Background: an optimization exercise with open tools, aiming at small area, a short achievable clock period and few clock cycles per item. Do not read the settings as production practice.
RTL that was checked went through simulation tests only; none was proved equivalent to the original.
Not every run is shown, and edits may drop behaviour that the tests do not exercise.
The RTL of run 2 was laid out without a check of its function.

==> flow/design.v <==
`timescale 1ns/1ps
module e0 (x, y);
	input [31:0] x;
	output [31:0] y;
	assign y = {x[1:0],x[31:2]} ^ {x[12:0],x[31:13]} ^ {x[21:0],x[31:22]};
endmodule
module e1 (x, y);
	input [31:0] x;
	output [31:0] y;
	assign y = {x[5:0],x[31:6]} ^ {x[10:0],x[31:11]} ^ {x[24:0],x[31:25]};
endmodule
module ch (x, y, z, o);
	input [31:0] x, y, z;
	output [31:0] o;
	assign o = z ^ (x & (y ^ z));
endmodule
module maj (x, y, z, o);
	input [31:0] x, y, z;
	output [31:0] o;
	assign o = (x & y) | (z & (x | y));
endmodule
module s0 (x, y);
	input [31:0] x;
	output [31:0] y;
	assign y[31:29] = x[6:4] ^ x[17:15];
	assign y[28:0] = {x[3:0], x[31:7]} ^ {x[14:0],x[31:18]} ^ x[31:3];
endmodule
module s1 (x, y);
	input [31:0] x;
	output [31:0] y;
	assign y[31:22] = x[16:7] ^ x[18:9];
	assign y[21:0] = {x[6:0],x[31:17]} ^ {x[8:0],x[31:19]} ^ x[31:10];
endmodule
`timescale 1ns/1ps
module sha256_transform #(
	parameter LOOP = 6'd4
) (
	input clk,
	input feedback,
	input [5:0] cnt,
	input [255:0] rx_state,
	input [511:0] rx_input,
	output reg [255:0] tx_hash
);
	localparam Ks = {
		32'h428a2f98, 32'h71374491, 32'hb5c0fbcf, 32'he9b5dba5,
		32'h3956c25b, 32'h59f111f1, 32'h923f82a4, 32'hab1c5ed5,
		32'hd807aa98, 32'h12835b01, 32'h243185be, 32'h550c7dc3,
		32'h72be5d74, 32'h80deb1fe, 32'h9bdc06a7, 32'hc19bf174,
		32'he49b69c1, 32'hefbe4786, 32'h0fc19dc6, 32'h240ca1cc,
		32'h2de92c6f, 32'h4a7484aa, 32'h5cb0a9dc, 32'h76f988da,
		32'h983e5152, 32'ha831c66d, 32'hb00327c8, 32'hbf597fc7,
		32'hc6e00bf3, 32'hd5a79147, 32'h06ca6351, 32'h14292967,
		32'h27b70a85, 32'h2e1b2138, 32'h4d2c6dfc, 32'h53380d13,
		32'h650a7354, 32'h766a0abb, 32'h81c2c92e, 32'h92722c85,
		32'ha2bfe8a1, 32'ha81a664b, 32'hc24b8b70, 32'hc76c51a3,
		32'hd192e819, 32'hd6990624, 32'hf40e3585, 32'h106aa070,
		32'h19a4c116, 32'h1e376c08, 32'h2748774c, 32'h34b0bcb5,
		32'h391c0cb3, 32'h4ed8aa4a, 32'h5b9cca4f, 32'h682e6ff3,
		32'h748f82ee, 32'h78a5636f, 32'h84c87814, 32'h8cc70208,
		32'h90befffa, 32'ha4506ceb, 32'hbef9a3f7, 32'hc67178f2};
	genvar i;
	generate
		for (i = 0; i < 64/LOOP; i = i + 1) begin : HASHERS
			wire [511:0] W;
			wire [255:0] state;
			if(i == 0)
				sha256_digester U (
					.clk(clk),
					.k(Ks[32*(63-cnt) +: 32]),
					.rx_w(feedback ? W : rx_input),
					.rx_state(feedback ? state : rx_state),
					.tx_w(W),
					.tx_state(state)
				);
			else
				sha256_digester U (
					.clk(clk),
					.k(Ks[32*(63-LOOP*i-cnt) +: 32]),
					.rx_w(feedback ? W : HASHERS[i-1].W),
					.rx_state(feedback ? state : HASHERS[i-1].state),
					.tx_w(W),
					.tx_state(state)
				);
		end
	endgenerate
	always @ (posedge clk)
	begin
		if (!feedback)
		begin
			tx_hash[(((0)+1)*(32)-1):((0)*(32))] <= rx_state[(((0)+1)*(32)-1):((0)*(32))] + HASHERS[64/LOOP-6'd1].state[(((0)+1)*(32)-1):((0)*(32))];
			tx_hash[(((1)+1)*(32)-1):((1)*(32))] <= rx_state[(((1)+1)*(32)-1):((1)*(32))] + HASHERS[64/LOOP-6'd1].state[(((1)+1)*(32)-1):((1)*(32))];
			tx_hash[(((2)+1)*(32)-1):((2)*(32))] <= rx_state[(((2)+1)*(32)-1):((2)*(32))] + HASHERS[64/LOOP-6'd1].state[(((2)+1)*(32)-1):((2)*(32))];
			tx_hash[(((3)+1)*(32)-1):((3)*(32))] <= rx_state[(((3)+1)*(32)-1):((3)*(32))] + HASHERS[64/LOOP-6'd1].state[(((3)+1)*(32)-1):((3)*(32))];
			tx_hash[(((4)+1)*(32)-1):((4)*(32))] <= rx_state[(((4)+1)*(32)-1):((4)*(32))] + HASHERS[64/LOOP-6'd1].state[(((4)+1)*(32)-1):((4)*(32))];
			tx_hash[(((5)+1)*(32)-1):((5)*(32))] <= rx_state[(((5)+1)*(32)-1):((5)*(32))] + HASHERS[64/LOOP-6'd1].state[(((5)+1)*(32)-1):((5)*(32))];
			tx_hash[(((6)+1)*(32)-1):((6)*(32))] <= rx_state[(((6)+1)*(32)-1):((6)*(32))] + HASHERS[64/LOOP-6'd1].state[(((6)+1)*(32)-1):((6)*(32))];
			tx_hash[(((7)+1)*(32)-1):((7)*(32))] <= rx_state[(((7)+1)*(32)-1):((7)*(32))] + HASHERS[64/LOOP-6'd1].state[(((7)+1)*(32)-1):((7)*(32))];
		end
	end
endmodule
module sha256_digester (clk, k, rx_w, rx_state, tx_w, tx_state);
	input clk;
	input [31:0] k;
	input [511:0] rx_w;
	input [255:0] rx_state;
	output reg [511:0] tx_w;
	output reg [255:0] tx_state;
	wire [31:0] e0_w, e1_w, ch_w, maj_w, s0_w, s1_w;
	e0	e0_blk	(rx_state[(((0)+1)*(32)-1):((0)*(32))], e0_w);
	e1	e1_blk	(rx_state[(((4)+1)*(32)-1):((4)*(32))], e1_w);
	ch	ch_blk	(rx_state[(((4)+1)*(32)-1):((4)*(32))], rx_state[(((5)+1)*(32)-1):((5)*(32))], rx_state[(((6)+1)*(32)-1):((6)*(32))], ch_w);
	maj	maj_blk	(rx_state[(((0)+1)*(32)-1):((0)*(32))], rx_state[(((1)+1)*(32)-1):((1)*(32))], rx_state[(((2)+1)*(32)-1):((2)*(32))], maj_w);
	s0	s0_blk	(rx_w[63:32], s0_w);
	s1	s1_blk	(rx_w[479:448], s1_w);
	wire [31:0] t1 = rx_state[(((7)+1)*(32)-1):((7)*(32))] + e1_w + ch_w + rx_w[31:0] + k;
	wire [31:0] t2 = e0_w + maj_w;
	wire [31:0] new_w = s1_w + rx_w[319:288] + s0_w + rx_w[31:0];
	always @ (posedge clk)
	begin
		tx_w[511:480] <= new_w;
		tx_w[479:0] <= rx_w[511:32];
		tx_state[(((7)+1)*(32)-1):((7)*(32))] <= rx_state[(((6)+1)*(32)-1):((6)*(32))];
		tx_state[(((6)+1)*(32)-1):((6)*(32))] <= rx_state[(((5)+1)*(32)-1):((5)*(32))];
		tx_state[(((5)+1)*(32)-1):((5)*(32))] <= rx_state[(((4)+1)*(32)-1):((4)*(32))];
		tx_state[(((4)+1)*(32)-1):((4)*(32))] <= rx_state[(((3)+1)*(32)-1):((3)*(32))] + t1;
		tx_state[(((3)+1)*(32)-1):((3)*(32))] <= rx_state[(((2)+1)*(32)-1):((2)*(32))];
		tx_state[(((2)+1)*(32)-1):((2)*(32))] <= rx_state[(((1)+1)*(32)-1):((1)*(32))];
		tx_state[(((1)+1)*(32)-1):((1)*(32))] <= rx_state[(((0)+1)*(32)-1):((0)*(32))];
		tx_state[(((0)+1)*(32)-1):((0)*(32))] <= t1 + t2;
	end
endmodule
`timescale 1ns/1ps
module fpgaminer_top (clk, rst, midstate, data, mask, golden_nonce, golden_valid);
   parameter LOOP_LOG2 = 5;
   localparam [5:0] LOOP = (6'd1 << LOOP_LOG2);
   localparam [31:0] GOLDEN_NONCE_OFFSET = (32'd1 << (7 - LOOP_LOG2)) + 32'd1;
   input clk;
   input rst;
   input [255:0] midstate;
   input [95:0]  data;
   input [31:0]  mask;
   output reg [31:0] golden_nonce;
   output reg 	     golden_valid;
   reg [255:0] state;
   reg [511:0] data_r;
   reg [31:0]  nonce;
   wire        hash_clk = clk;
   wire [255:0] hash, hash2;
   reg [5:0] 	cnt;
   reg 		feedback;
   sha256_transform #(.LOOP(LOOP)) uut (
					.clk(hash_clk),
					.feedback(feedback),
					.cnt(cnt),
					.rx_state(state),
					.rx_input(data_r),
					.tx_hash(hash)
					);
   sha256_transform #(.LOOP(LOOP)) uut2 (
					 .clk(hash_clk),
					 .feedback(feedback),
					 .cnt(cnt),
					 .rx_state(256'h5be0cd191f83d9ab9b05688c510e527fa54ff53a3c6ef372bb67ae856a09e667),
					 .rx_input({256'h0000010000000000000000000000000000000000000000000000000080000000, hash}),
					 .tx_hash(hash2)
					 );
   reg [255:0] 	midstate_buf, data_buf;
   reg [31:0] 	mask_buf;
   reg 		is_golden_ticket;
   reg 		feedback_d1;
   reg [2:0] 	primed;
   wire [5:0] 	cnt_next;
   wire [31:0] 	nonce_next;
   wire 	feedback_next;
   wire 	reset = rst;
   assign cnt_next =  reset ? 6'd0 : (LOOP == 1) ? 6'd0 : (cnt + 6'd1) & (LOOP-1);
   assign feedback_next = (LOOP == 1) ? 1'b0 : (cnt_next != {(LOOP_LOG2){1'b0}});
   assign nonce_next =
		      reset ? 32'd0 :
		      feedback_next ? nonce : (nonce + 32'd1);
   always @ (posedge hash_clk)
     begin
	midstate_buf <= midstate;
	data_buf <= {160'd0, data};
	mask_buf <= mask;
	cnt <= cnt_next;
	feedback <= feedback_next;
	feedback_d1 <= feedback;
	state <= midstate_buf;
	data_r <= {384'h000002800000000000000000000000000000000000000000000000000000000000000000000000000000000080000000, nonce_next, data_buf[95:0]};
	nonce <= nonce_next;
	if (reset)
	  primed <= 3'd0;
	else if (!feedback_d1 && primed != 3'd6)
	  primed <= primed + 3'd1;
	is_golden_ticket <= ((hash2[255:224] & mask_buf) == 32'h00000000) && !feedback_d1 && (primed == 3'd6) && !reset;
	if(is_golden_ticket)
	  begin
	     if (LOOP == 1)
	       golden_nonce <= nonce - 32'd131;
	     else if (LOOP == 2)
	       golden_nonce <= nonce - 32'd66;
	     else
	       golden_nonce <= nonce - GOLDEN_NONCE_OFFSET;
	  end
	golden_valid <= is_golden_ticket && !reset;
     end
endmodule
==> flow/run.sh <==
#!/bin/bash
# synth_recipe.tcl (not shown) runs the flow's synth.tcl, then flattens the netlist and writes it again
# the make line also repeats each setting of config.mk as NAME=value (left out here)
make -C /OpenROAD-flow-scripts/flow DESIGN_CONFIG=/design/flow/config.mk WORK_HOME=/design/flow/orfs CLKGATE_MAP_FILE= SYNTH_SCRIPT=/design/flow/synth_recipe.tcl finish
==> flow/config.mk <==
export PLATFORM = sky130hd
export DESIGN_NAME = fpgaminer_top
export DESIGN_NICKNAME = fpgaminer_top
export VERILOG_FILES = /design/flow/design.v
export SDC_FILE = /design/flow/constraint.sdc
export NUM_CORES = 4
export LEC_CHECK = 0
export CAP_MARGIN = 20
export CORE_MARGIN = 2
export CORE_UTILIZATION = 45
export PLACE_DENSITY = 0.6
export SLEW_MARGIN = 20
==> flow/constraint.sdc <==
create_clock -name core_clock -period 12.0 [get_ports {clk}]
set_input_delay 2.4000 -clock core_clock [delete_from_list [all_inputs] [get_ports {clk}]]
set_output_delay 2.4000 -clock core_clock [all_outputs]
set_load 0.01 [all_outputs]
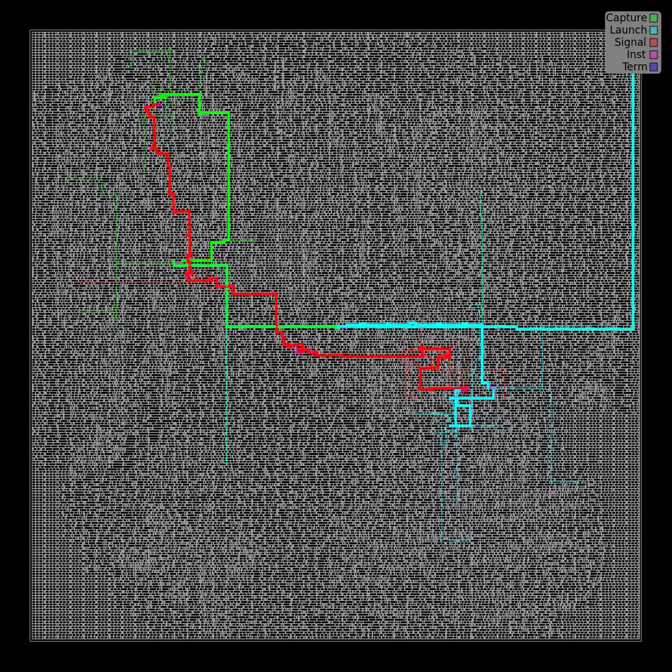
Run 1: path with the least slack
setup_tns: 0 ns
min setup slack post-route: 1.38 ns
Tmin final: 10.62 ns

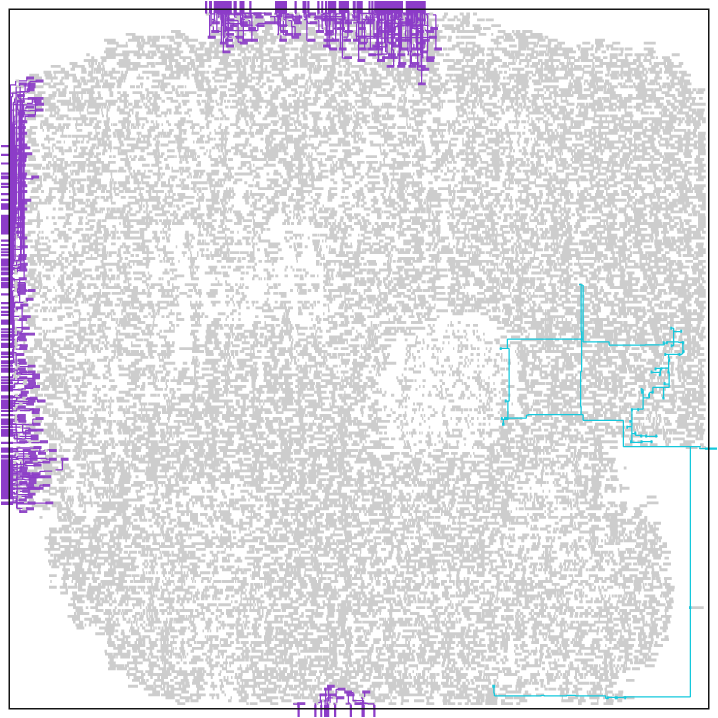
Run 1: I/O nets highlighted
Cyan marks `rst`, bits 1, direction input, end cells 43, buffers 2, wire 1390 um. Purple marks `midstate`, bits 256, direction input, end cells 256, buffers 256, wire 9330 um.

==> flow_summary.json, run 1 <==
{
  "pin_count": 419,
  "syn2layout_area_growth_pct": 14.4,
  "max_cap_violations": 0,
  "use_met1": 0.413,
  "die_area_sq_mm": 0.426,
  "syn_avg_cell_area_sq_um": 11.1,
  "worst_slew_pin_slew_ns": 1.23,
  "endpoint": "uut.HASHERS[0].genblk1.U.tx_state[156]$_DFF_P_",
  "ys_top_cells_by_count": "3852 x dfxtp_1, 1676 x inv_1, 1649 x mux2_2",
  "period_share": 0.885,
  "slew_violations": 0,
  "grt_max_degree": 193,
  "critPathTopFamily": "compound AO/OA/AOI/OAI gates",
  "cts_buffers": 433,
  "regArea_sq_mm": 0.0867,
  "setup_viol": 0,
  "cts_hold_buf": 0,
  "wl_met1_mm": 292,
  "synth_top_cell_by_area": "dfxtp_1",
  "vias_per_cell": 5.27,
  "top_layer": "met5",
  "largestRegisters": "uut.HASHERS.genblk1.U.tx_w (1024), uut2.HASHERS.genblk1.U.tx_w (1024)",
  "ctsResizeCount": 0,
  "critPathBufInv": 6,
  "dp.final_hpwl_mm": 556,
  "syn-cell-area_sq_mm": 0.189,
  "synthArstFlopShare": 0,
  "yosys_warnings": 3,
  "path_clk_slew_ns": 0.07,
  "io_buffers": 418,
  "critPathRequiredTime_ns": 12.91,
  "path_max_fanout": 21,
  "fill_cells": 37500,
  "run_status": "finished clean",
  "gp_congestion": 1.01,
  "slowest_delay_ns": 0.91,
  "r2r_start": "cnt[0]$_DFF_P_"
}
Testbench counts for the RTL of run 1, summed over its fixed seeds: cycles 202,928, items 6,145.
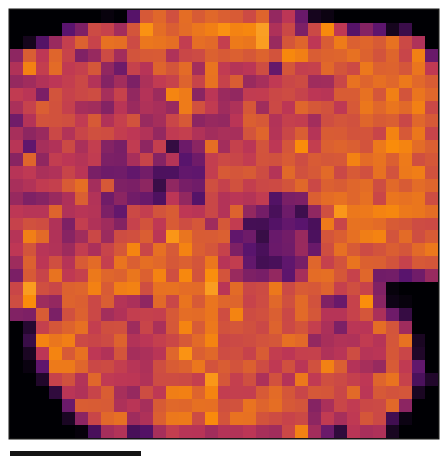
Run 1: local utilization
The bar under the picture is 200 um long. 33 x 33 tiles, from black (low) to pale yellow (high), 0 to 100% covered.
6.3% of the tiles are nearly empty. The mean over all tiles is 49%. The fullest tile reaches 79%.

-- run 1: area by class of cell --
class / count / share of cell area
Inverter: 1677 / 0.0291
Timing Repair Buffer: 781 / 0.0327
Multi-Input combinational cell: 10600 / 0.435
Clock inverter: 205 / 0.0126
Sequential cell: 4172 / 0.401
Clock buffer: 605 / 0.0577
Antenna cell: 74 / 0.000855
Tap cell: 5520 / 0.0319
-- run 1: worst reg2reg max path, delay by kind of cell (launching register included) --
| family | cells | cell delay, ns |
|---|---|---|
| adder cells (fa/ha/maj) | 8 | 3.36 |
| AND/OR/NAND/NOR | 1 | 0.12 |
| XOR/XNOR | 2 | 0.81 |
| AO/OA/AOI/OAI | 19 | 5.14 |
| flip-flops | 1 | 0.30 |
| buffers and inverters | 6 | 0.81 |
-- run 1: logic make-up after synthesis --
group | count (synthesis) | share of synthesized area
multiplexers | 2297 | 0.132
AO/OA/AOI/OAI | 2136 | 0.0729
AND/OR/NAND/NOR | 2861 | 0.0766
XOR/XNOR | 1755 | 0.0818
flip-flops | 4172 | 0.458
buffers and inverters | 2218 | 0.0455
adder cells (fa/ha/maj) | 1580 | 0.132
--- run 2 (changed files replaced; the others as in run 1) ---
==> flow/design.v <==
`timescale 1ns/1ps
module e0 (x, y);
	input [31:0] x;
	output [31:0] y;
	assign y = {x[1:0],x[31:2]} ^ {x[12:0],x[31:13]} ^ {x[21:0],x[31:22]};
endmodule
module e1 (x, y);
	input [31:0] x;
	output [31:0] y;
	assign y = {x[5:0],x[31:6]} ^ {x[10:0],x[31:11]} ^ {x[24:0],x[31:25]};
endmodule
module ch (x, y, z, o);
	input [31:0] x, y, z;
	output [31:0] o;
	assign o = z ^ (x & (y ^ z));
endmodule
module maj (x, y, z, o);
	input [31:0] x, y, z;
	output [31:0] o;
	assign o = (x & y) | (z & (x | y));
endmodule
module s0 (x, y);
	input [31:0] x;
	output [31:0] y;
	assign y[31:29] = x[6:4] ^ x[17:15];
	assign y[28:0] = {x[3:0], x[31:7]} ^ {x[14:0],x[31:18]} ^ x[31:3];
endmodule
module s1 (x, y);
	input [31:0] x;
	output [31:0] y;
	assign y[31:22] = x[16:7] ^ x[18:9];
	assign y[21:0] = {x[6:0],x[31:17]} ^ {x[8:0],x[31:19]} ^ x[31:10];
endmodule
module csa32 (x, y, z, s, c);
	input [31:0] x, y, z;
	output [31:0] s, c;
	wire [31:0] m = (x & y) | (z & (x | y));
	assign s = x ^ y ^ z;
	assign c = {m[30:0], 1'b0};
endmodule
module add32 (a, b, y);
	input [31:0] a, b;
	output [31:0] y;
	wire [31:0] p0 = a ^ b;
	wire [31:0] g0 = a & b;
	wire [31:0] g1 = g0 | (p0 & {g0[30:0], 1'b0});
	wire [31:0] p1 = p0 & {p0[30:0], 1'b0};
	wire [31:0] g2 = g1 | (p1 & {g1[29:0], 2'b0});
	wire [31:0] p2 = p1 & {p1[29:0], 2'b0};
	wire [31:0] g3 = g2 | (p2 & {g2[27:0], 4'b0});
	wire [31:0] p3 = p2 & {p2[27:0], 4'b0};
	wire [31:0] g4 = g3 | (p3 & {g3[23:0], 8'b0});
	wire [31:0] p4 = p3 & {p3[23:0], 8'b0};
	wire [31:0] g5 = g4 | (p4 & {g4[15:0], 16'b0});
	assign y = p0 ^ {g5[30:0], 1'b0};
endmodule
`timescale 1ns/1ps
module sha256_transform (
	input             clk,
	input             rst,
	input      [255:0] midstate,
	input      [95:0]  data,
	output     [31:0]  h7,        
	output reg         s127,      
	output     [31:0]  nonce      
);
	localparam [31:0] IV0 = 32'h6a09e667, IV1 = 32'hbb67ae85, IV2 = 32'h3c6ef372, IV3 = 32'ha54ff53a,
	                  IV4 = 32'h510e527f, IV5 = 32'h9b05688c, IV6 = 32'h1f83d9ab, IV7 = 32'h5be0cd19;
	reg [6:0]  st;
	reg [31:0] A, B, C, E, F, G;
	reg [31:0] PS, PC, QS, QC;
	reg [31:0] X [0:15];
	reg [31:0] msel;
	reg [31:0] nonce_w;
	wire [31:0] mid [0:7];
	genvar gi;
	generate
		for (gi = 0; gi < 8; gi = gi + 1) begin : MID
			assign mid[gi] = midstate[32*gi +: 32];
		end
	endgenerate
	reg [31:0] kc;
	always @* begin
		case (st)
			7'd0: kc = 32'h71374491;
			7'd1: kc = 32'hb5c0fbcf;
			7'd2: kc = 32'he9b5dba5;
			7'd3: kc = 32'h3956c25b;
			7'd4: kc = 32'h59f111f1;
			7'd5: kc = 32'h923f82a4;
			7'd6: kc = 32'hab1c5ed5;
			7'd7: kc = 32'hd807aa98;
			7'd8: kc = 32'h12835b01;
			7'd9: kc = 32'h243185be;
			7'd10: kc = 32'h550c7dc3;
			7'd11: kc = 32'h72be5d74;
			7'd12: kc = 32'h80deb1fe;
			7'd13: kc = 32'h9bdc06a7;
			7'd14: kc = 32'hc19bf174;
			7'd15: kc = 32'he49b69c1;
			7'd16: kc = 32'hefbe4786;
			7'd17: kc = 32'h0fc19dc6;
			7'd18: kc = 32'h240ca1cc;
			7'd19: kc = 32'h2de92c6f;
			7'd20: kc = 32'h4a7484aa;
			7'd21: kc = 32'h5cb0a9dc;
			7'd22: kc = 32'h76f988da;
			7'd23: kc = 32'h983e5152;
			7'd24: kc = 32'ha831c66d;
			7'd25: kc = 32'hb00327c8;
			7'd26: kc = 32'hbf597fc7;
			7'd27: kc = 32'hc6e00bf3;
			7'd28: kc = 32'hd5a79147;
			7'd29: kc = 32'h06ca6351;
			7'd30: kc = 32'h14292967;
			7'd31: kc = 32'h27b70a85;
			7'd32: kc = 32'h2e1b2138;
			7'd33: kc = 32'h4d2c6dfc;
			7'd34: kc = 32'h53380d13;
			7'd35: kc = 32'h650a7354;
			7'd36: kc = 32'h766a0abb;
			7'd37: kc = 32'h81c2c92e;
			7'd38: kc = 32'h92722c85;
			7'd39: kc = 32'ha2bfe8a1;
			7'd40: kc = 32'ha81a664b;
			7'd41: kc = 32'hc24b8b70;
			7'd42: kc = 32'hc76c51a3;
			7'd43: kc = 32'hd192e819;
			7'd44: kc = 32'hd6990624;
			7'd45: kc = 32'hf40e3585;
			7'd46: kc = 32'h106aa070;
			7'd47: kc = 32'h19a4c116;
			7'd48: kc = 32'h1e376c08;
			7'd49: kc = 32'h2748774c;
			7'd50: kc = 32'h34b0bcb5;
			7'd51: kc = 32'h391c0cb3;
			7'd52: kc = 32'h4ed8aa4a;
			7'd53: kc = 32'h5b9cca4f;
			7'd54: kc = 32'h682e6ff3;
			7'd55: kc = 32'h748f82ee;
			7'd56: kc = 32'h78a5636f;
			7'd57: kc = 32'h84c87814;
			7'd58: kc = 32'h8cc70208;
			7'd59: kc = 32'h90befffa;
			7'd60: kc = 32'ha4506ceb;
			7'd61: kc = 32'hbef9a3f7;
			7'd62: kc = 32'hc67178f2;
			7'd63: kc = 32'h00000000;
			7'd64: kc = 32'h00000000;
			7'd65: kc = 32'h428a2f98;
			7'd66: kc = 32'h71374491;
			7'd67: kc = 32'hb5c0fbcf;
			7'd68: kc = 32'he9b5dba5;
			7'd69: kc = 32'h3956c25b;
			7'd70: kc = 32'h59f111f1;
			7'd71: kc = 32'h923f82a4;
			7'd72: kc = 32'hab1c5ed5;
			7'd73: kc = 32'hd807aa98;
			7'd74: kc = 32'h12835b01;
			7'd75: kc = 32'h243185be;
			7'd76: kc = 32'h550c7dc3;
			7'd77: kc = 32'h72be5d74;
			7'd78: kc = 32'h80deb1fe;
			7'd79: kc = 32'h9bdc06a7;
			7'd80: kc = 32'hc19bf174;
			7'd81: kc = 32'he49b69c1;
			7'd82: kc = 32'hefbe4786;
			7'd83: kc = 32'h0fc19dc6;
			7'd84: kc = 32'h240ca1cc;
			7'd85: kc = 32'h2de92c6f;
			7'd86: kc = 32'h4a7484aa;
			7'd87: kc = 32'h5cb0a9dc;
			7'd88: kc = 32'h76f988da;
			7'd89: kc = 32'h983e5152;
			7'd90: kc = 32'ha831c66d;
			7'd91: kc = 32'hb00327c8;
			7'd92: kc = 32'hbf597fc7;
			7'd93: kc = 32'hc6e00bf3;
			7'd94: kc = 32'hd5a79147;
			7'd95: kc = 32'h06ca6351;
			7'd96: kc = 32'h14292967;
			7'd97: kc = 32'h27b70a85;
			7'd98: kc = 32'h2e1b2138;
			7'd99: kc = 32'h4d2c6dfc;
			7'd100: kc = 32'h53380d13;
			7'd101: kc = 32'h650a7354;
			7'd102: kc = 32'h766a0abb;
			7'd103: kc = 32'h81c2c92e;
			7'd104: kc = 32'h92722c85;
			7'd105: kc = 32'ha2bfe8a1;
			7'd106: kc = 32'ha81a664b;
			7'd107: kc = 32'hc24b8b70;
			7'd108: kc = 32'hc76c51a3;
			7'd109: kc = 32'hd192e819;
			7'd110: kc = 32'hd6990624;
			7'd111: kc = 32'hf40e3585;
			7'd112: kc = 32'h106aa070;
			7'd113: kc = 32'h19a4c116;
			7'd114: kc = 32'h1e376c08;
			7'd115: kc = 32'h2748774c;
			7'd116: kc = 32'h34b0bcb5;
			7'd117: kc = 32'h391c0cb3;
			7'd118: kc = 32'h4ed8aa4a;
			7'd119: kc = 32'h5b9cca4f;
			7'd120: kc = 32'h682e6ff3;
			7'd121: kc = 32'h748f82ee;
			7'd122: kc = 32'h78a5636f;
			7'd123: kc = 32'h84c87814;
			7'd124: kc = 32'h8cc70208;
			7'd125: kc = 32'hec9fcd13;
			7'd126: kc = 32'h00000000;
			7'd127: kc = 32'h428a2f98;
			default: kc = 32'h0;
		endcase
	end
	wire [6:0] nst = st + 7'd1;
	wire [6:0] nxt = rst ? 7'd123 : nst;    
	reg s0, s63, s64, s65, s65x, s126, sld, smm, smm1, smm3;
	reg xy, xd0, xd1, xd2, xn, k31, k280, k100;
	always @(posedge clk) begin
		s0   <= nxt == 7'd0;
		s63  <= nxt == 7'd63;
		s64  <= nxt == 7'd64;
		s65  <= nxt == 7'd65;
		s65x <= nxt == 7'd65;
		s126 <= nxt == 7'd126;
		s127 <= nxt == 7'd127;
		sld  <= nxt[6:2] == 5'b11111;               
		smm  <= nxt[6:3] == 4'b1000;                
		smm1 <= nxt[6:3] == 4'b1000;
		smm3 <= nxt[6:3] == 4'b1000;
		xy   <= (nxt >= 7'd14 && nxt <= 7'd71) || (nxt >= 7'd80 && nxt <= 7'd125);
		xd2  <= nxt == 7'd0;
		xn   <= nxt == 7'd1;
		k31  <= nxt == 7'd2 || nxt == 7'd72;
		k280 <= nxt == 7'd13;
		k100 <= nxt == 7'd79;
		xd0  <= nxt == 7'd126;
		xd1  <= nxt == 7'd127;
	end
	wire [31:0] S0, S1, CH, MJ;
	e0  e0_blk  (A, S0);
	e1  e1_blk  (E, S1);
	ch  ch_blk  (E, F, G, CH);
	maj maj_blk (A, B, C, MJ);
	wire [31:0] ra_s1, ra_c1, rb_s1, rb_c1, ra_s2, ra_c2, ra_s3, ra_c3;
	csa32 ra1 (S0, S1, CH, ra_s1, ra_c1);
	csa32 rb1 (PS, PC, MJ, rb_s1, rb_c1);
	csa32 ra2 (ra_s1, ra_c1, rb_s1, ra_s2, ra_c2);
	csa32 ra3 (ra_s2, ra_c2, rb_c1, ra_s3, ra_c3);
	wire [31:0] re_s1, re_c1, re_s2, re_c2;
	csa32 re1 (QS, QC, S1, re_s1, re_c1);
	csa32 re2 (re_s1, re_c1, CH, re_s2, re_c2);
	wire [31:0] a_next, e_next;
	add32 ra (ra_s3, ra_c3, a_next);
	add32 re (re_s2, re_c2, e_next);
	assign h7 = E;
	assign nonce = nonce_w;
	wire [31:0] Gp = s65x ? IV7 : G;
	wire [31:0] Cp = s65x ? IV3 : C;
	wire [31:0] p_s, p_c, q_s, q_c;
	csa32 pq1 (Gp, kc, X[0], p_s, p_c);
	csa32 pq2 (p_s, p_c, Cp, q_s, q_c);
	wire [31:0] ws0, ws1;
	s0 s0_blk (X[14], ws0);
	s1 s1_blk (X[1], ws1);
	wire [31:0] op1 = smm1 ? 32'd0 : ws1;
	wire [31:0] op2 = smm ? msel : X[6];
	wire [31:0] op3 = smm3 ? 32'd0 : ws0;
	wire [31:0] op4 = X[15];
	wire [31:0] y_s1, y_c1, y_s2, y_c2, Y;
	csa32 y1 (op4, op2, op3, y_s1, y_c1);
	csa32 y2 (y_s1, y_c1, op1, y_s2, y_c2);
	add32 ya (y_s2, y_c2, Y);
	wire [31:0] x0_next = ({32{xy}} & Y) | ({32{xd0}} & data[31:0]) | ({32{xd1}} & data[63:32]) |
	                      ({32{xd2}} & data[95:64]) | ({32{xn}} & nonce_w) |
	                      {k31, 21'd0, k280, k100, k280, 7'd0};
	wire [2:0] midx = nst[5] ? {1'b0, ~nst[1:0]} : nst[2:0];
	integer i;
	always @(posedge clk) begin
		st <= nxt;
		if (rst)
			nonce_w <= 32'hffffffff;
		else if (s0)
			nonce_w <= nonce_w + 32'd1;
		msel <= mid[midx];
		A <= sld ? msel : s65 ? IV0 : a_next;
		B <= s65 ? IV1 : A;
		C <= s65 ? IV2 : B;
		E <= s127 ? mid[4] : s65 ? IV4 : e_next;
		F <= s126 ? mid[6] : s127 ? mid[5] : s65 ? IV5 : E;
		G <= s126 ? mid[7] : s65 ? IV6 : F;
		PS <= p_s;
		PC <= p_c;
		QS <= q_s;
		QC <= q_c;
		X[0] <= x0_next;
		for (i = 1; i < 16; i = i + 1)
			X[i] <= X[i-1];
		if (s63)
			X[15] <= a_next;
		if (s64)
			X[15] <= B;
		if (s63) begin
			X[12] <= C;
			X[8]  <= G;
		end
		if (s64) begin
			X[14] <= C;
			X[10] <= G;
		end
		if (s65) begin
			X[12] <= G;
			X[13] <= F;
		end
	end
endmodule
`timescale 1ns/1ps
module fpgaminer_top (clk, rst, midstate, data, mask, golden_nonce, golden_valid);
   input clk;
   input rst;
   input [255:0] midstate;
   input [95:0]  data;
   input [31:0]  mask;
   output [31:0] golden_nonce;
   output reg 	 golden_valid;
   wire [31:0] 	 h7;
   wire 	 s127;
   wire [31:0] 	 nonce;
   sha256_transform uut (
			 .clk(clk),
			 .rst(rst),
			 .midstate(midstate),
			 .data(data),
			 .h7(h7),
			 .s127(s127),
			 .nonce(nonce)
			 );
   reg 		 primed;
   always @(posedge clk) begin
      if (rst)
	primed <= 1'b0;
      else if (s127)
	primed <= 1'b1;
      golden_valid <= !rst && primed && s127 && ((h7 & mask) == 32'd0);
   end
   assign golden_nonce = nonce;
endmodule
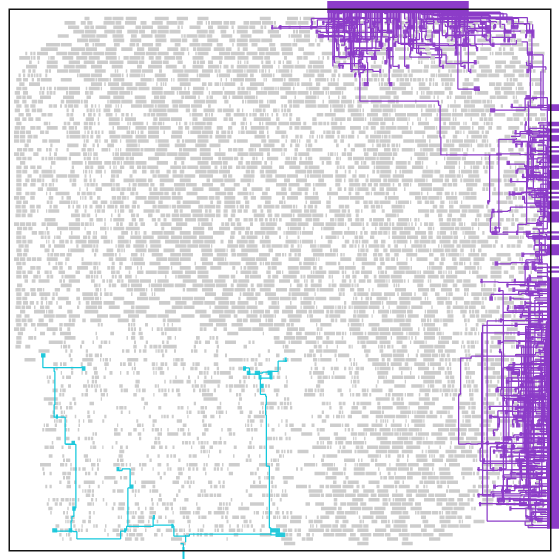
Run 2: I/O nets highlighted
Purple marks `midstate`, bits 256, direction input, end cells 267, buffers 256, wire 11900 um. Cyan marks `rst`, bits 1, direction input, end cells 22, buffers 2, wire 535 um.

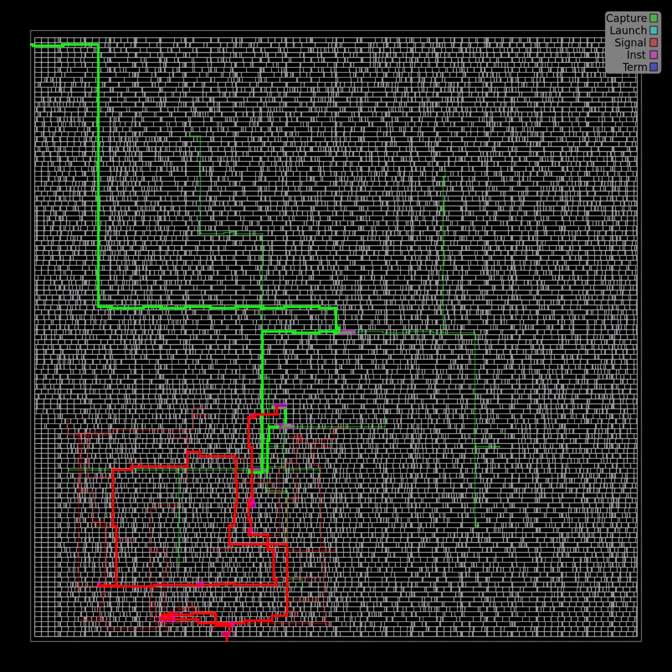
Run 2: path with the least slack
min setup slack post-route: 5.42 ns
Core Util, Final: 0.534

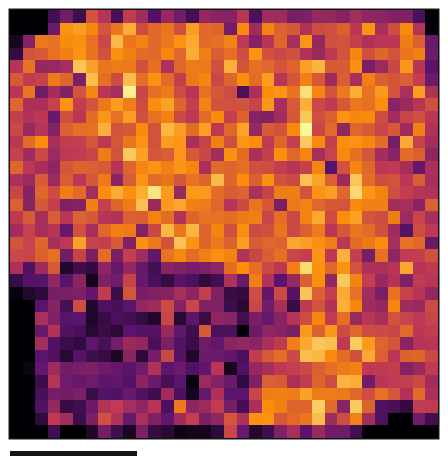
Run 2: local utilization
The bar under the picture is 100 um long. 34 x 34 tiles, from black (low) to pale yellow (high), 0 to 100% covered.
The emptiest ninth of the die: south-west. The mean over all tiles is 50%. The fullest tile reaches 98%.

==> flow_summary.json, run 2 <==
{
  "run_status": "finished clean",
  "synthArstFlopShare": 0,
  "synth_top_cell_by_area": "dfxtp_1",
  "nClkBuffers": 127,
  "grt_usage": 0.372,
  "cts_buffers": 99,
  "pin_count": 419,
  "fin_crit_ns": 6.58,
  "nonClkBufAreaFrac": 0.0812,
  "worst_slew_pin_slew_ns": 1.23,
  "multi_input_gates": 3461,
  "tns_ns": 0,
  "cts_hold_buf": 0,
  "dp.final_hpwl_mm": 163,
  "ys_top_cells_by_count": "948 x dfxtp_1, 484 x inv_1, 400 x nand2_1",
  "final_area_sq_mm": 0.0582,
  "layout-drive-gt1-share": 0.0841,
  "grt_max_degree": 179,
  "final_cell_mix": "941 x dfxtp_1, 484 x inv_1, 418 x clkdlybuf4s50_1",
  "first_global_vias": 40100,
  "vias_per_cell": 5.91,
  "wl_per_cell_um": 30.4,
  "seq_share": 0.326,
  "syn-cell-area_sq_mm": 0.0495,
  "slew_violations": 0,
  "critPathTopFamily": "buffers and inverters",
  "antennaDiodeCount": 10,
  "yosys_warnings": 4,
  "placementRows": 121,
  "path_clk_slew_ns": 0.07,
  "max_cap_violations": 0,
  "period_share": 0.548,
  "maxSlewHeadroom": 0.177,
  "rsz0062_at_grt": "no",
  "multi_input_area_sq_mm": 0.0274,
  "dr.pass1.iters": 8,
  "seq_cells": 948,
  "multi_input_area_share": 0.471,
  "nNonClkBuffers": 487,
  "pre_cts_slack_ns": 4.96,
  "critPathRequiredTime_ns": 12.50,
  "grt_first_pass_wirelength_mm": 300,
  "syn_avg_cell_area_sq_um": 9.45,
  "largest_reg_flops": 512,
  "io_buffers": 418,
  "largest_class": "multi-input combinational cells",
  "fill_cells": 10100,
  "synthTopCellsByArea": "dfxtp_1 38%, fa_1 12%, xnor2_1 4.6%",
  "path_max_fanout": 29,
  "drt_iter0_markers": 4618,
  "critPathBufInv": 5,
  "setup_viol": 0,
  "antenna_found_initial": 16,
  "tapCellCount": 1414,
  "synthCells": 5244,
  "die_area_sq_mm": 0.113,
  "dp.cells": 6798,
  "vias": 41300,
  "syn2layout_area_growth_pct": 17.5,
  "slowest_delay_ns": 0.79,
  "inv_count": 489,
  "regArea_sq_mm": 0.0190,
  "core_area_sq_mm": 0.109,
  "ant_nets": 0,
  "postCtsSetupBuffers": 0,
  "ctsResizeCount": 0,
  "clkCellAreaFrac": 0.0588,
  "gp_congestion": 1.03
}
-- run 2: logic make-up (layout without fill, tap and decap cells) --
group | Yosys count | count (layout) | share of synthesized area
adder cells (fa/ha/maj) | 434 | 434 | 0.156
other | 0 | 10 | 0
AO/OA/AOI/OAI | 1246 | 1246 | 0.166
buffers and inverters | 835 | 1153 | 0.0650
XOR/XNOR | 361 | 361 | 0.0640
flip-flops | 948 | 948 | 0.383
AND/OR/NAND/NOR | 1167 | 1167 | 0.111
multiplexers | 253 | 253 | 0.0548
-- run 2: routing by layer --
metal | global-route usage | wire [um]
met1 | 0.524 | 92700
met2 | 0.536 | 87400
met3 | 0.0889 | 21000
met4 | 0.172 | 11100
met5 | 0 | 23
-- run 2: worst paths after layout --
check	cells past startpoint	endpoint	slack (ns)	from
worst max register to register	18	uut.X[15][28]$_DFF_P_	5.69	uut.E[27]$_DFF_P_
worst min register to register	0	uut.X[3][21]$_DFF_P_	0.31	uut.X[2][21]$_DFF_P_
worst max-delay path	12	uut.pq1.y[20]$_DFF_P_	5.42	rst
worst min-delay path	0	uut.X[3][21]$_DFF_P_	0.31	uut.X[2][21]$_DFF_P_
==> run 3: a larger rewrite; changed files in full <==
==> flow/design.v <==
`timescale 1ns/1ps
module e0 (x, y);
	input [31:0] x;
	output [31:0] y;
	assign y = {x[1:0],x[31:2]} ^ {x[12:0],x[31:13]} ^ {x[21:0],x[31:22]};
endmodule
module e1 (x, y);
	input [31:0] x;
	output [31:0] y;
	assign y = {x[5:0],x[31:6]} ^ {x[10:0],x[31:11]} ^ {x[24:0],x[31:25]};
endmodule
module ch (x, y, z, o);
	input [31:0] x, y, z;
	output [31:0] o;
	assign o = z ^ (x & (y ^ z));
endmodule
module maj (x, y, z, o);
	input [31:0] x, y, z;
	output [31:0] o;
	assign o = (x & y) | (z & (x | y));
endmodule
module s0 (x, y);
	input [31:0] x;
	output [31:0] y;
	assign y[31:29] = x[6:4] ^ x[17:15];
	assign y[28:0] = {x[3:0], x[31:7]} ^ {x[14:0],x[31:18]} ^ x[31:3];
endmodule
module s1 (x, y);
	input [31:0] x;
	output [31:0] y;
	assign y[31:22] = x[16:7] ^ x[18:9];
	assign y[21:0] = {x[6:0],x[31:17]} ^ {x[8:0],x[31:19]} ^ x[31:10];
endmodule
module csa32 (x, y, z, s, c);
	input [31:0] x, y, z;
	output [31:0] s, c;
	wire [31:0] m = (x & y) | (z & (x | y));
	assign s = x ^ y ^ z;
	assign c = {m[30:0], 1'b0};
endmodule
module add32 (a, b, y);
	input [31:0] a, b;
	output [31:0] y;
	wire [31:0] p0 = a ^ b;
	wire [31:0] g0 = a & b;
	wire [31:0] g1 = g0 | (p0 & {g0[30:0], 1'b0});
	wire [31:0] p1 = p0 & {p0[30:0], 1'b0};
	wire [31:0] g2 = g1 | (p1 & {g1[29:0], 2'b0});
	wire [31:0] p2 = p1 & {p1[29:0], 2'b0};
	wire [31:0] g3 = g2 | (p2 & {g2[27:0], 4'b0});
	wire [31:0] p3 = p2 & {p2[27:0], 4'b0};
	wire [31:0] g4 = g3 | (p3 & {g3[23:0], 8'b0});
	wire [31:0] p4 = p3 & {p3[23:0], 8'b0};
	wire [31:0] g5 = g4 | (p4 & {g4[15:0], 16'b0});
	assign y = p0 ^ {g5[30:0], 1'b0};
endmodule
`timescale 1ns/1ps
module sha256_transform (
	input             clk,
	input             rst,
	input      [255:0] midstate,
	input      [95:0]  data,
	output     [31:0]  h7,        
	output reg         s127,      
	output     [31:0]  nonce      
);
	localparam [31:0] IV0 = 32'h6a09e667, IV1 = 32'hbb67ae85, IV2 = 32'h3c6ef372, IV3 = 32'ha54ff53a,
	                  IV4 = 32'h510e527f, IV5 = 32'h9b05688c, IV6 = 32'h1f83d9ab, IV7 = 32'h5be0cd19;
	reg [6:0]  st;
	reg [31:0] A, B, C, D, E, F, G;
	reg [31:0] PS, PC;
	reg [31:0] X [0:15];
	reg [31:0] msel;
	reg [31:0] nonce_w;
	wire [31:0] mid [0:7];
	genvar gi;
	generate
		for (gi = 0; gi < 8; gi = gi + 1) begin : MID
			assign mid[gi] = midstate[32*gi +: 32];
		end
	endgenerate
	wire [6:0] nst = st + 7'd1;
	wire [6:0] nxt = rst ? 7'd123 : nst;    
	reg [31:0] kc;
	always @(posedge clk) begin
		case (nst)
			7'd0: kc <= 32'h71374491;
			7'd1: kc <= 32'hb5c0fbcf;
			7'd2: kc <= 32'he9b5dba5;
			7'd3: kc <= 32'h3956c25b;
			7'd4: kc <= 32'h59f111f1;
			7'd5: kc <= 32'h923f82a4;
			7'd6: kc <= 32'hab1c5ed5;
			7'd7: kc <= 32'hd807aa98;
			7'd8: kc <= 32'h12835b01;
			7'd9: kc <= 32'h243185be;
			7'd10: kc <= 32'h550c7dc3;
			7'd11: kc <= 32'h72be5d74;
			7'd12: kc <= 32'h80deb1fe;
			7'd13: kc <= 32'h9bdc06a7;
			7'd14: kc <= 32'hc19bf174;
			7'd15: kc <= 32'he49b69c1;
			7'd16: kc <= 32'hefbe4786;
			7'd17: kc <= 32'h0fc19dc6;
			7'd18: kc <= 32'h240ca1cc;
			7'd19: kc <= 32'h2de92c6f;
			7'd20: kc <= 32'h4a7484aa;
			7'd21: kc <= 32'h5cb0a9dc;
			7'd22: kc <= 32'h76f988da;
			7'd23: kc <= 32'h983e5152;
			7'd24: kc <= 32'ha831c66d;
			7'd25: kc <= 32'hb00327c8;
			7'd26: kc <= 32'hbf597fc7;
			7'd27: kc <= 32'hc6e00bf3;
			7'd28: kc <= 32'hd5a79147;
			7'd29: kc <= 32'h06ca6351;
			7'd30: kc <= 32'h14292967;
			7'd31: kc <= 32'h27b70a85;
			7'd32: kc <= 32'h2e1b2138;
			7'd33: kc <= 32'h4d2c6dfc;
			7'd34: kc <= 32'h53380d13;
			7'd35: kc <= 32'h650a7354;
			7'd36: kc <= 32'h766a0abb;
			7'd37: kc <= 32'h81c2c92e;
			7'd38: kc <= 32'h92722c85;
			7'd39: kc <= 32'ha2bfe8a1;
			7'd40: kc <= 32'ha81a664b;
			7'd41: kc <= 32'hc24b8b70;
			7'd42: kc <= 32'hc76c51a3;
			7'd43: kc <= 32'hd192e819;
			7'd44: kc <= 32'hd6990624;
			7'd45: kc <= 32'hf40e3585;
			7'd46: kc <= 32'h106aa070;
			7'd47: kc <= 32'h19a4c116;
			7'd48: kc <= 32'h1e376c08;
			7'd49: kc <= 32'h2748774c;
			7'd50: kc <= 32'h34b0bcb5;
			7'd51: kc <= 32'h391c0cb3;
			7'd52: kc <= 32'h4ed8aa4a;
			7'd53: kc <= 32'h5b9cca4f;
			7'd54: kc <= 32'h682e6ff3;
			7'd55: kc <= 32'h748f82ee;
			7'd56: kc <= 32'h78a5636f;
			7'd57: kc <= 32'h84c87814;
			7'd58: kc <= 32'h8cc70208;
			7'd59: kc <= 32'h90befffa;
			7'd60: kc <= 32'ha4506ceb;
			7'd61: kc <= 32'hbef9a3f7;
			7'd62: kc <= 32'hc67178f2;
			7'd63: kc <= 32'h00000000;
			7'd64: kc <= 32'h00000000;
			7'd65: kc <= 32'h428a2f98;
			7'd66: kc <= 32'h71374491;
			7'd67: kc <= 32'hb5c0fbcf;
			7'd68: kc <= 32'he9b5dba5;
			7'd69: kc <= 32'h3956c25b;
			7'd70: kc <= 32'h59f111f1;
			7'd71: kc <= 32'h923f82a4;
			7'd72: kc <= 32'hab1c5ed5;
			7'd73: kc <= 32'hd807aa98;
			7'd74: kc <= 32'h12835b01;
			7'd75: kc <= 32'h243185be;
			7'd76: kc <= 32'h550c7dc3;
			7'd77: kc <= 32'h72be5d74;
			7'd78: kc <= 32'h80deb1fe;
			7'd79: kc <= 32'h9bdc06a7;
			7'd80: kc <= 32'hc19bf174;
			7'd81: kc <= 32'he49b69c1;
			7'd82: kc <= 32'hefbe4786;
			7'd83: kc <= 32'h0fc19dc6;
			7'd84: kc <= 32'h240ca1cc;
			7'd85: kc <= 32'h2de92c6f;
			7'd86: kc <= 32'h4a7484aa;
			7'd87: kc <= 32'h5cb0a9dc;
			7'd88: kc <= 32'h76f988da;
			7'd89: kc <= 32'h983e5152;
			7'd90: kc <= 32'ha831c66d;
			7'd91: kc <= 32'hb00327c8;
			7'd92: kc <= 32'hbf597fc7;
			7'd93: kc <= 32'hc6e00bf3;
			7'd94: kc <= 32'hd5a79147;
			7'd95: kc <= 32'h06ca6351;
			7'd96: kc <= 32'h14292967;
			7'd97: kc <= 32'h27b70a85;
			7'd98: kc <= 32'h2e1b2138;
			7'd99: kc <= 32'h4d2c6dfc;
			7'd100: kc <= 32'h53380d13;
			7'd101: kc <= 32'h650a7354;
			7'd102: kc <= 32'h766a0abb;
			7'd103: kc <= 32'h81c2c92e;
			7'd104: kc <= 32'h92722c85;
			7'd105: kc <= 32'ha2bfe8a1;
			7'd106: kc <= 32'ha81a664b;
			7'd107: kc <= 32'hc24b8b70;
			7'd108: kc <= 32'hc76c51a3;
			7'd109: kc <= 32'hd192e819;
			7'd110: kc <= 32'hd6990624;
			7'd111: kc <= 32'hf40e3585;
			7'd112: kc <= 32'h106aa070;
			7'd113: kc <= 32'h19a4c116;
			7'd114: kc <= 32'h1e376c08;
			7'd115: kc <= 32'h2748774c;
			7'd116: kc <= 32'h34b0bcb5;
			7'd117: kc <= 32'h391c0cb3;
			7'd118: kc <= 32'h4ed8aa4a;
			7'd119: kc <= 32'h5b9cca4f;
			7'd120: kc <= 32'h682e6ff3;
			7'd121: kc <= 32'h748f82ee;
			7'd122: kc <= 32'h78a5636f;
			7'd123: kc <= 32'h84c87814;
			7'd124: kc <= 32'h8cc70208;
			7'd125: kc <= 32'hec9fcd13;
			7'd126: kc <= 32'h00000000;
			7'd127: kc <= 32'h428a2f98;
			default: kc <= 32'h0;
		endcase
	end
	reg s0, s63, s64, s65, s65x, s126, sld, smm, smm1, smm3;
	reg xy, xd0, xd1, xd2, xn, k31, k280, k100;
	always @(posedge clk) begin
		s0   <= !rst && (nst == 7'd0);
		s63  <= !rst && (nst == 7'd63);
		s64  <= !rst && (nst == 7'd64);
		s65  <= !rst && (nst == 7'd65);
		s65x <= !rst && (nst == 7'd64 || nst == 7'd65);
		s126 <= !rst && (nst == 7'd126);
		s127 <= !rst && (nst == 7'd127);
		sld  <= !rst && (nst[6:2] == 5'b11111);               
		smm  <= !rst && (nst[6:3] == 4'b1000);                
		smm1 <= !rst && (nst >= 7'd63 && nst <= 7'd71);
		smm3 <= !rst && (nst >= 7'd64 && nst <= 7'd72);
		xy   <= !rst && ((nst >= 7'd14 && nst <= 7'd71) || (nst >= 7'd80 && nst <= 7'd125));
		xd2  <= !rst && (nst == 7'd0);
		xn   <= !rst && (nst == 7'd1);
		k31  <= !rst && (nst == 7'd2 || nst == 7'd72);
		k280 <= !rst && (nst == 7'd13);
		k100 <= !rst && (nst == 7'd79);
		xd0  <= !rst && (nst == 7'd126);
		xd1  <= !rst && (nst == 7'd127);
	end
	wire [31:0] S0, S1, CH, MJ;
	e0  e0_blk  (A, S0);
	e1  e1_blk  (E, S1);
	ch  ch_blk  (E, F, G, CH);
	maj maj_blk (A, B, C, MJ);
	wire [31:0] ra_s1, ra_c1, rb_s1, rb_c1, ra_s2, ra_c2, ra_s3, ra_c3;
	csa32 ra1 (S0, S1, CH, ra_s1, ra_c1);
	csa32 rb1 (PS, PC, MJ, rb_s1, rb_c1);
	csa32 ra2 (ra_s1, ra_c1, rb_s1, ra_s2, ra_c2);
	csa32 ra3 (ra_s2, ra_c2, rb_c1, ra_s3, ra_c3);
	wire [31:0] re_s0, re_c0, re_s1, re_c1, re_s2, re_c2;
	csa32 re0 (PS, PC, D, re_s0, re_c0);
	csa32 re1 (re_s0, re_c0, S1, re_s1, re_c1);
	csa32 re2 (re_s1, re_c1, CH, re_s2, re_c2);
	wire [31:0] a_next, e_next;
	add32 ra (ra_s3, ra_c3, a_next);
	add32 re (re_s2, re_c2, e_next);
	assign h7 = E;
	assign nonce = nonce_w;
	wire [31:0] Gp = s65x ? IV7 : G;
	wire [31:0] p_s, p_c;
	csa32 pq1 (Gp, kc, X[0], p_s, p_c);
	wire [31:0] ws0, ws1;
	s0 s0_blk (X[14], ws0);
	s1 s1_blk (X[1], ws1);
	wire [31:0] op1 = smm1 ? 32'd0 : ws1;
	wire [31:0] op2 = smm ? msel : X[6];
	wire [31:0] op3 = smm3 ? 32'd0 : ws0;
	wire [31:0] op4 = X[15];
	wire [31:0] y_s1, y_c1, y_s2, y_c2, Y;
	csa32 y1 (op4, op2, op3, y_s1, y_c1);
	csa32 y2 (y_s1, y_c1, op1, y_s2, y_c2);
	add32 ya (y_s2, y_c2, Y);
	wire [31:0] x0_next = ({32{xy}} & Y) | ({32{xd0}} & data[31:0]) | ({32{xd1}} & data[63:32]) |
	                      ({32{xd2}} & data[95:64]) | ({32{xn}} & nonce_w) |
	                      {k31, 21'd0, k280, k100, k280, 7'd0};
	wire [2:0] midx = nst[5] ? {1'b0, ~nst[1:0]} : nst[2:0];
	integer i;
	always @(posedge clk) begin
		st <= nxt;
		if (rst)
			nonce_w <= 32'hffffffff;
		else if (s0)
			nonce_w <= nonce_w + 32'd1;
		msel <= mid[midx];
		A <= sld ? msel : s65 ? IV0 : a_next;
		B <= s65 ? IV1 : A;
		C <= s65 ? IV2 : B;
		D <= s65 ? IV3 : C;
		E <= s127 ? mid[4] : s65 ? IV4 : e_next;
		F <= s126 ? mid[6] : s127 ? mid[5] : s65 ? IV5 : E;
		G <= s126 ? mid[7] : s65 ? IV6 : F;
		PS <= p_s;
		PC <= p_c;
		X[0] <= x0_next;
		for (i = 1; i < 16; i = i + 1)
			X[i] <= X[i-1];
		if (s63)
			X[15] <= a_next;
		if (s64)
			X[15] <= B;
		if (s63) begin
			X[12] <= C;
			X[8]  <= G;
		end
		if (s64) begin
			X[14] <= C;
			X[10] <= G;
		end
		if (s65) begin
			X[12] <= G;
			X[13] <= F;
		end
	end
endmodule
`timescale 1ns/1ps
module fpgaminer_top (clk, rst, midstate, data, mask, golden_nonce, golden_valid);
   input clk;
   input rst;
   input [255:0] midstate;
   input [95:0]  data;
   input [31:0]  mask;
   output [31:0] golden_nonce;
   output reg 	 golden_valid;
   wire [31:0] 	 h7;
   wire 	 s127;
   wire [31:0] 	 nonce;
   sha256_transform uut (
			 .clk(clk),
			 .rst(rst),
			 .midstate(midstate),
			 .data(data),
			 .h7(h7),
			 .s127(s127),
			 .nonce(nonce)
			 );
   reg 		 primed;
   always @(posedge clk) begin
      if (rst)
	primed <= 1'b0;
      else if (s127)
	primed <= 1'b1;
      golden_valid <= !rst && primed && s127 && ((h7 & mask) == 32'd0);
   end
   assign golden_nonce = nonce;
endmodule
==> flow/config.mk <==
export PLATFORM = sky130hd
export DESIGN_NAME = fpgaminer_top
export DESIGN_NICKNAME = fpgaminer_top
export VERILOG_FILES = /design/flow/design.v
export SDC_FILE = /design/flow/constraint.sdc
export NUM_CORES = 4
export LEC_CHECK = 0
export ABC_AREA = 0
export CAP_MARGIN = 20
export CORE_MARGIN = 2
export CORE_UTILIZATION = 60
export PLACE_DENSITY = 0.7
export SETUP_SLACK_MARGIN = 5
export SLEW_MARGIN = 20
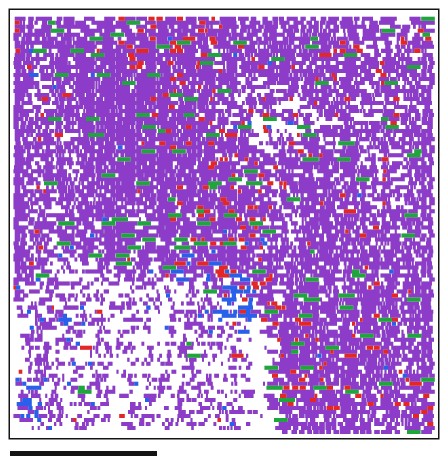
Run 3: cell sizes after repair
The bar under the picture is 100 um long.
Purple marks drive 1 or less, cells 5005. Red marks drive 2, cells 263. Green marks drive 6 and up, cells 121. Blue marks drive 3 to 4, cells 101.

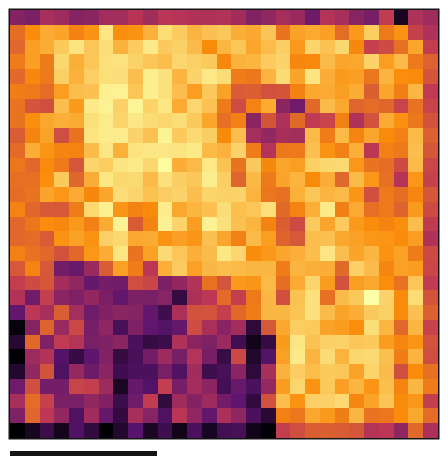
Run 3: local utilization
The bar under the picture is 100 um long. 29 x 29 tiles, from black (low) to pale yellow (high), 0 to 100% covered.
The fullest tile reaches 100%. The mean over all tiles is 66%. 0.50% of the tiles are nearly empty. The emptiest ninth of the die: south-west.

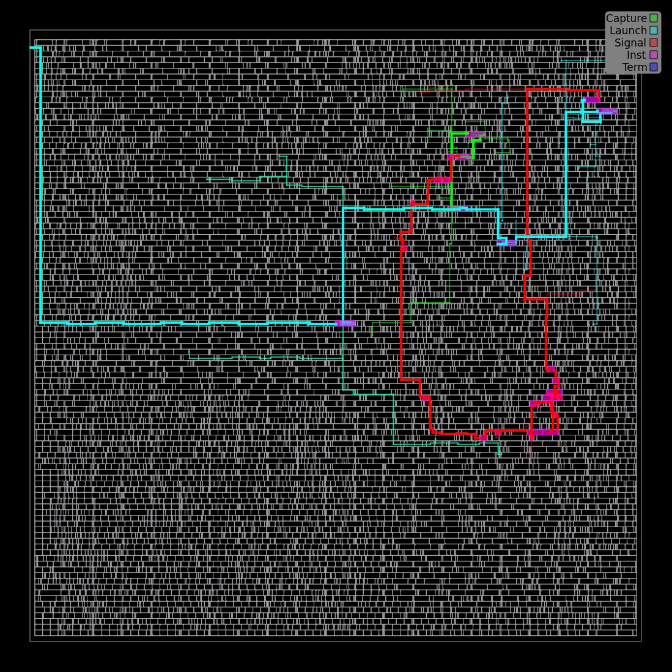
Run 3: path with the least slack
fin cells: 6562
Tmin final: 5.48 ns
Core Util, Final: 0.708
min setup slack post-route: 6.52 ns

==> flow_summary.json, run 3 <==
{
  "grt_usage": 0.485,
  "endpoint": "uut.A[24]$_DFF_P_",
  "final_cell_mix": "912 x dfxtp_1, 419 x inv_1, 417 x clkdlybuf4s50_1",
  "syn-cell-area_sq_mm": 0.0491,
  "rsz0062_at_grt": "no",
  "yosys.area_share.adder": 0.157,
  "grtUsageMet3": 0.194,
  "ant_nets": 0,
  "postCtsSetupBuffers": 0,
  "synthCells": 5163,
  "synth_xor_area_frac": 0.0645,
  "cts_hold_buf": 0,
  "synth_top_cell_by_area": "dfxtp_1",
  "syn_avg_cell_area_sq_um": 9.52,
  "largest_reg_flops": 512,
  "tns_ns": 0,
  "setup_viol": 0,
  "period_share": 0.457,
  "first_global_vias": 42800,
  "synth_edf_count": 0,
  "maxSlewHeadroom": 0.202,
  "final_area_sq_mm": 0.0572,
  "wl_met1_mm": 76.4,
  "io_buffers": 418,
  "synth_compound_area_frac": 0.166,
  "pin_count": 419,
  "hold_depth": 0,
  "dp.final_hpwl_mm": 157,
  "grt_first_pass_wirelength_mm": 298,
  "hold_end": "uut.X[11][16]$_DFF_P_",
  "dr_wl_met3_mm": 32.6,
  "synth_top_family_by_area": "compound AO/OA/AOI/OAI gates",
  "path_clk_slew_ns": 0.07,
  "dp.cells": 6380,
  "gr-max-usage-layer": "met2",
  "path_max_fanout": 6,
  "max_cap_violations": 0,
  "placementRows": 104,
  "die_area_sq_mm": 0.0842,
  "worst_slew_pin_slew_ns": 1.20,
  "pre_cts_slack_ns": 6.71,
  "vias_per_cell": 6.67,
  "ys_top_cells_by_count": "920 x dfxtp_1, 419 x inv_1, 397 x nand2_1",
  "core_area_sq_mm": 0.0808,
  "critPathRequiredTime_ns": 12.56,
  "synthMuxAreaShare": 0.0551,
  "synthTopCellsByArea": "dfxtp_1 37%, fa_1 12%, xnor2_1 4.6%",
  "worstSetupStartpoint": "uut.E[26]$_DFF_P_",
  "r2r_start": "uut.E[26]$_DFF_P_",
  "cts_buffers": 94,
  "min_from": "uut.X[10][16]$_DFF_P_",
  "syn2layout_area_growth_pct": 16.4,
  "drt_iter0_markers": 6138,
  "wl_met2_mm": 83.8,
  "wl_per_cell_um": 31.8,
  "run_status": "finished clean",
  "antenna_found_initial": 14,
  "r2r_end": "uut.A[24]$_DFF_P_",
  "synthArstFlopShare": 0,
  "grt_max_degree": 87,
  "use_met1": 0.622,
  "synth-simple-area-share": 0.124,
  "slew_violations": 0
}
Testbench counts for the RTL of run 3, summed over its fixed seeds: cycles 786,800, items 6,145.
-- run 3: final cells by class --
class	instances	area (sq um)
clock buffers	122	2570
well taps	1060	1330
diodes	12	30.0
repair buffers	483	4670
multi-input cells	3495	28000
inverters	422	1580
fillers	5906	23600
clock inverters	48	606
flip-flops and latches	920	18400
-- run 3: through the flow --
step	hold WS (ns)
after global placement	0.310
after floorplan	0.310
after detailed placement	0.312
final	0.289
after global routing	0.292
after CTS	0.288
-- run 3: logic make-up after synthesis --
group | count (synthesis)
flops | 920
mux | 251
xor+xnor | 354
buf+inv | 748
simple gates | 1240
fa+ha+maj | 435
compound gates | 1215
-- run 3: worst max-delay path, delay by kind of cell, from the launching register on --
kind	cells	cell delay (ns)
flip-flops	1	0.77
AND/OR/NAND/NOR	1	0.17
AO/OA/AOI/OAI	6	1.60
buffers and inverters	4	0.30
XOR/XNOR	3	0.53
adder cells (fa/ha/maj)	5	1.98
==> run 3 -> run 4 <==
==> flow/config.mk (replaced) <==
export PLATFORM = sky130hd
export DESIGN_NAME = fpgaminer_top
export DESIGN_NICKNAME = fpgaminer_top
export VERILOG_FILES = /design/flow/design.v
export SDC_FILE = /design/flow/constraint.sdc
export NUM_CORES = 4
export LEC_CHECK = 0
export ABC_AREA = 1
export CAP_MARGIN = 20
export CORE_MARGIN = 2
export CORE_UTILIZATION = 45
export PLACE_DENSITY = 0.6
export SETUP_SLACK_MARGIN = 5
export SLEW_MARGIN = 20
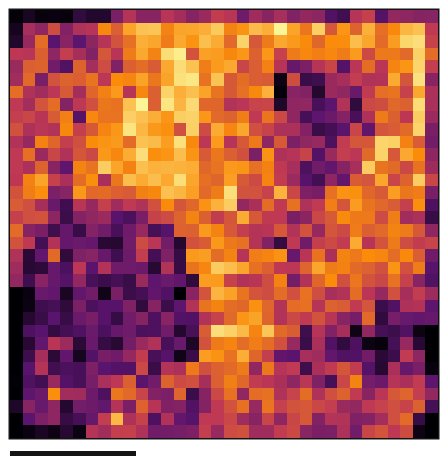
Run 4: local utilization
The bar under the picture is 100 um long. 34 x 34 tiles, from black (low) to pale yellow (high), 0 to 100% covered.
The emptiest ninth of the die: south-west. The fullest tile reaches 98%. 1.9% of the tiles are nearly empty. 15% of the tiles are over 75% full. The mean over all tiles is 50%. The densest ninth of the die: north.

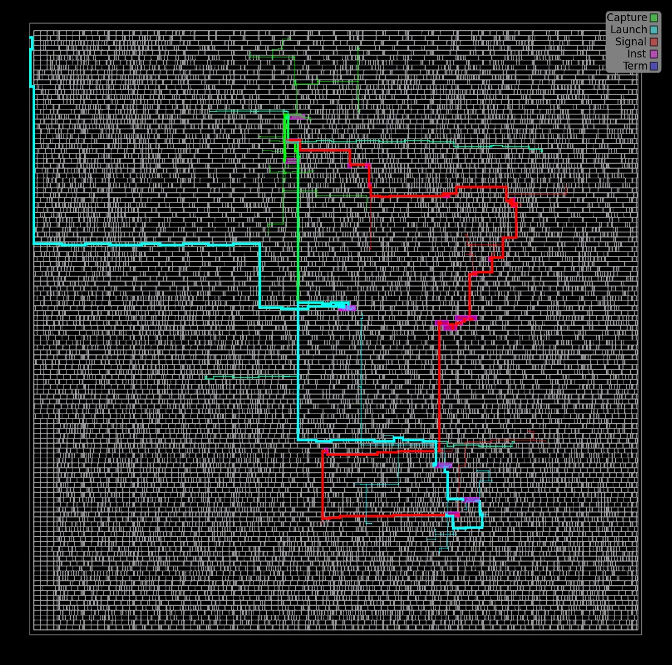
Run 4: path with the least slack
Tmin final: 5.31 ns
Core Util, Final: 0.533
fin cells: 8524
min setup slack post-route: 6.69 ns

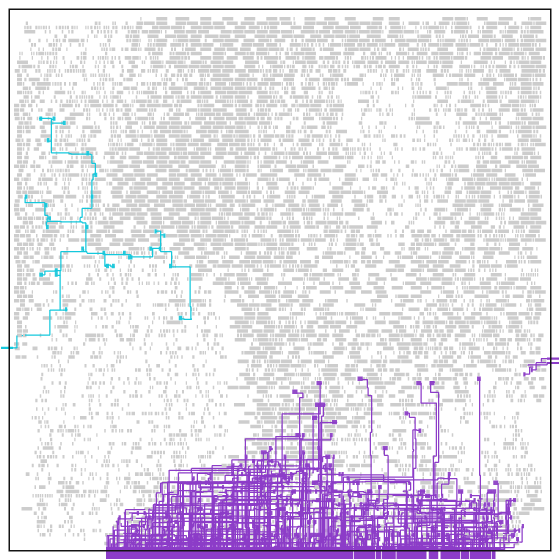
Run 4: I/O nets highlighted
Cyan marks `rst`, bits 1, direction input, end cells 28, buffers 2, wire 483 um. Purple marks `midstate`, bits 256, direction input, end cells 320, buffers 256, wire 14200 um.

==> flow_summary.json, run 4 <==
{
  "syn_avg_cell_area_sq_um": 7.60,
  "nNonClkBuffers": 476,
  "multi_input_area_sq_mm": 0.0269,
  "yosysSeqAreaShare": 0.365,
  "top_layer": "met5",
  "synth_xor_area_frac": 0.0363,
  "hold_viol": 0,
  "largest_class": "multi-input combinational cells",
  "placementRows": 122,
  "multi_input_area_share": 0.454,
  "pre_cts_slack_ns": 6.88,
  "dp.final_hpwl_mm": 215,
  "grt_first_pass_wirelength_mm": 362,
  "pin_count": 419,
  "seq_share": 0.311,
  "yosys.area_share.adder": 0.152,
  "synth_edf_count": 0,
  "period_share": 0.443,
  "ff2ff_setup_slack_ns": 6.69,
  "die_area_sq_mm": 0.115,
  "cts_buffers": 93,
  "synthMuxAreaShare": 0.00280,
  "synthCells": 6635,
  "regArea_sq_mm": 0.0184,
  "final_area_sq_mm": 0.0592,
  "critPathBufInv": 1,
  "grt_usage": 0.449,
  "worst_slew_pin_slew_ns": 1.22,
  "cts_hold_buf": 0,
  "largest_reg_flops": 512,
  "ys.flop_type": "dfxtp_1",
  "ctsResizeCount": 0,
  "synthTopCellsByArea": "dfxtp_1 37%, fa_1 12%, nand2_1 11%",
  "tns_ns": 0,
  "rsz0062_at_grt": "no",
  "syn2layout_area_growth_pct": 17.4,
  "synthArstFlopShare": 0,
  "worstSetupStartpoint": "uut.E[6]$_DFF_P_",
  "dr.pass1.iters": 8,
  "maxSlewHeadroom": 0.177,
  "antennaDiodeCount": 10,
  "core_area_sq_mm": 0.111,
  "final_cell_mix": "1428 x nand2_1, 1065 x inv_1, 913 x dfxtp_1",
  "setup_viol": 0,
  "synth_top_cell_by_area": "dfxtp_1",
  "synth_compound_area_frac": 0.136,
  "r2r_start": "uut.E[6]$_DFF_P_",
  "multi_input_gates": 4371,
  "synth-simple-area-share": 0.205,
  "run_status": "finished clean",
  "vias": 50100,
  "wl_met2_mm": 110,
  "syn-cell-area_sq_mm": 0.0504,
  "antenna_found_initial": 24,
  "gp_congestion": 1.11,
  "fill_cells": 10600,
  "max_cap_violations": 0,
  "first_global_vias": 47900,
  "critPathTopFamily": "adder cells",
  "endpoint": "uut.X[15][15]$_DFF_P_",
  "path_max_fanout": 6,
  "clkCellAreaFrac": 0.0554,
  "slew_violations": 0,
  "ant_nets": 0,
  "min_path_type": "reg -> reg",
  "ys_top_cells_by_count": "1428 x nand2_1, 1067 x inv_1, 920 x dfxtp_1",
  "vias_per_cell": 5.88,
  "tapCellCount": 1488,
  "grt_max_degree": 96,
  "reg2reg_depth": 14,
  "inv_count": 1086,
  "cp.depth": 14,
  "wl_met1_mm": 98.8,
  "nClkBuffers": 122,
  "r2r_end": "uut.X[15][15]$_DFF_P_",
  "yosys_warnings": 4,
  "fin_skew_ns": 0.0397,
  "io_buffers": 418,
  "top_register": "uut.X",
  "wl_per_cell_um": 31.0,
  "nonClkBufAreaFrac": 0.0784,
  "drt_iter0_markers": 7281,
  "layout-drive-gt1-share": 0.0463,
  "path_clk_slew_ns": 0.07,
  "synth_top_family_by_area": "simple AND/OR/NAND/NOR gates",
  "dp.cells": 8340,
  "dr_wl_met3_mm": 29.8,
  "cp-start-kind": "flip-flop",
  "wl_mm": 264,
  "slowest_delay_ns": 0.97,
  "postCtsSetupBuffers": 0,
  "grt_overflow_total": 0,
  "seq_cells": 920,
  "worst_hold_slack_ns": 0.314,
  "critPathRequiredTime_ns": 12.52
}
[run 4: changes by cell type in the layout (fill, tap and decap cells not counted), moves of 98 or more]
cell,delta
xnor2_1,-142
nand2b_1,-113
mux2i_1,-98
nand2_1,+1031
nand3_1,+270
o21ai_0,+272
mux2_2,-137
nor2_1,+203
a21oi_1,+117
inv_1,+646
[run 4: metal layers]
layer,vias up,global-route usage
li1,21700,-
met1,23900,0.557
met2,3588,0.665
met3,909,0.117
met4,22,0.345
met5,-,0
[run 4: worst min-delay path by stage]
stage               cells past startpoint                    end  slack (ns)                   from
global placement                        0    uut.X[3][7]$_DFF_P_        0.31    uut.X[2][7]$_DFF_P_
detailed placement                      0   uut.X[3][27]$_DFF_P_        0.31   uut.X[2][27]$_DFF_P_
finish                                  0    uut.X[5][5]$_DFF_P_        0.31    uut.X[4][5]$_DFF_P_
global route                            0  uut.X[11][18]$_DFF_P_        0.33  uut.X[10][18]$_DFF_P_
CTS                                     0    uut.X[5][5]$_DFF_P_        0.31    uut.X[4][5]$_DFF_P_
floorplan                               0   uut.X[11][0]$_DFF_P_        0.31   uut.X[10][0]$_DFF_P_

==> gallery <==
Pin placement.
Pins as bars across the die edge, other pins in gray.
Plate I
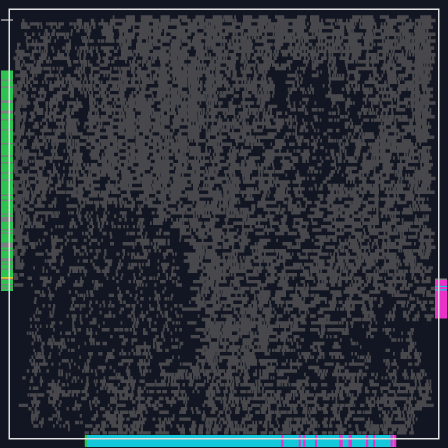
Plate II
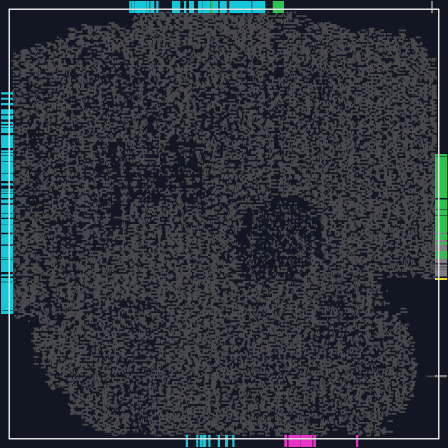
Plate III
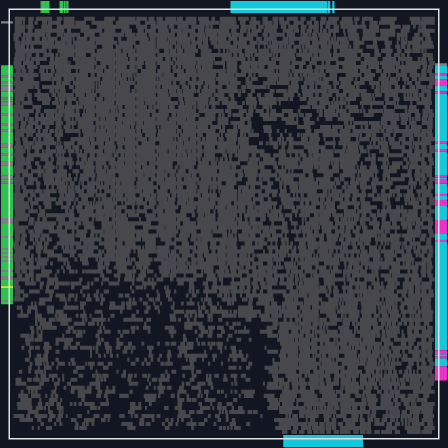
Plate IV
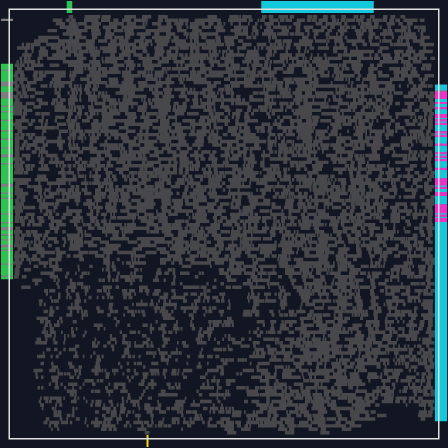
- run 4 = Plate I
- run 1 = Plate II
- run 2 = Plate IV
- run 3 = Plate III

Key to Plate III:
Green marks `data`, pins 96, direction input, edge 87 west, 9 north. Yellow marks `rst`, pins 1, direction input, edge west. Cyan marks `midstate`, pins 256, direction input, edge 125 east, 73 north, 58 south. Magenta marks `mask`, pins 32, direction input, edge east.
All pins by edge: 158 east, 120 west, 83 north, 58 south.

what the ideal ports hide:
How much do the figures lean on ideal ports? The routed layouts below were timed once more, with nothing changed but the port constraints.
Step 1, drivers: a clkbuf_16 drives clk and a buf_2 each remaining input, both assumed.
Step 2, shift: input delay + t, output delay - t, t = (earliest + latest rising clock arrival at the registers) / 2. This alone moves slack from input paths to output paths.
Three values: no drivers, after step 1, after step 2; two values: the first two.
| run | shift t [ns] | setup WS [ns] | worst setup path after step 2 | clock arrival spread, ns |
|---|---|---|---|---|
| run 1 | 1.125 | 1.377 / 1.377 / 1.377 | register to register | 0.084 / 0.085 |
| run 2 | 0.774 | 5.420 / 5.478 / 4.704 | input to register | 0.056 / 0.056 |
| run 3 | 0.752 | 6.519 / 6.519 / 6.519 | register to register | 0.064 / 0.064 |
| run 4 | 0.786 | 6.688 / 6.688 / 6.688 | register to register | 0.043 / 0.043 |
After both steps setup and hold are still met in every run listed. The setup slack of run 2, which loses most, moves by +0.058 ns with the drivers and by -0.716 ns with both steps.
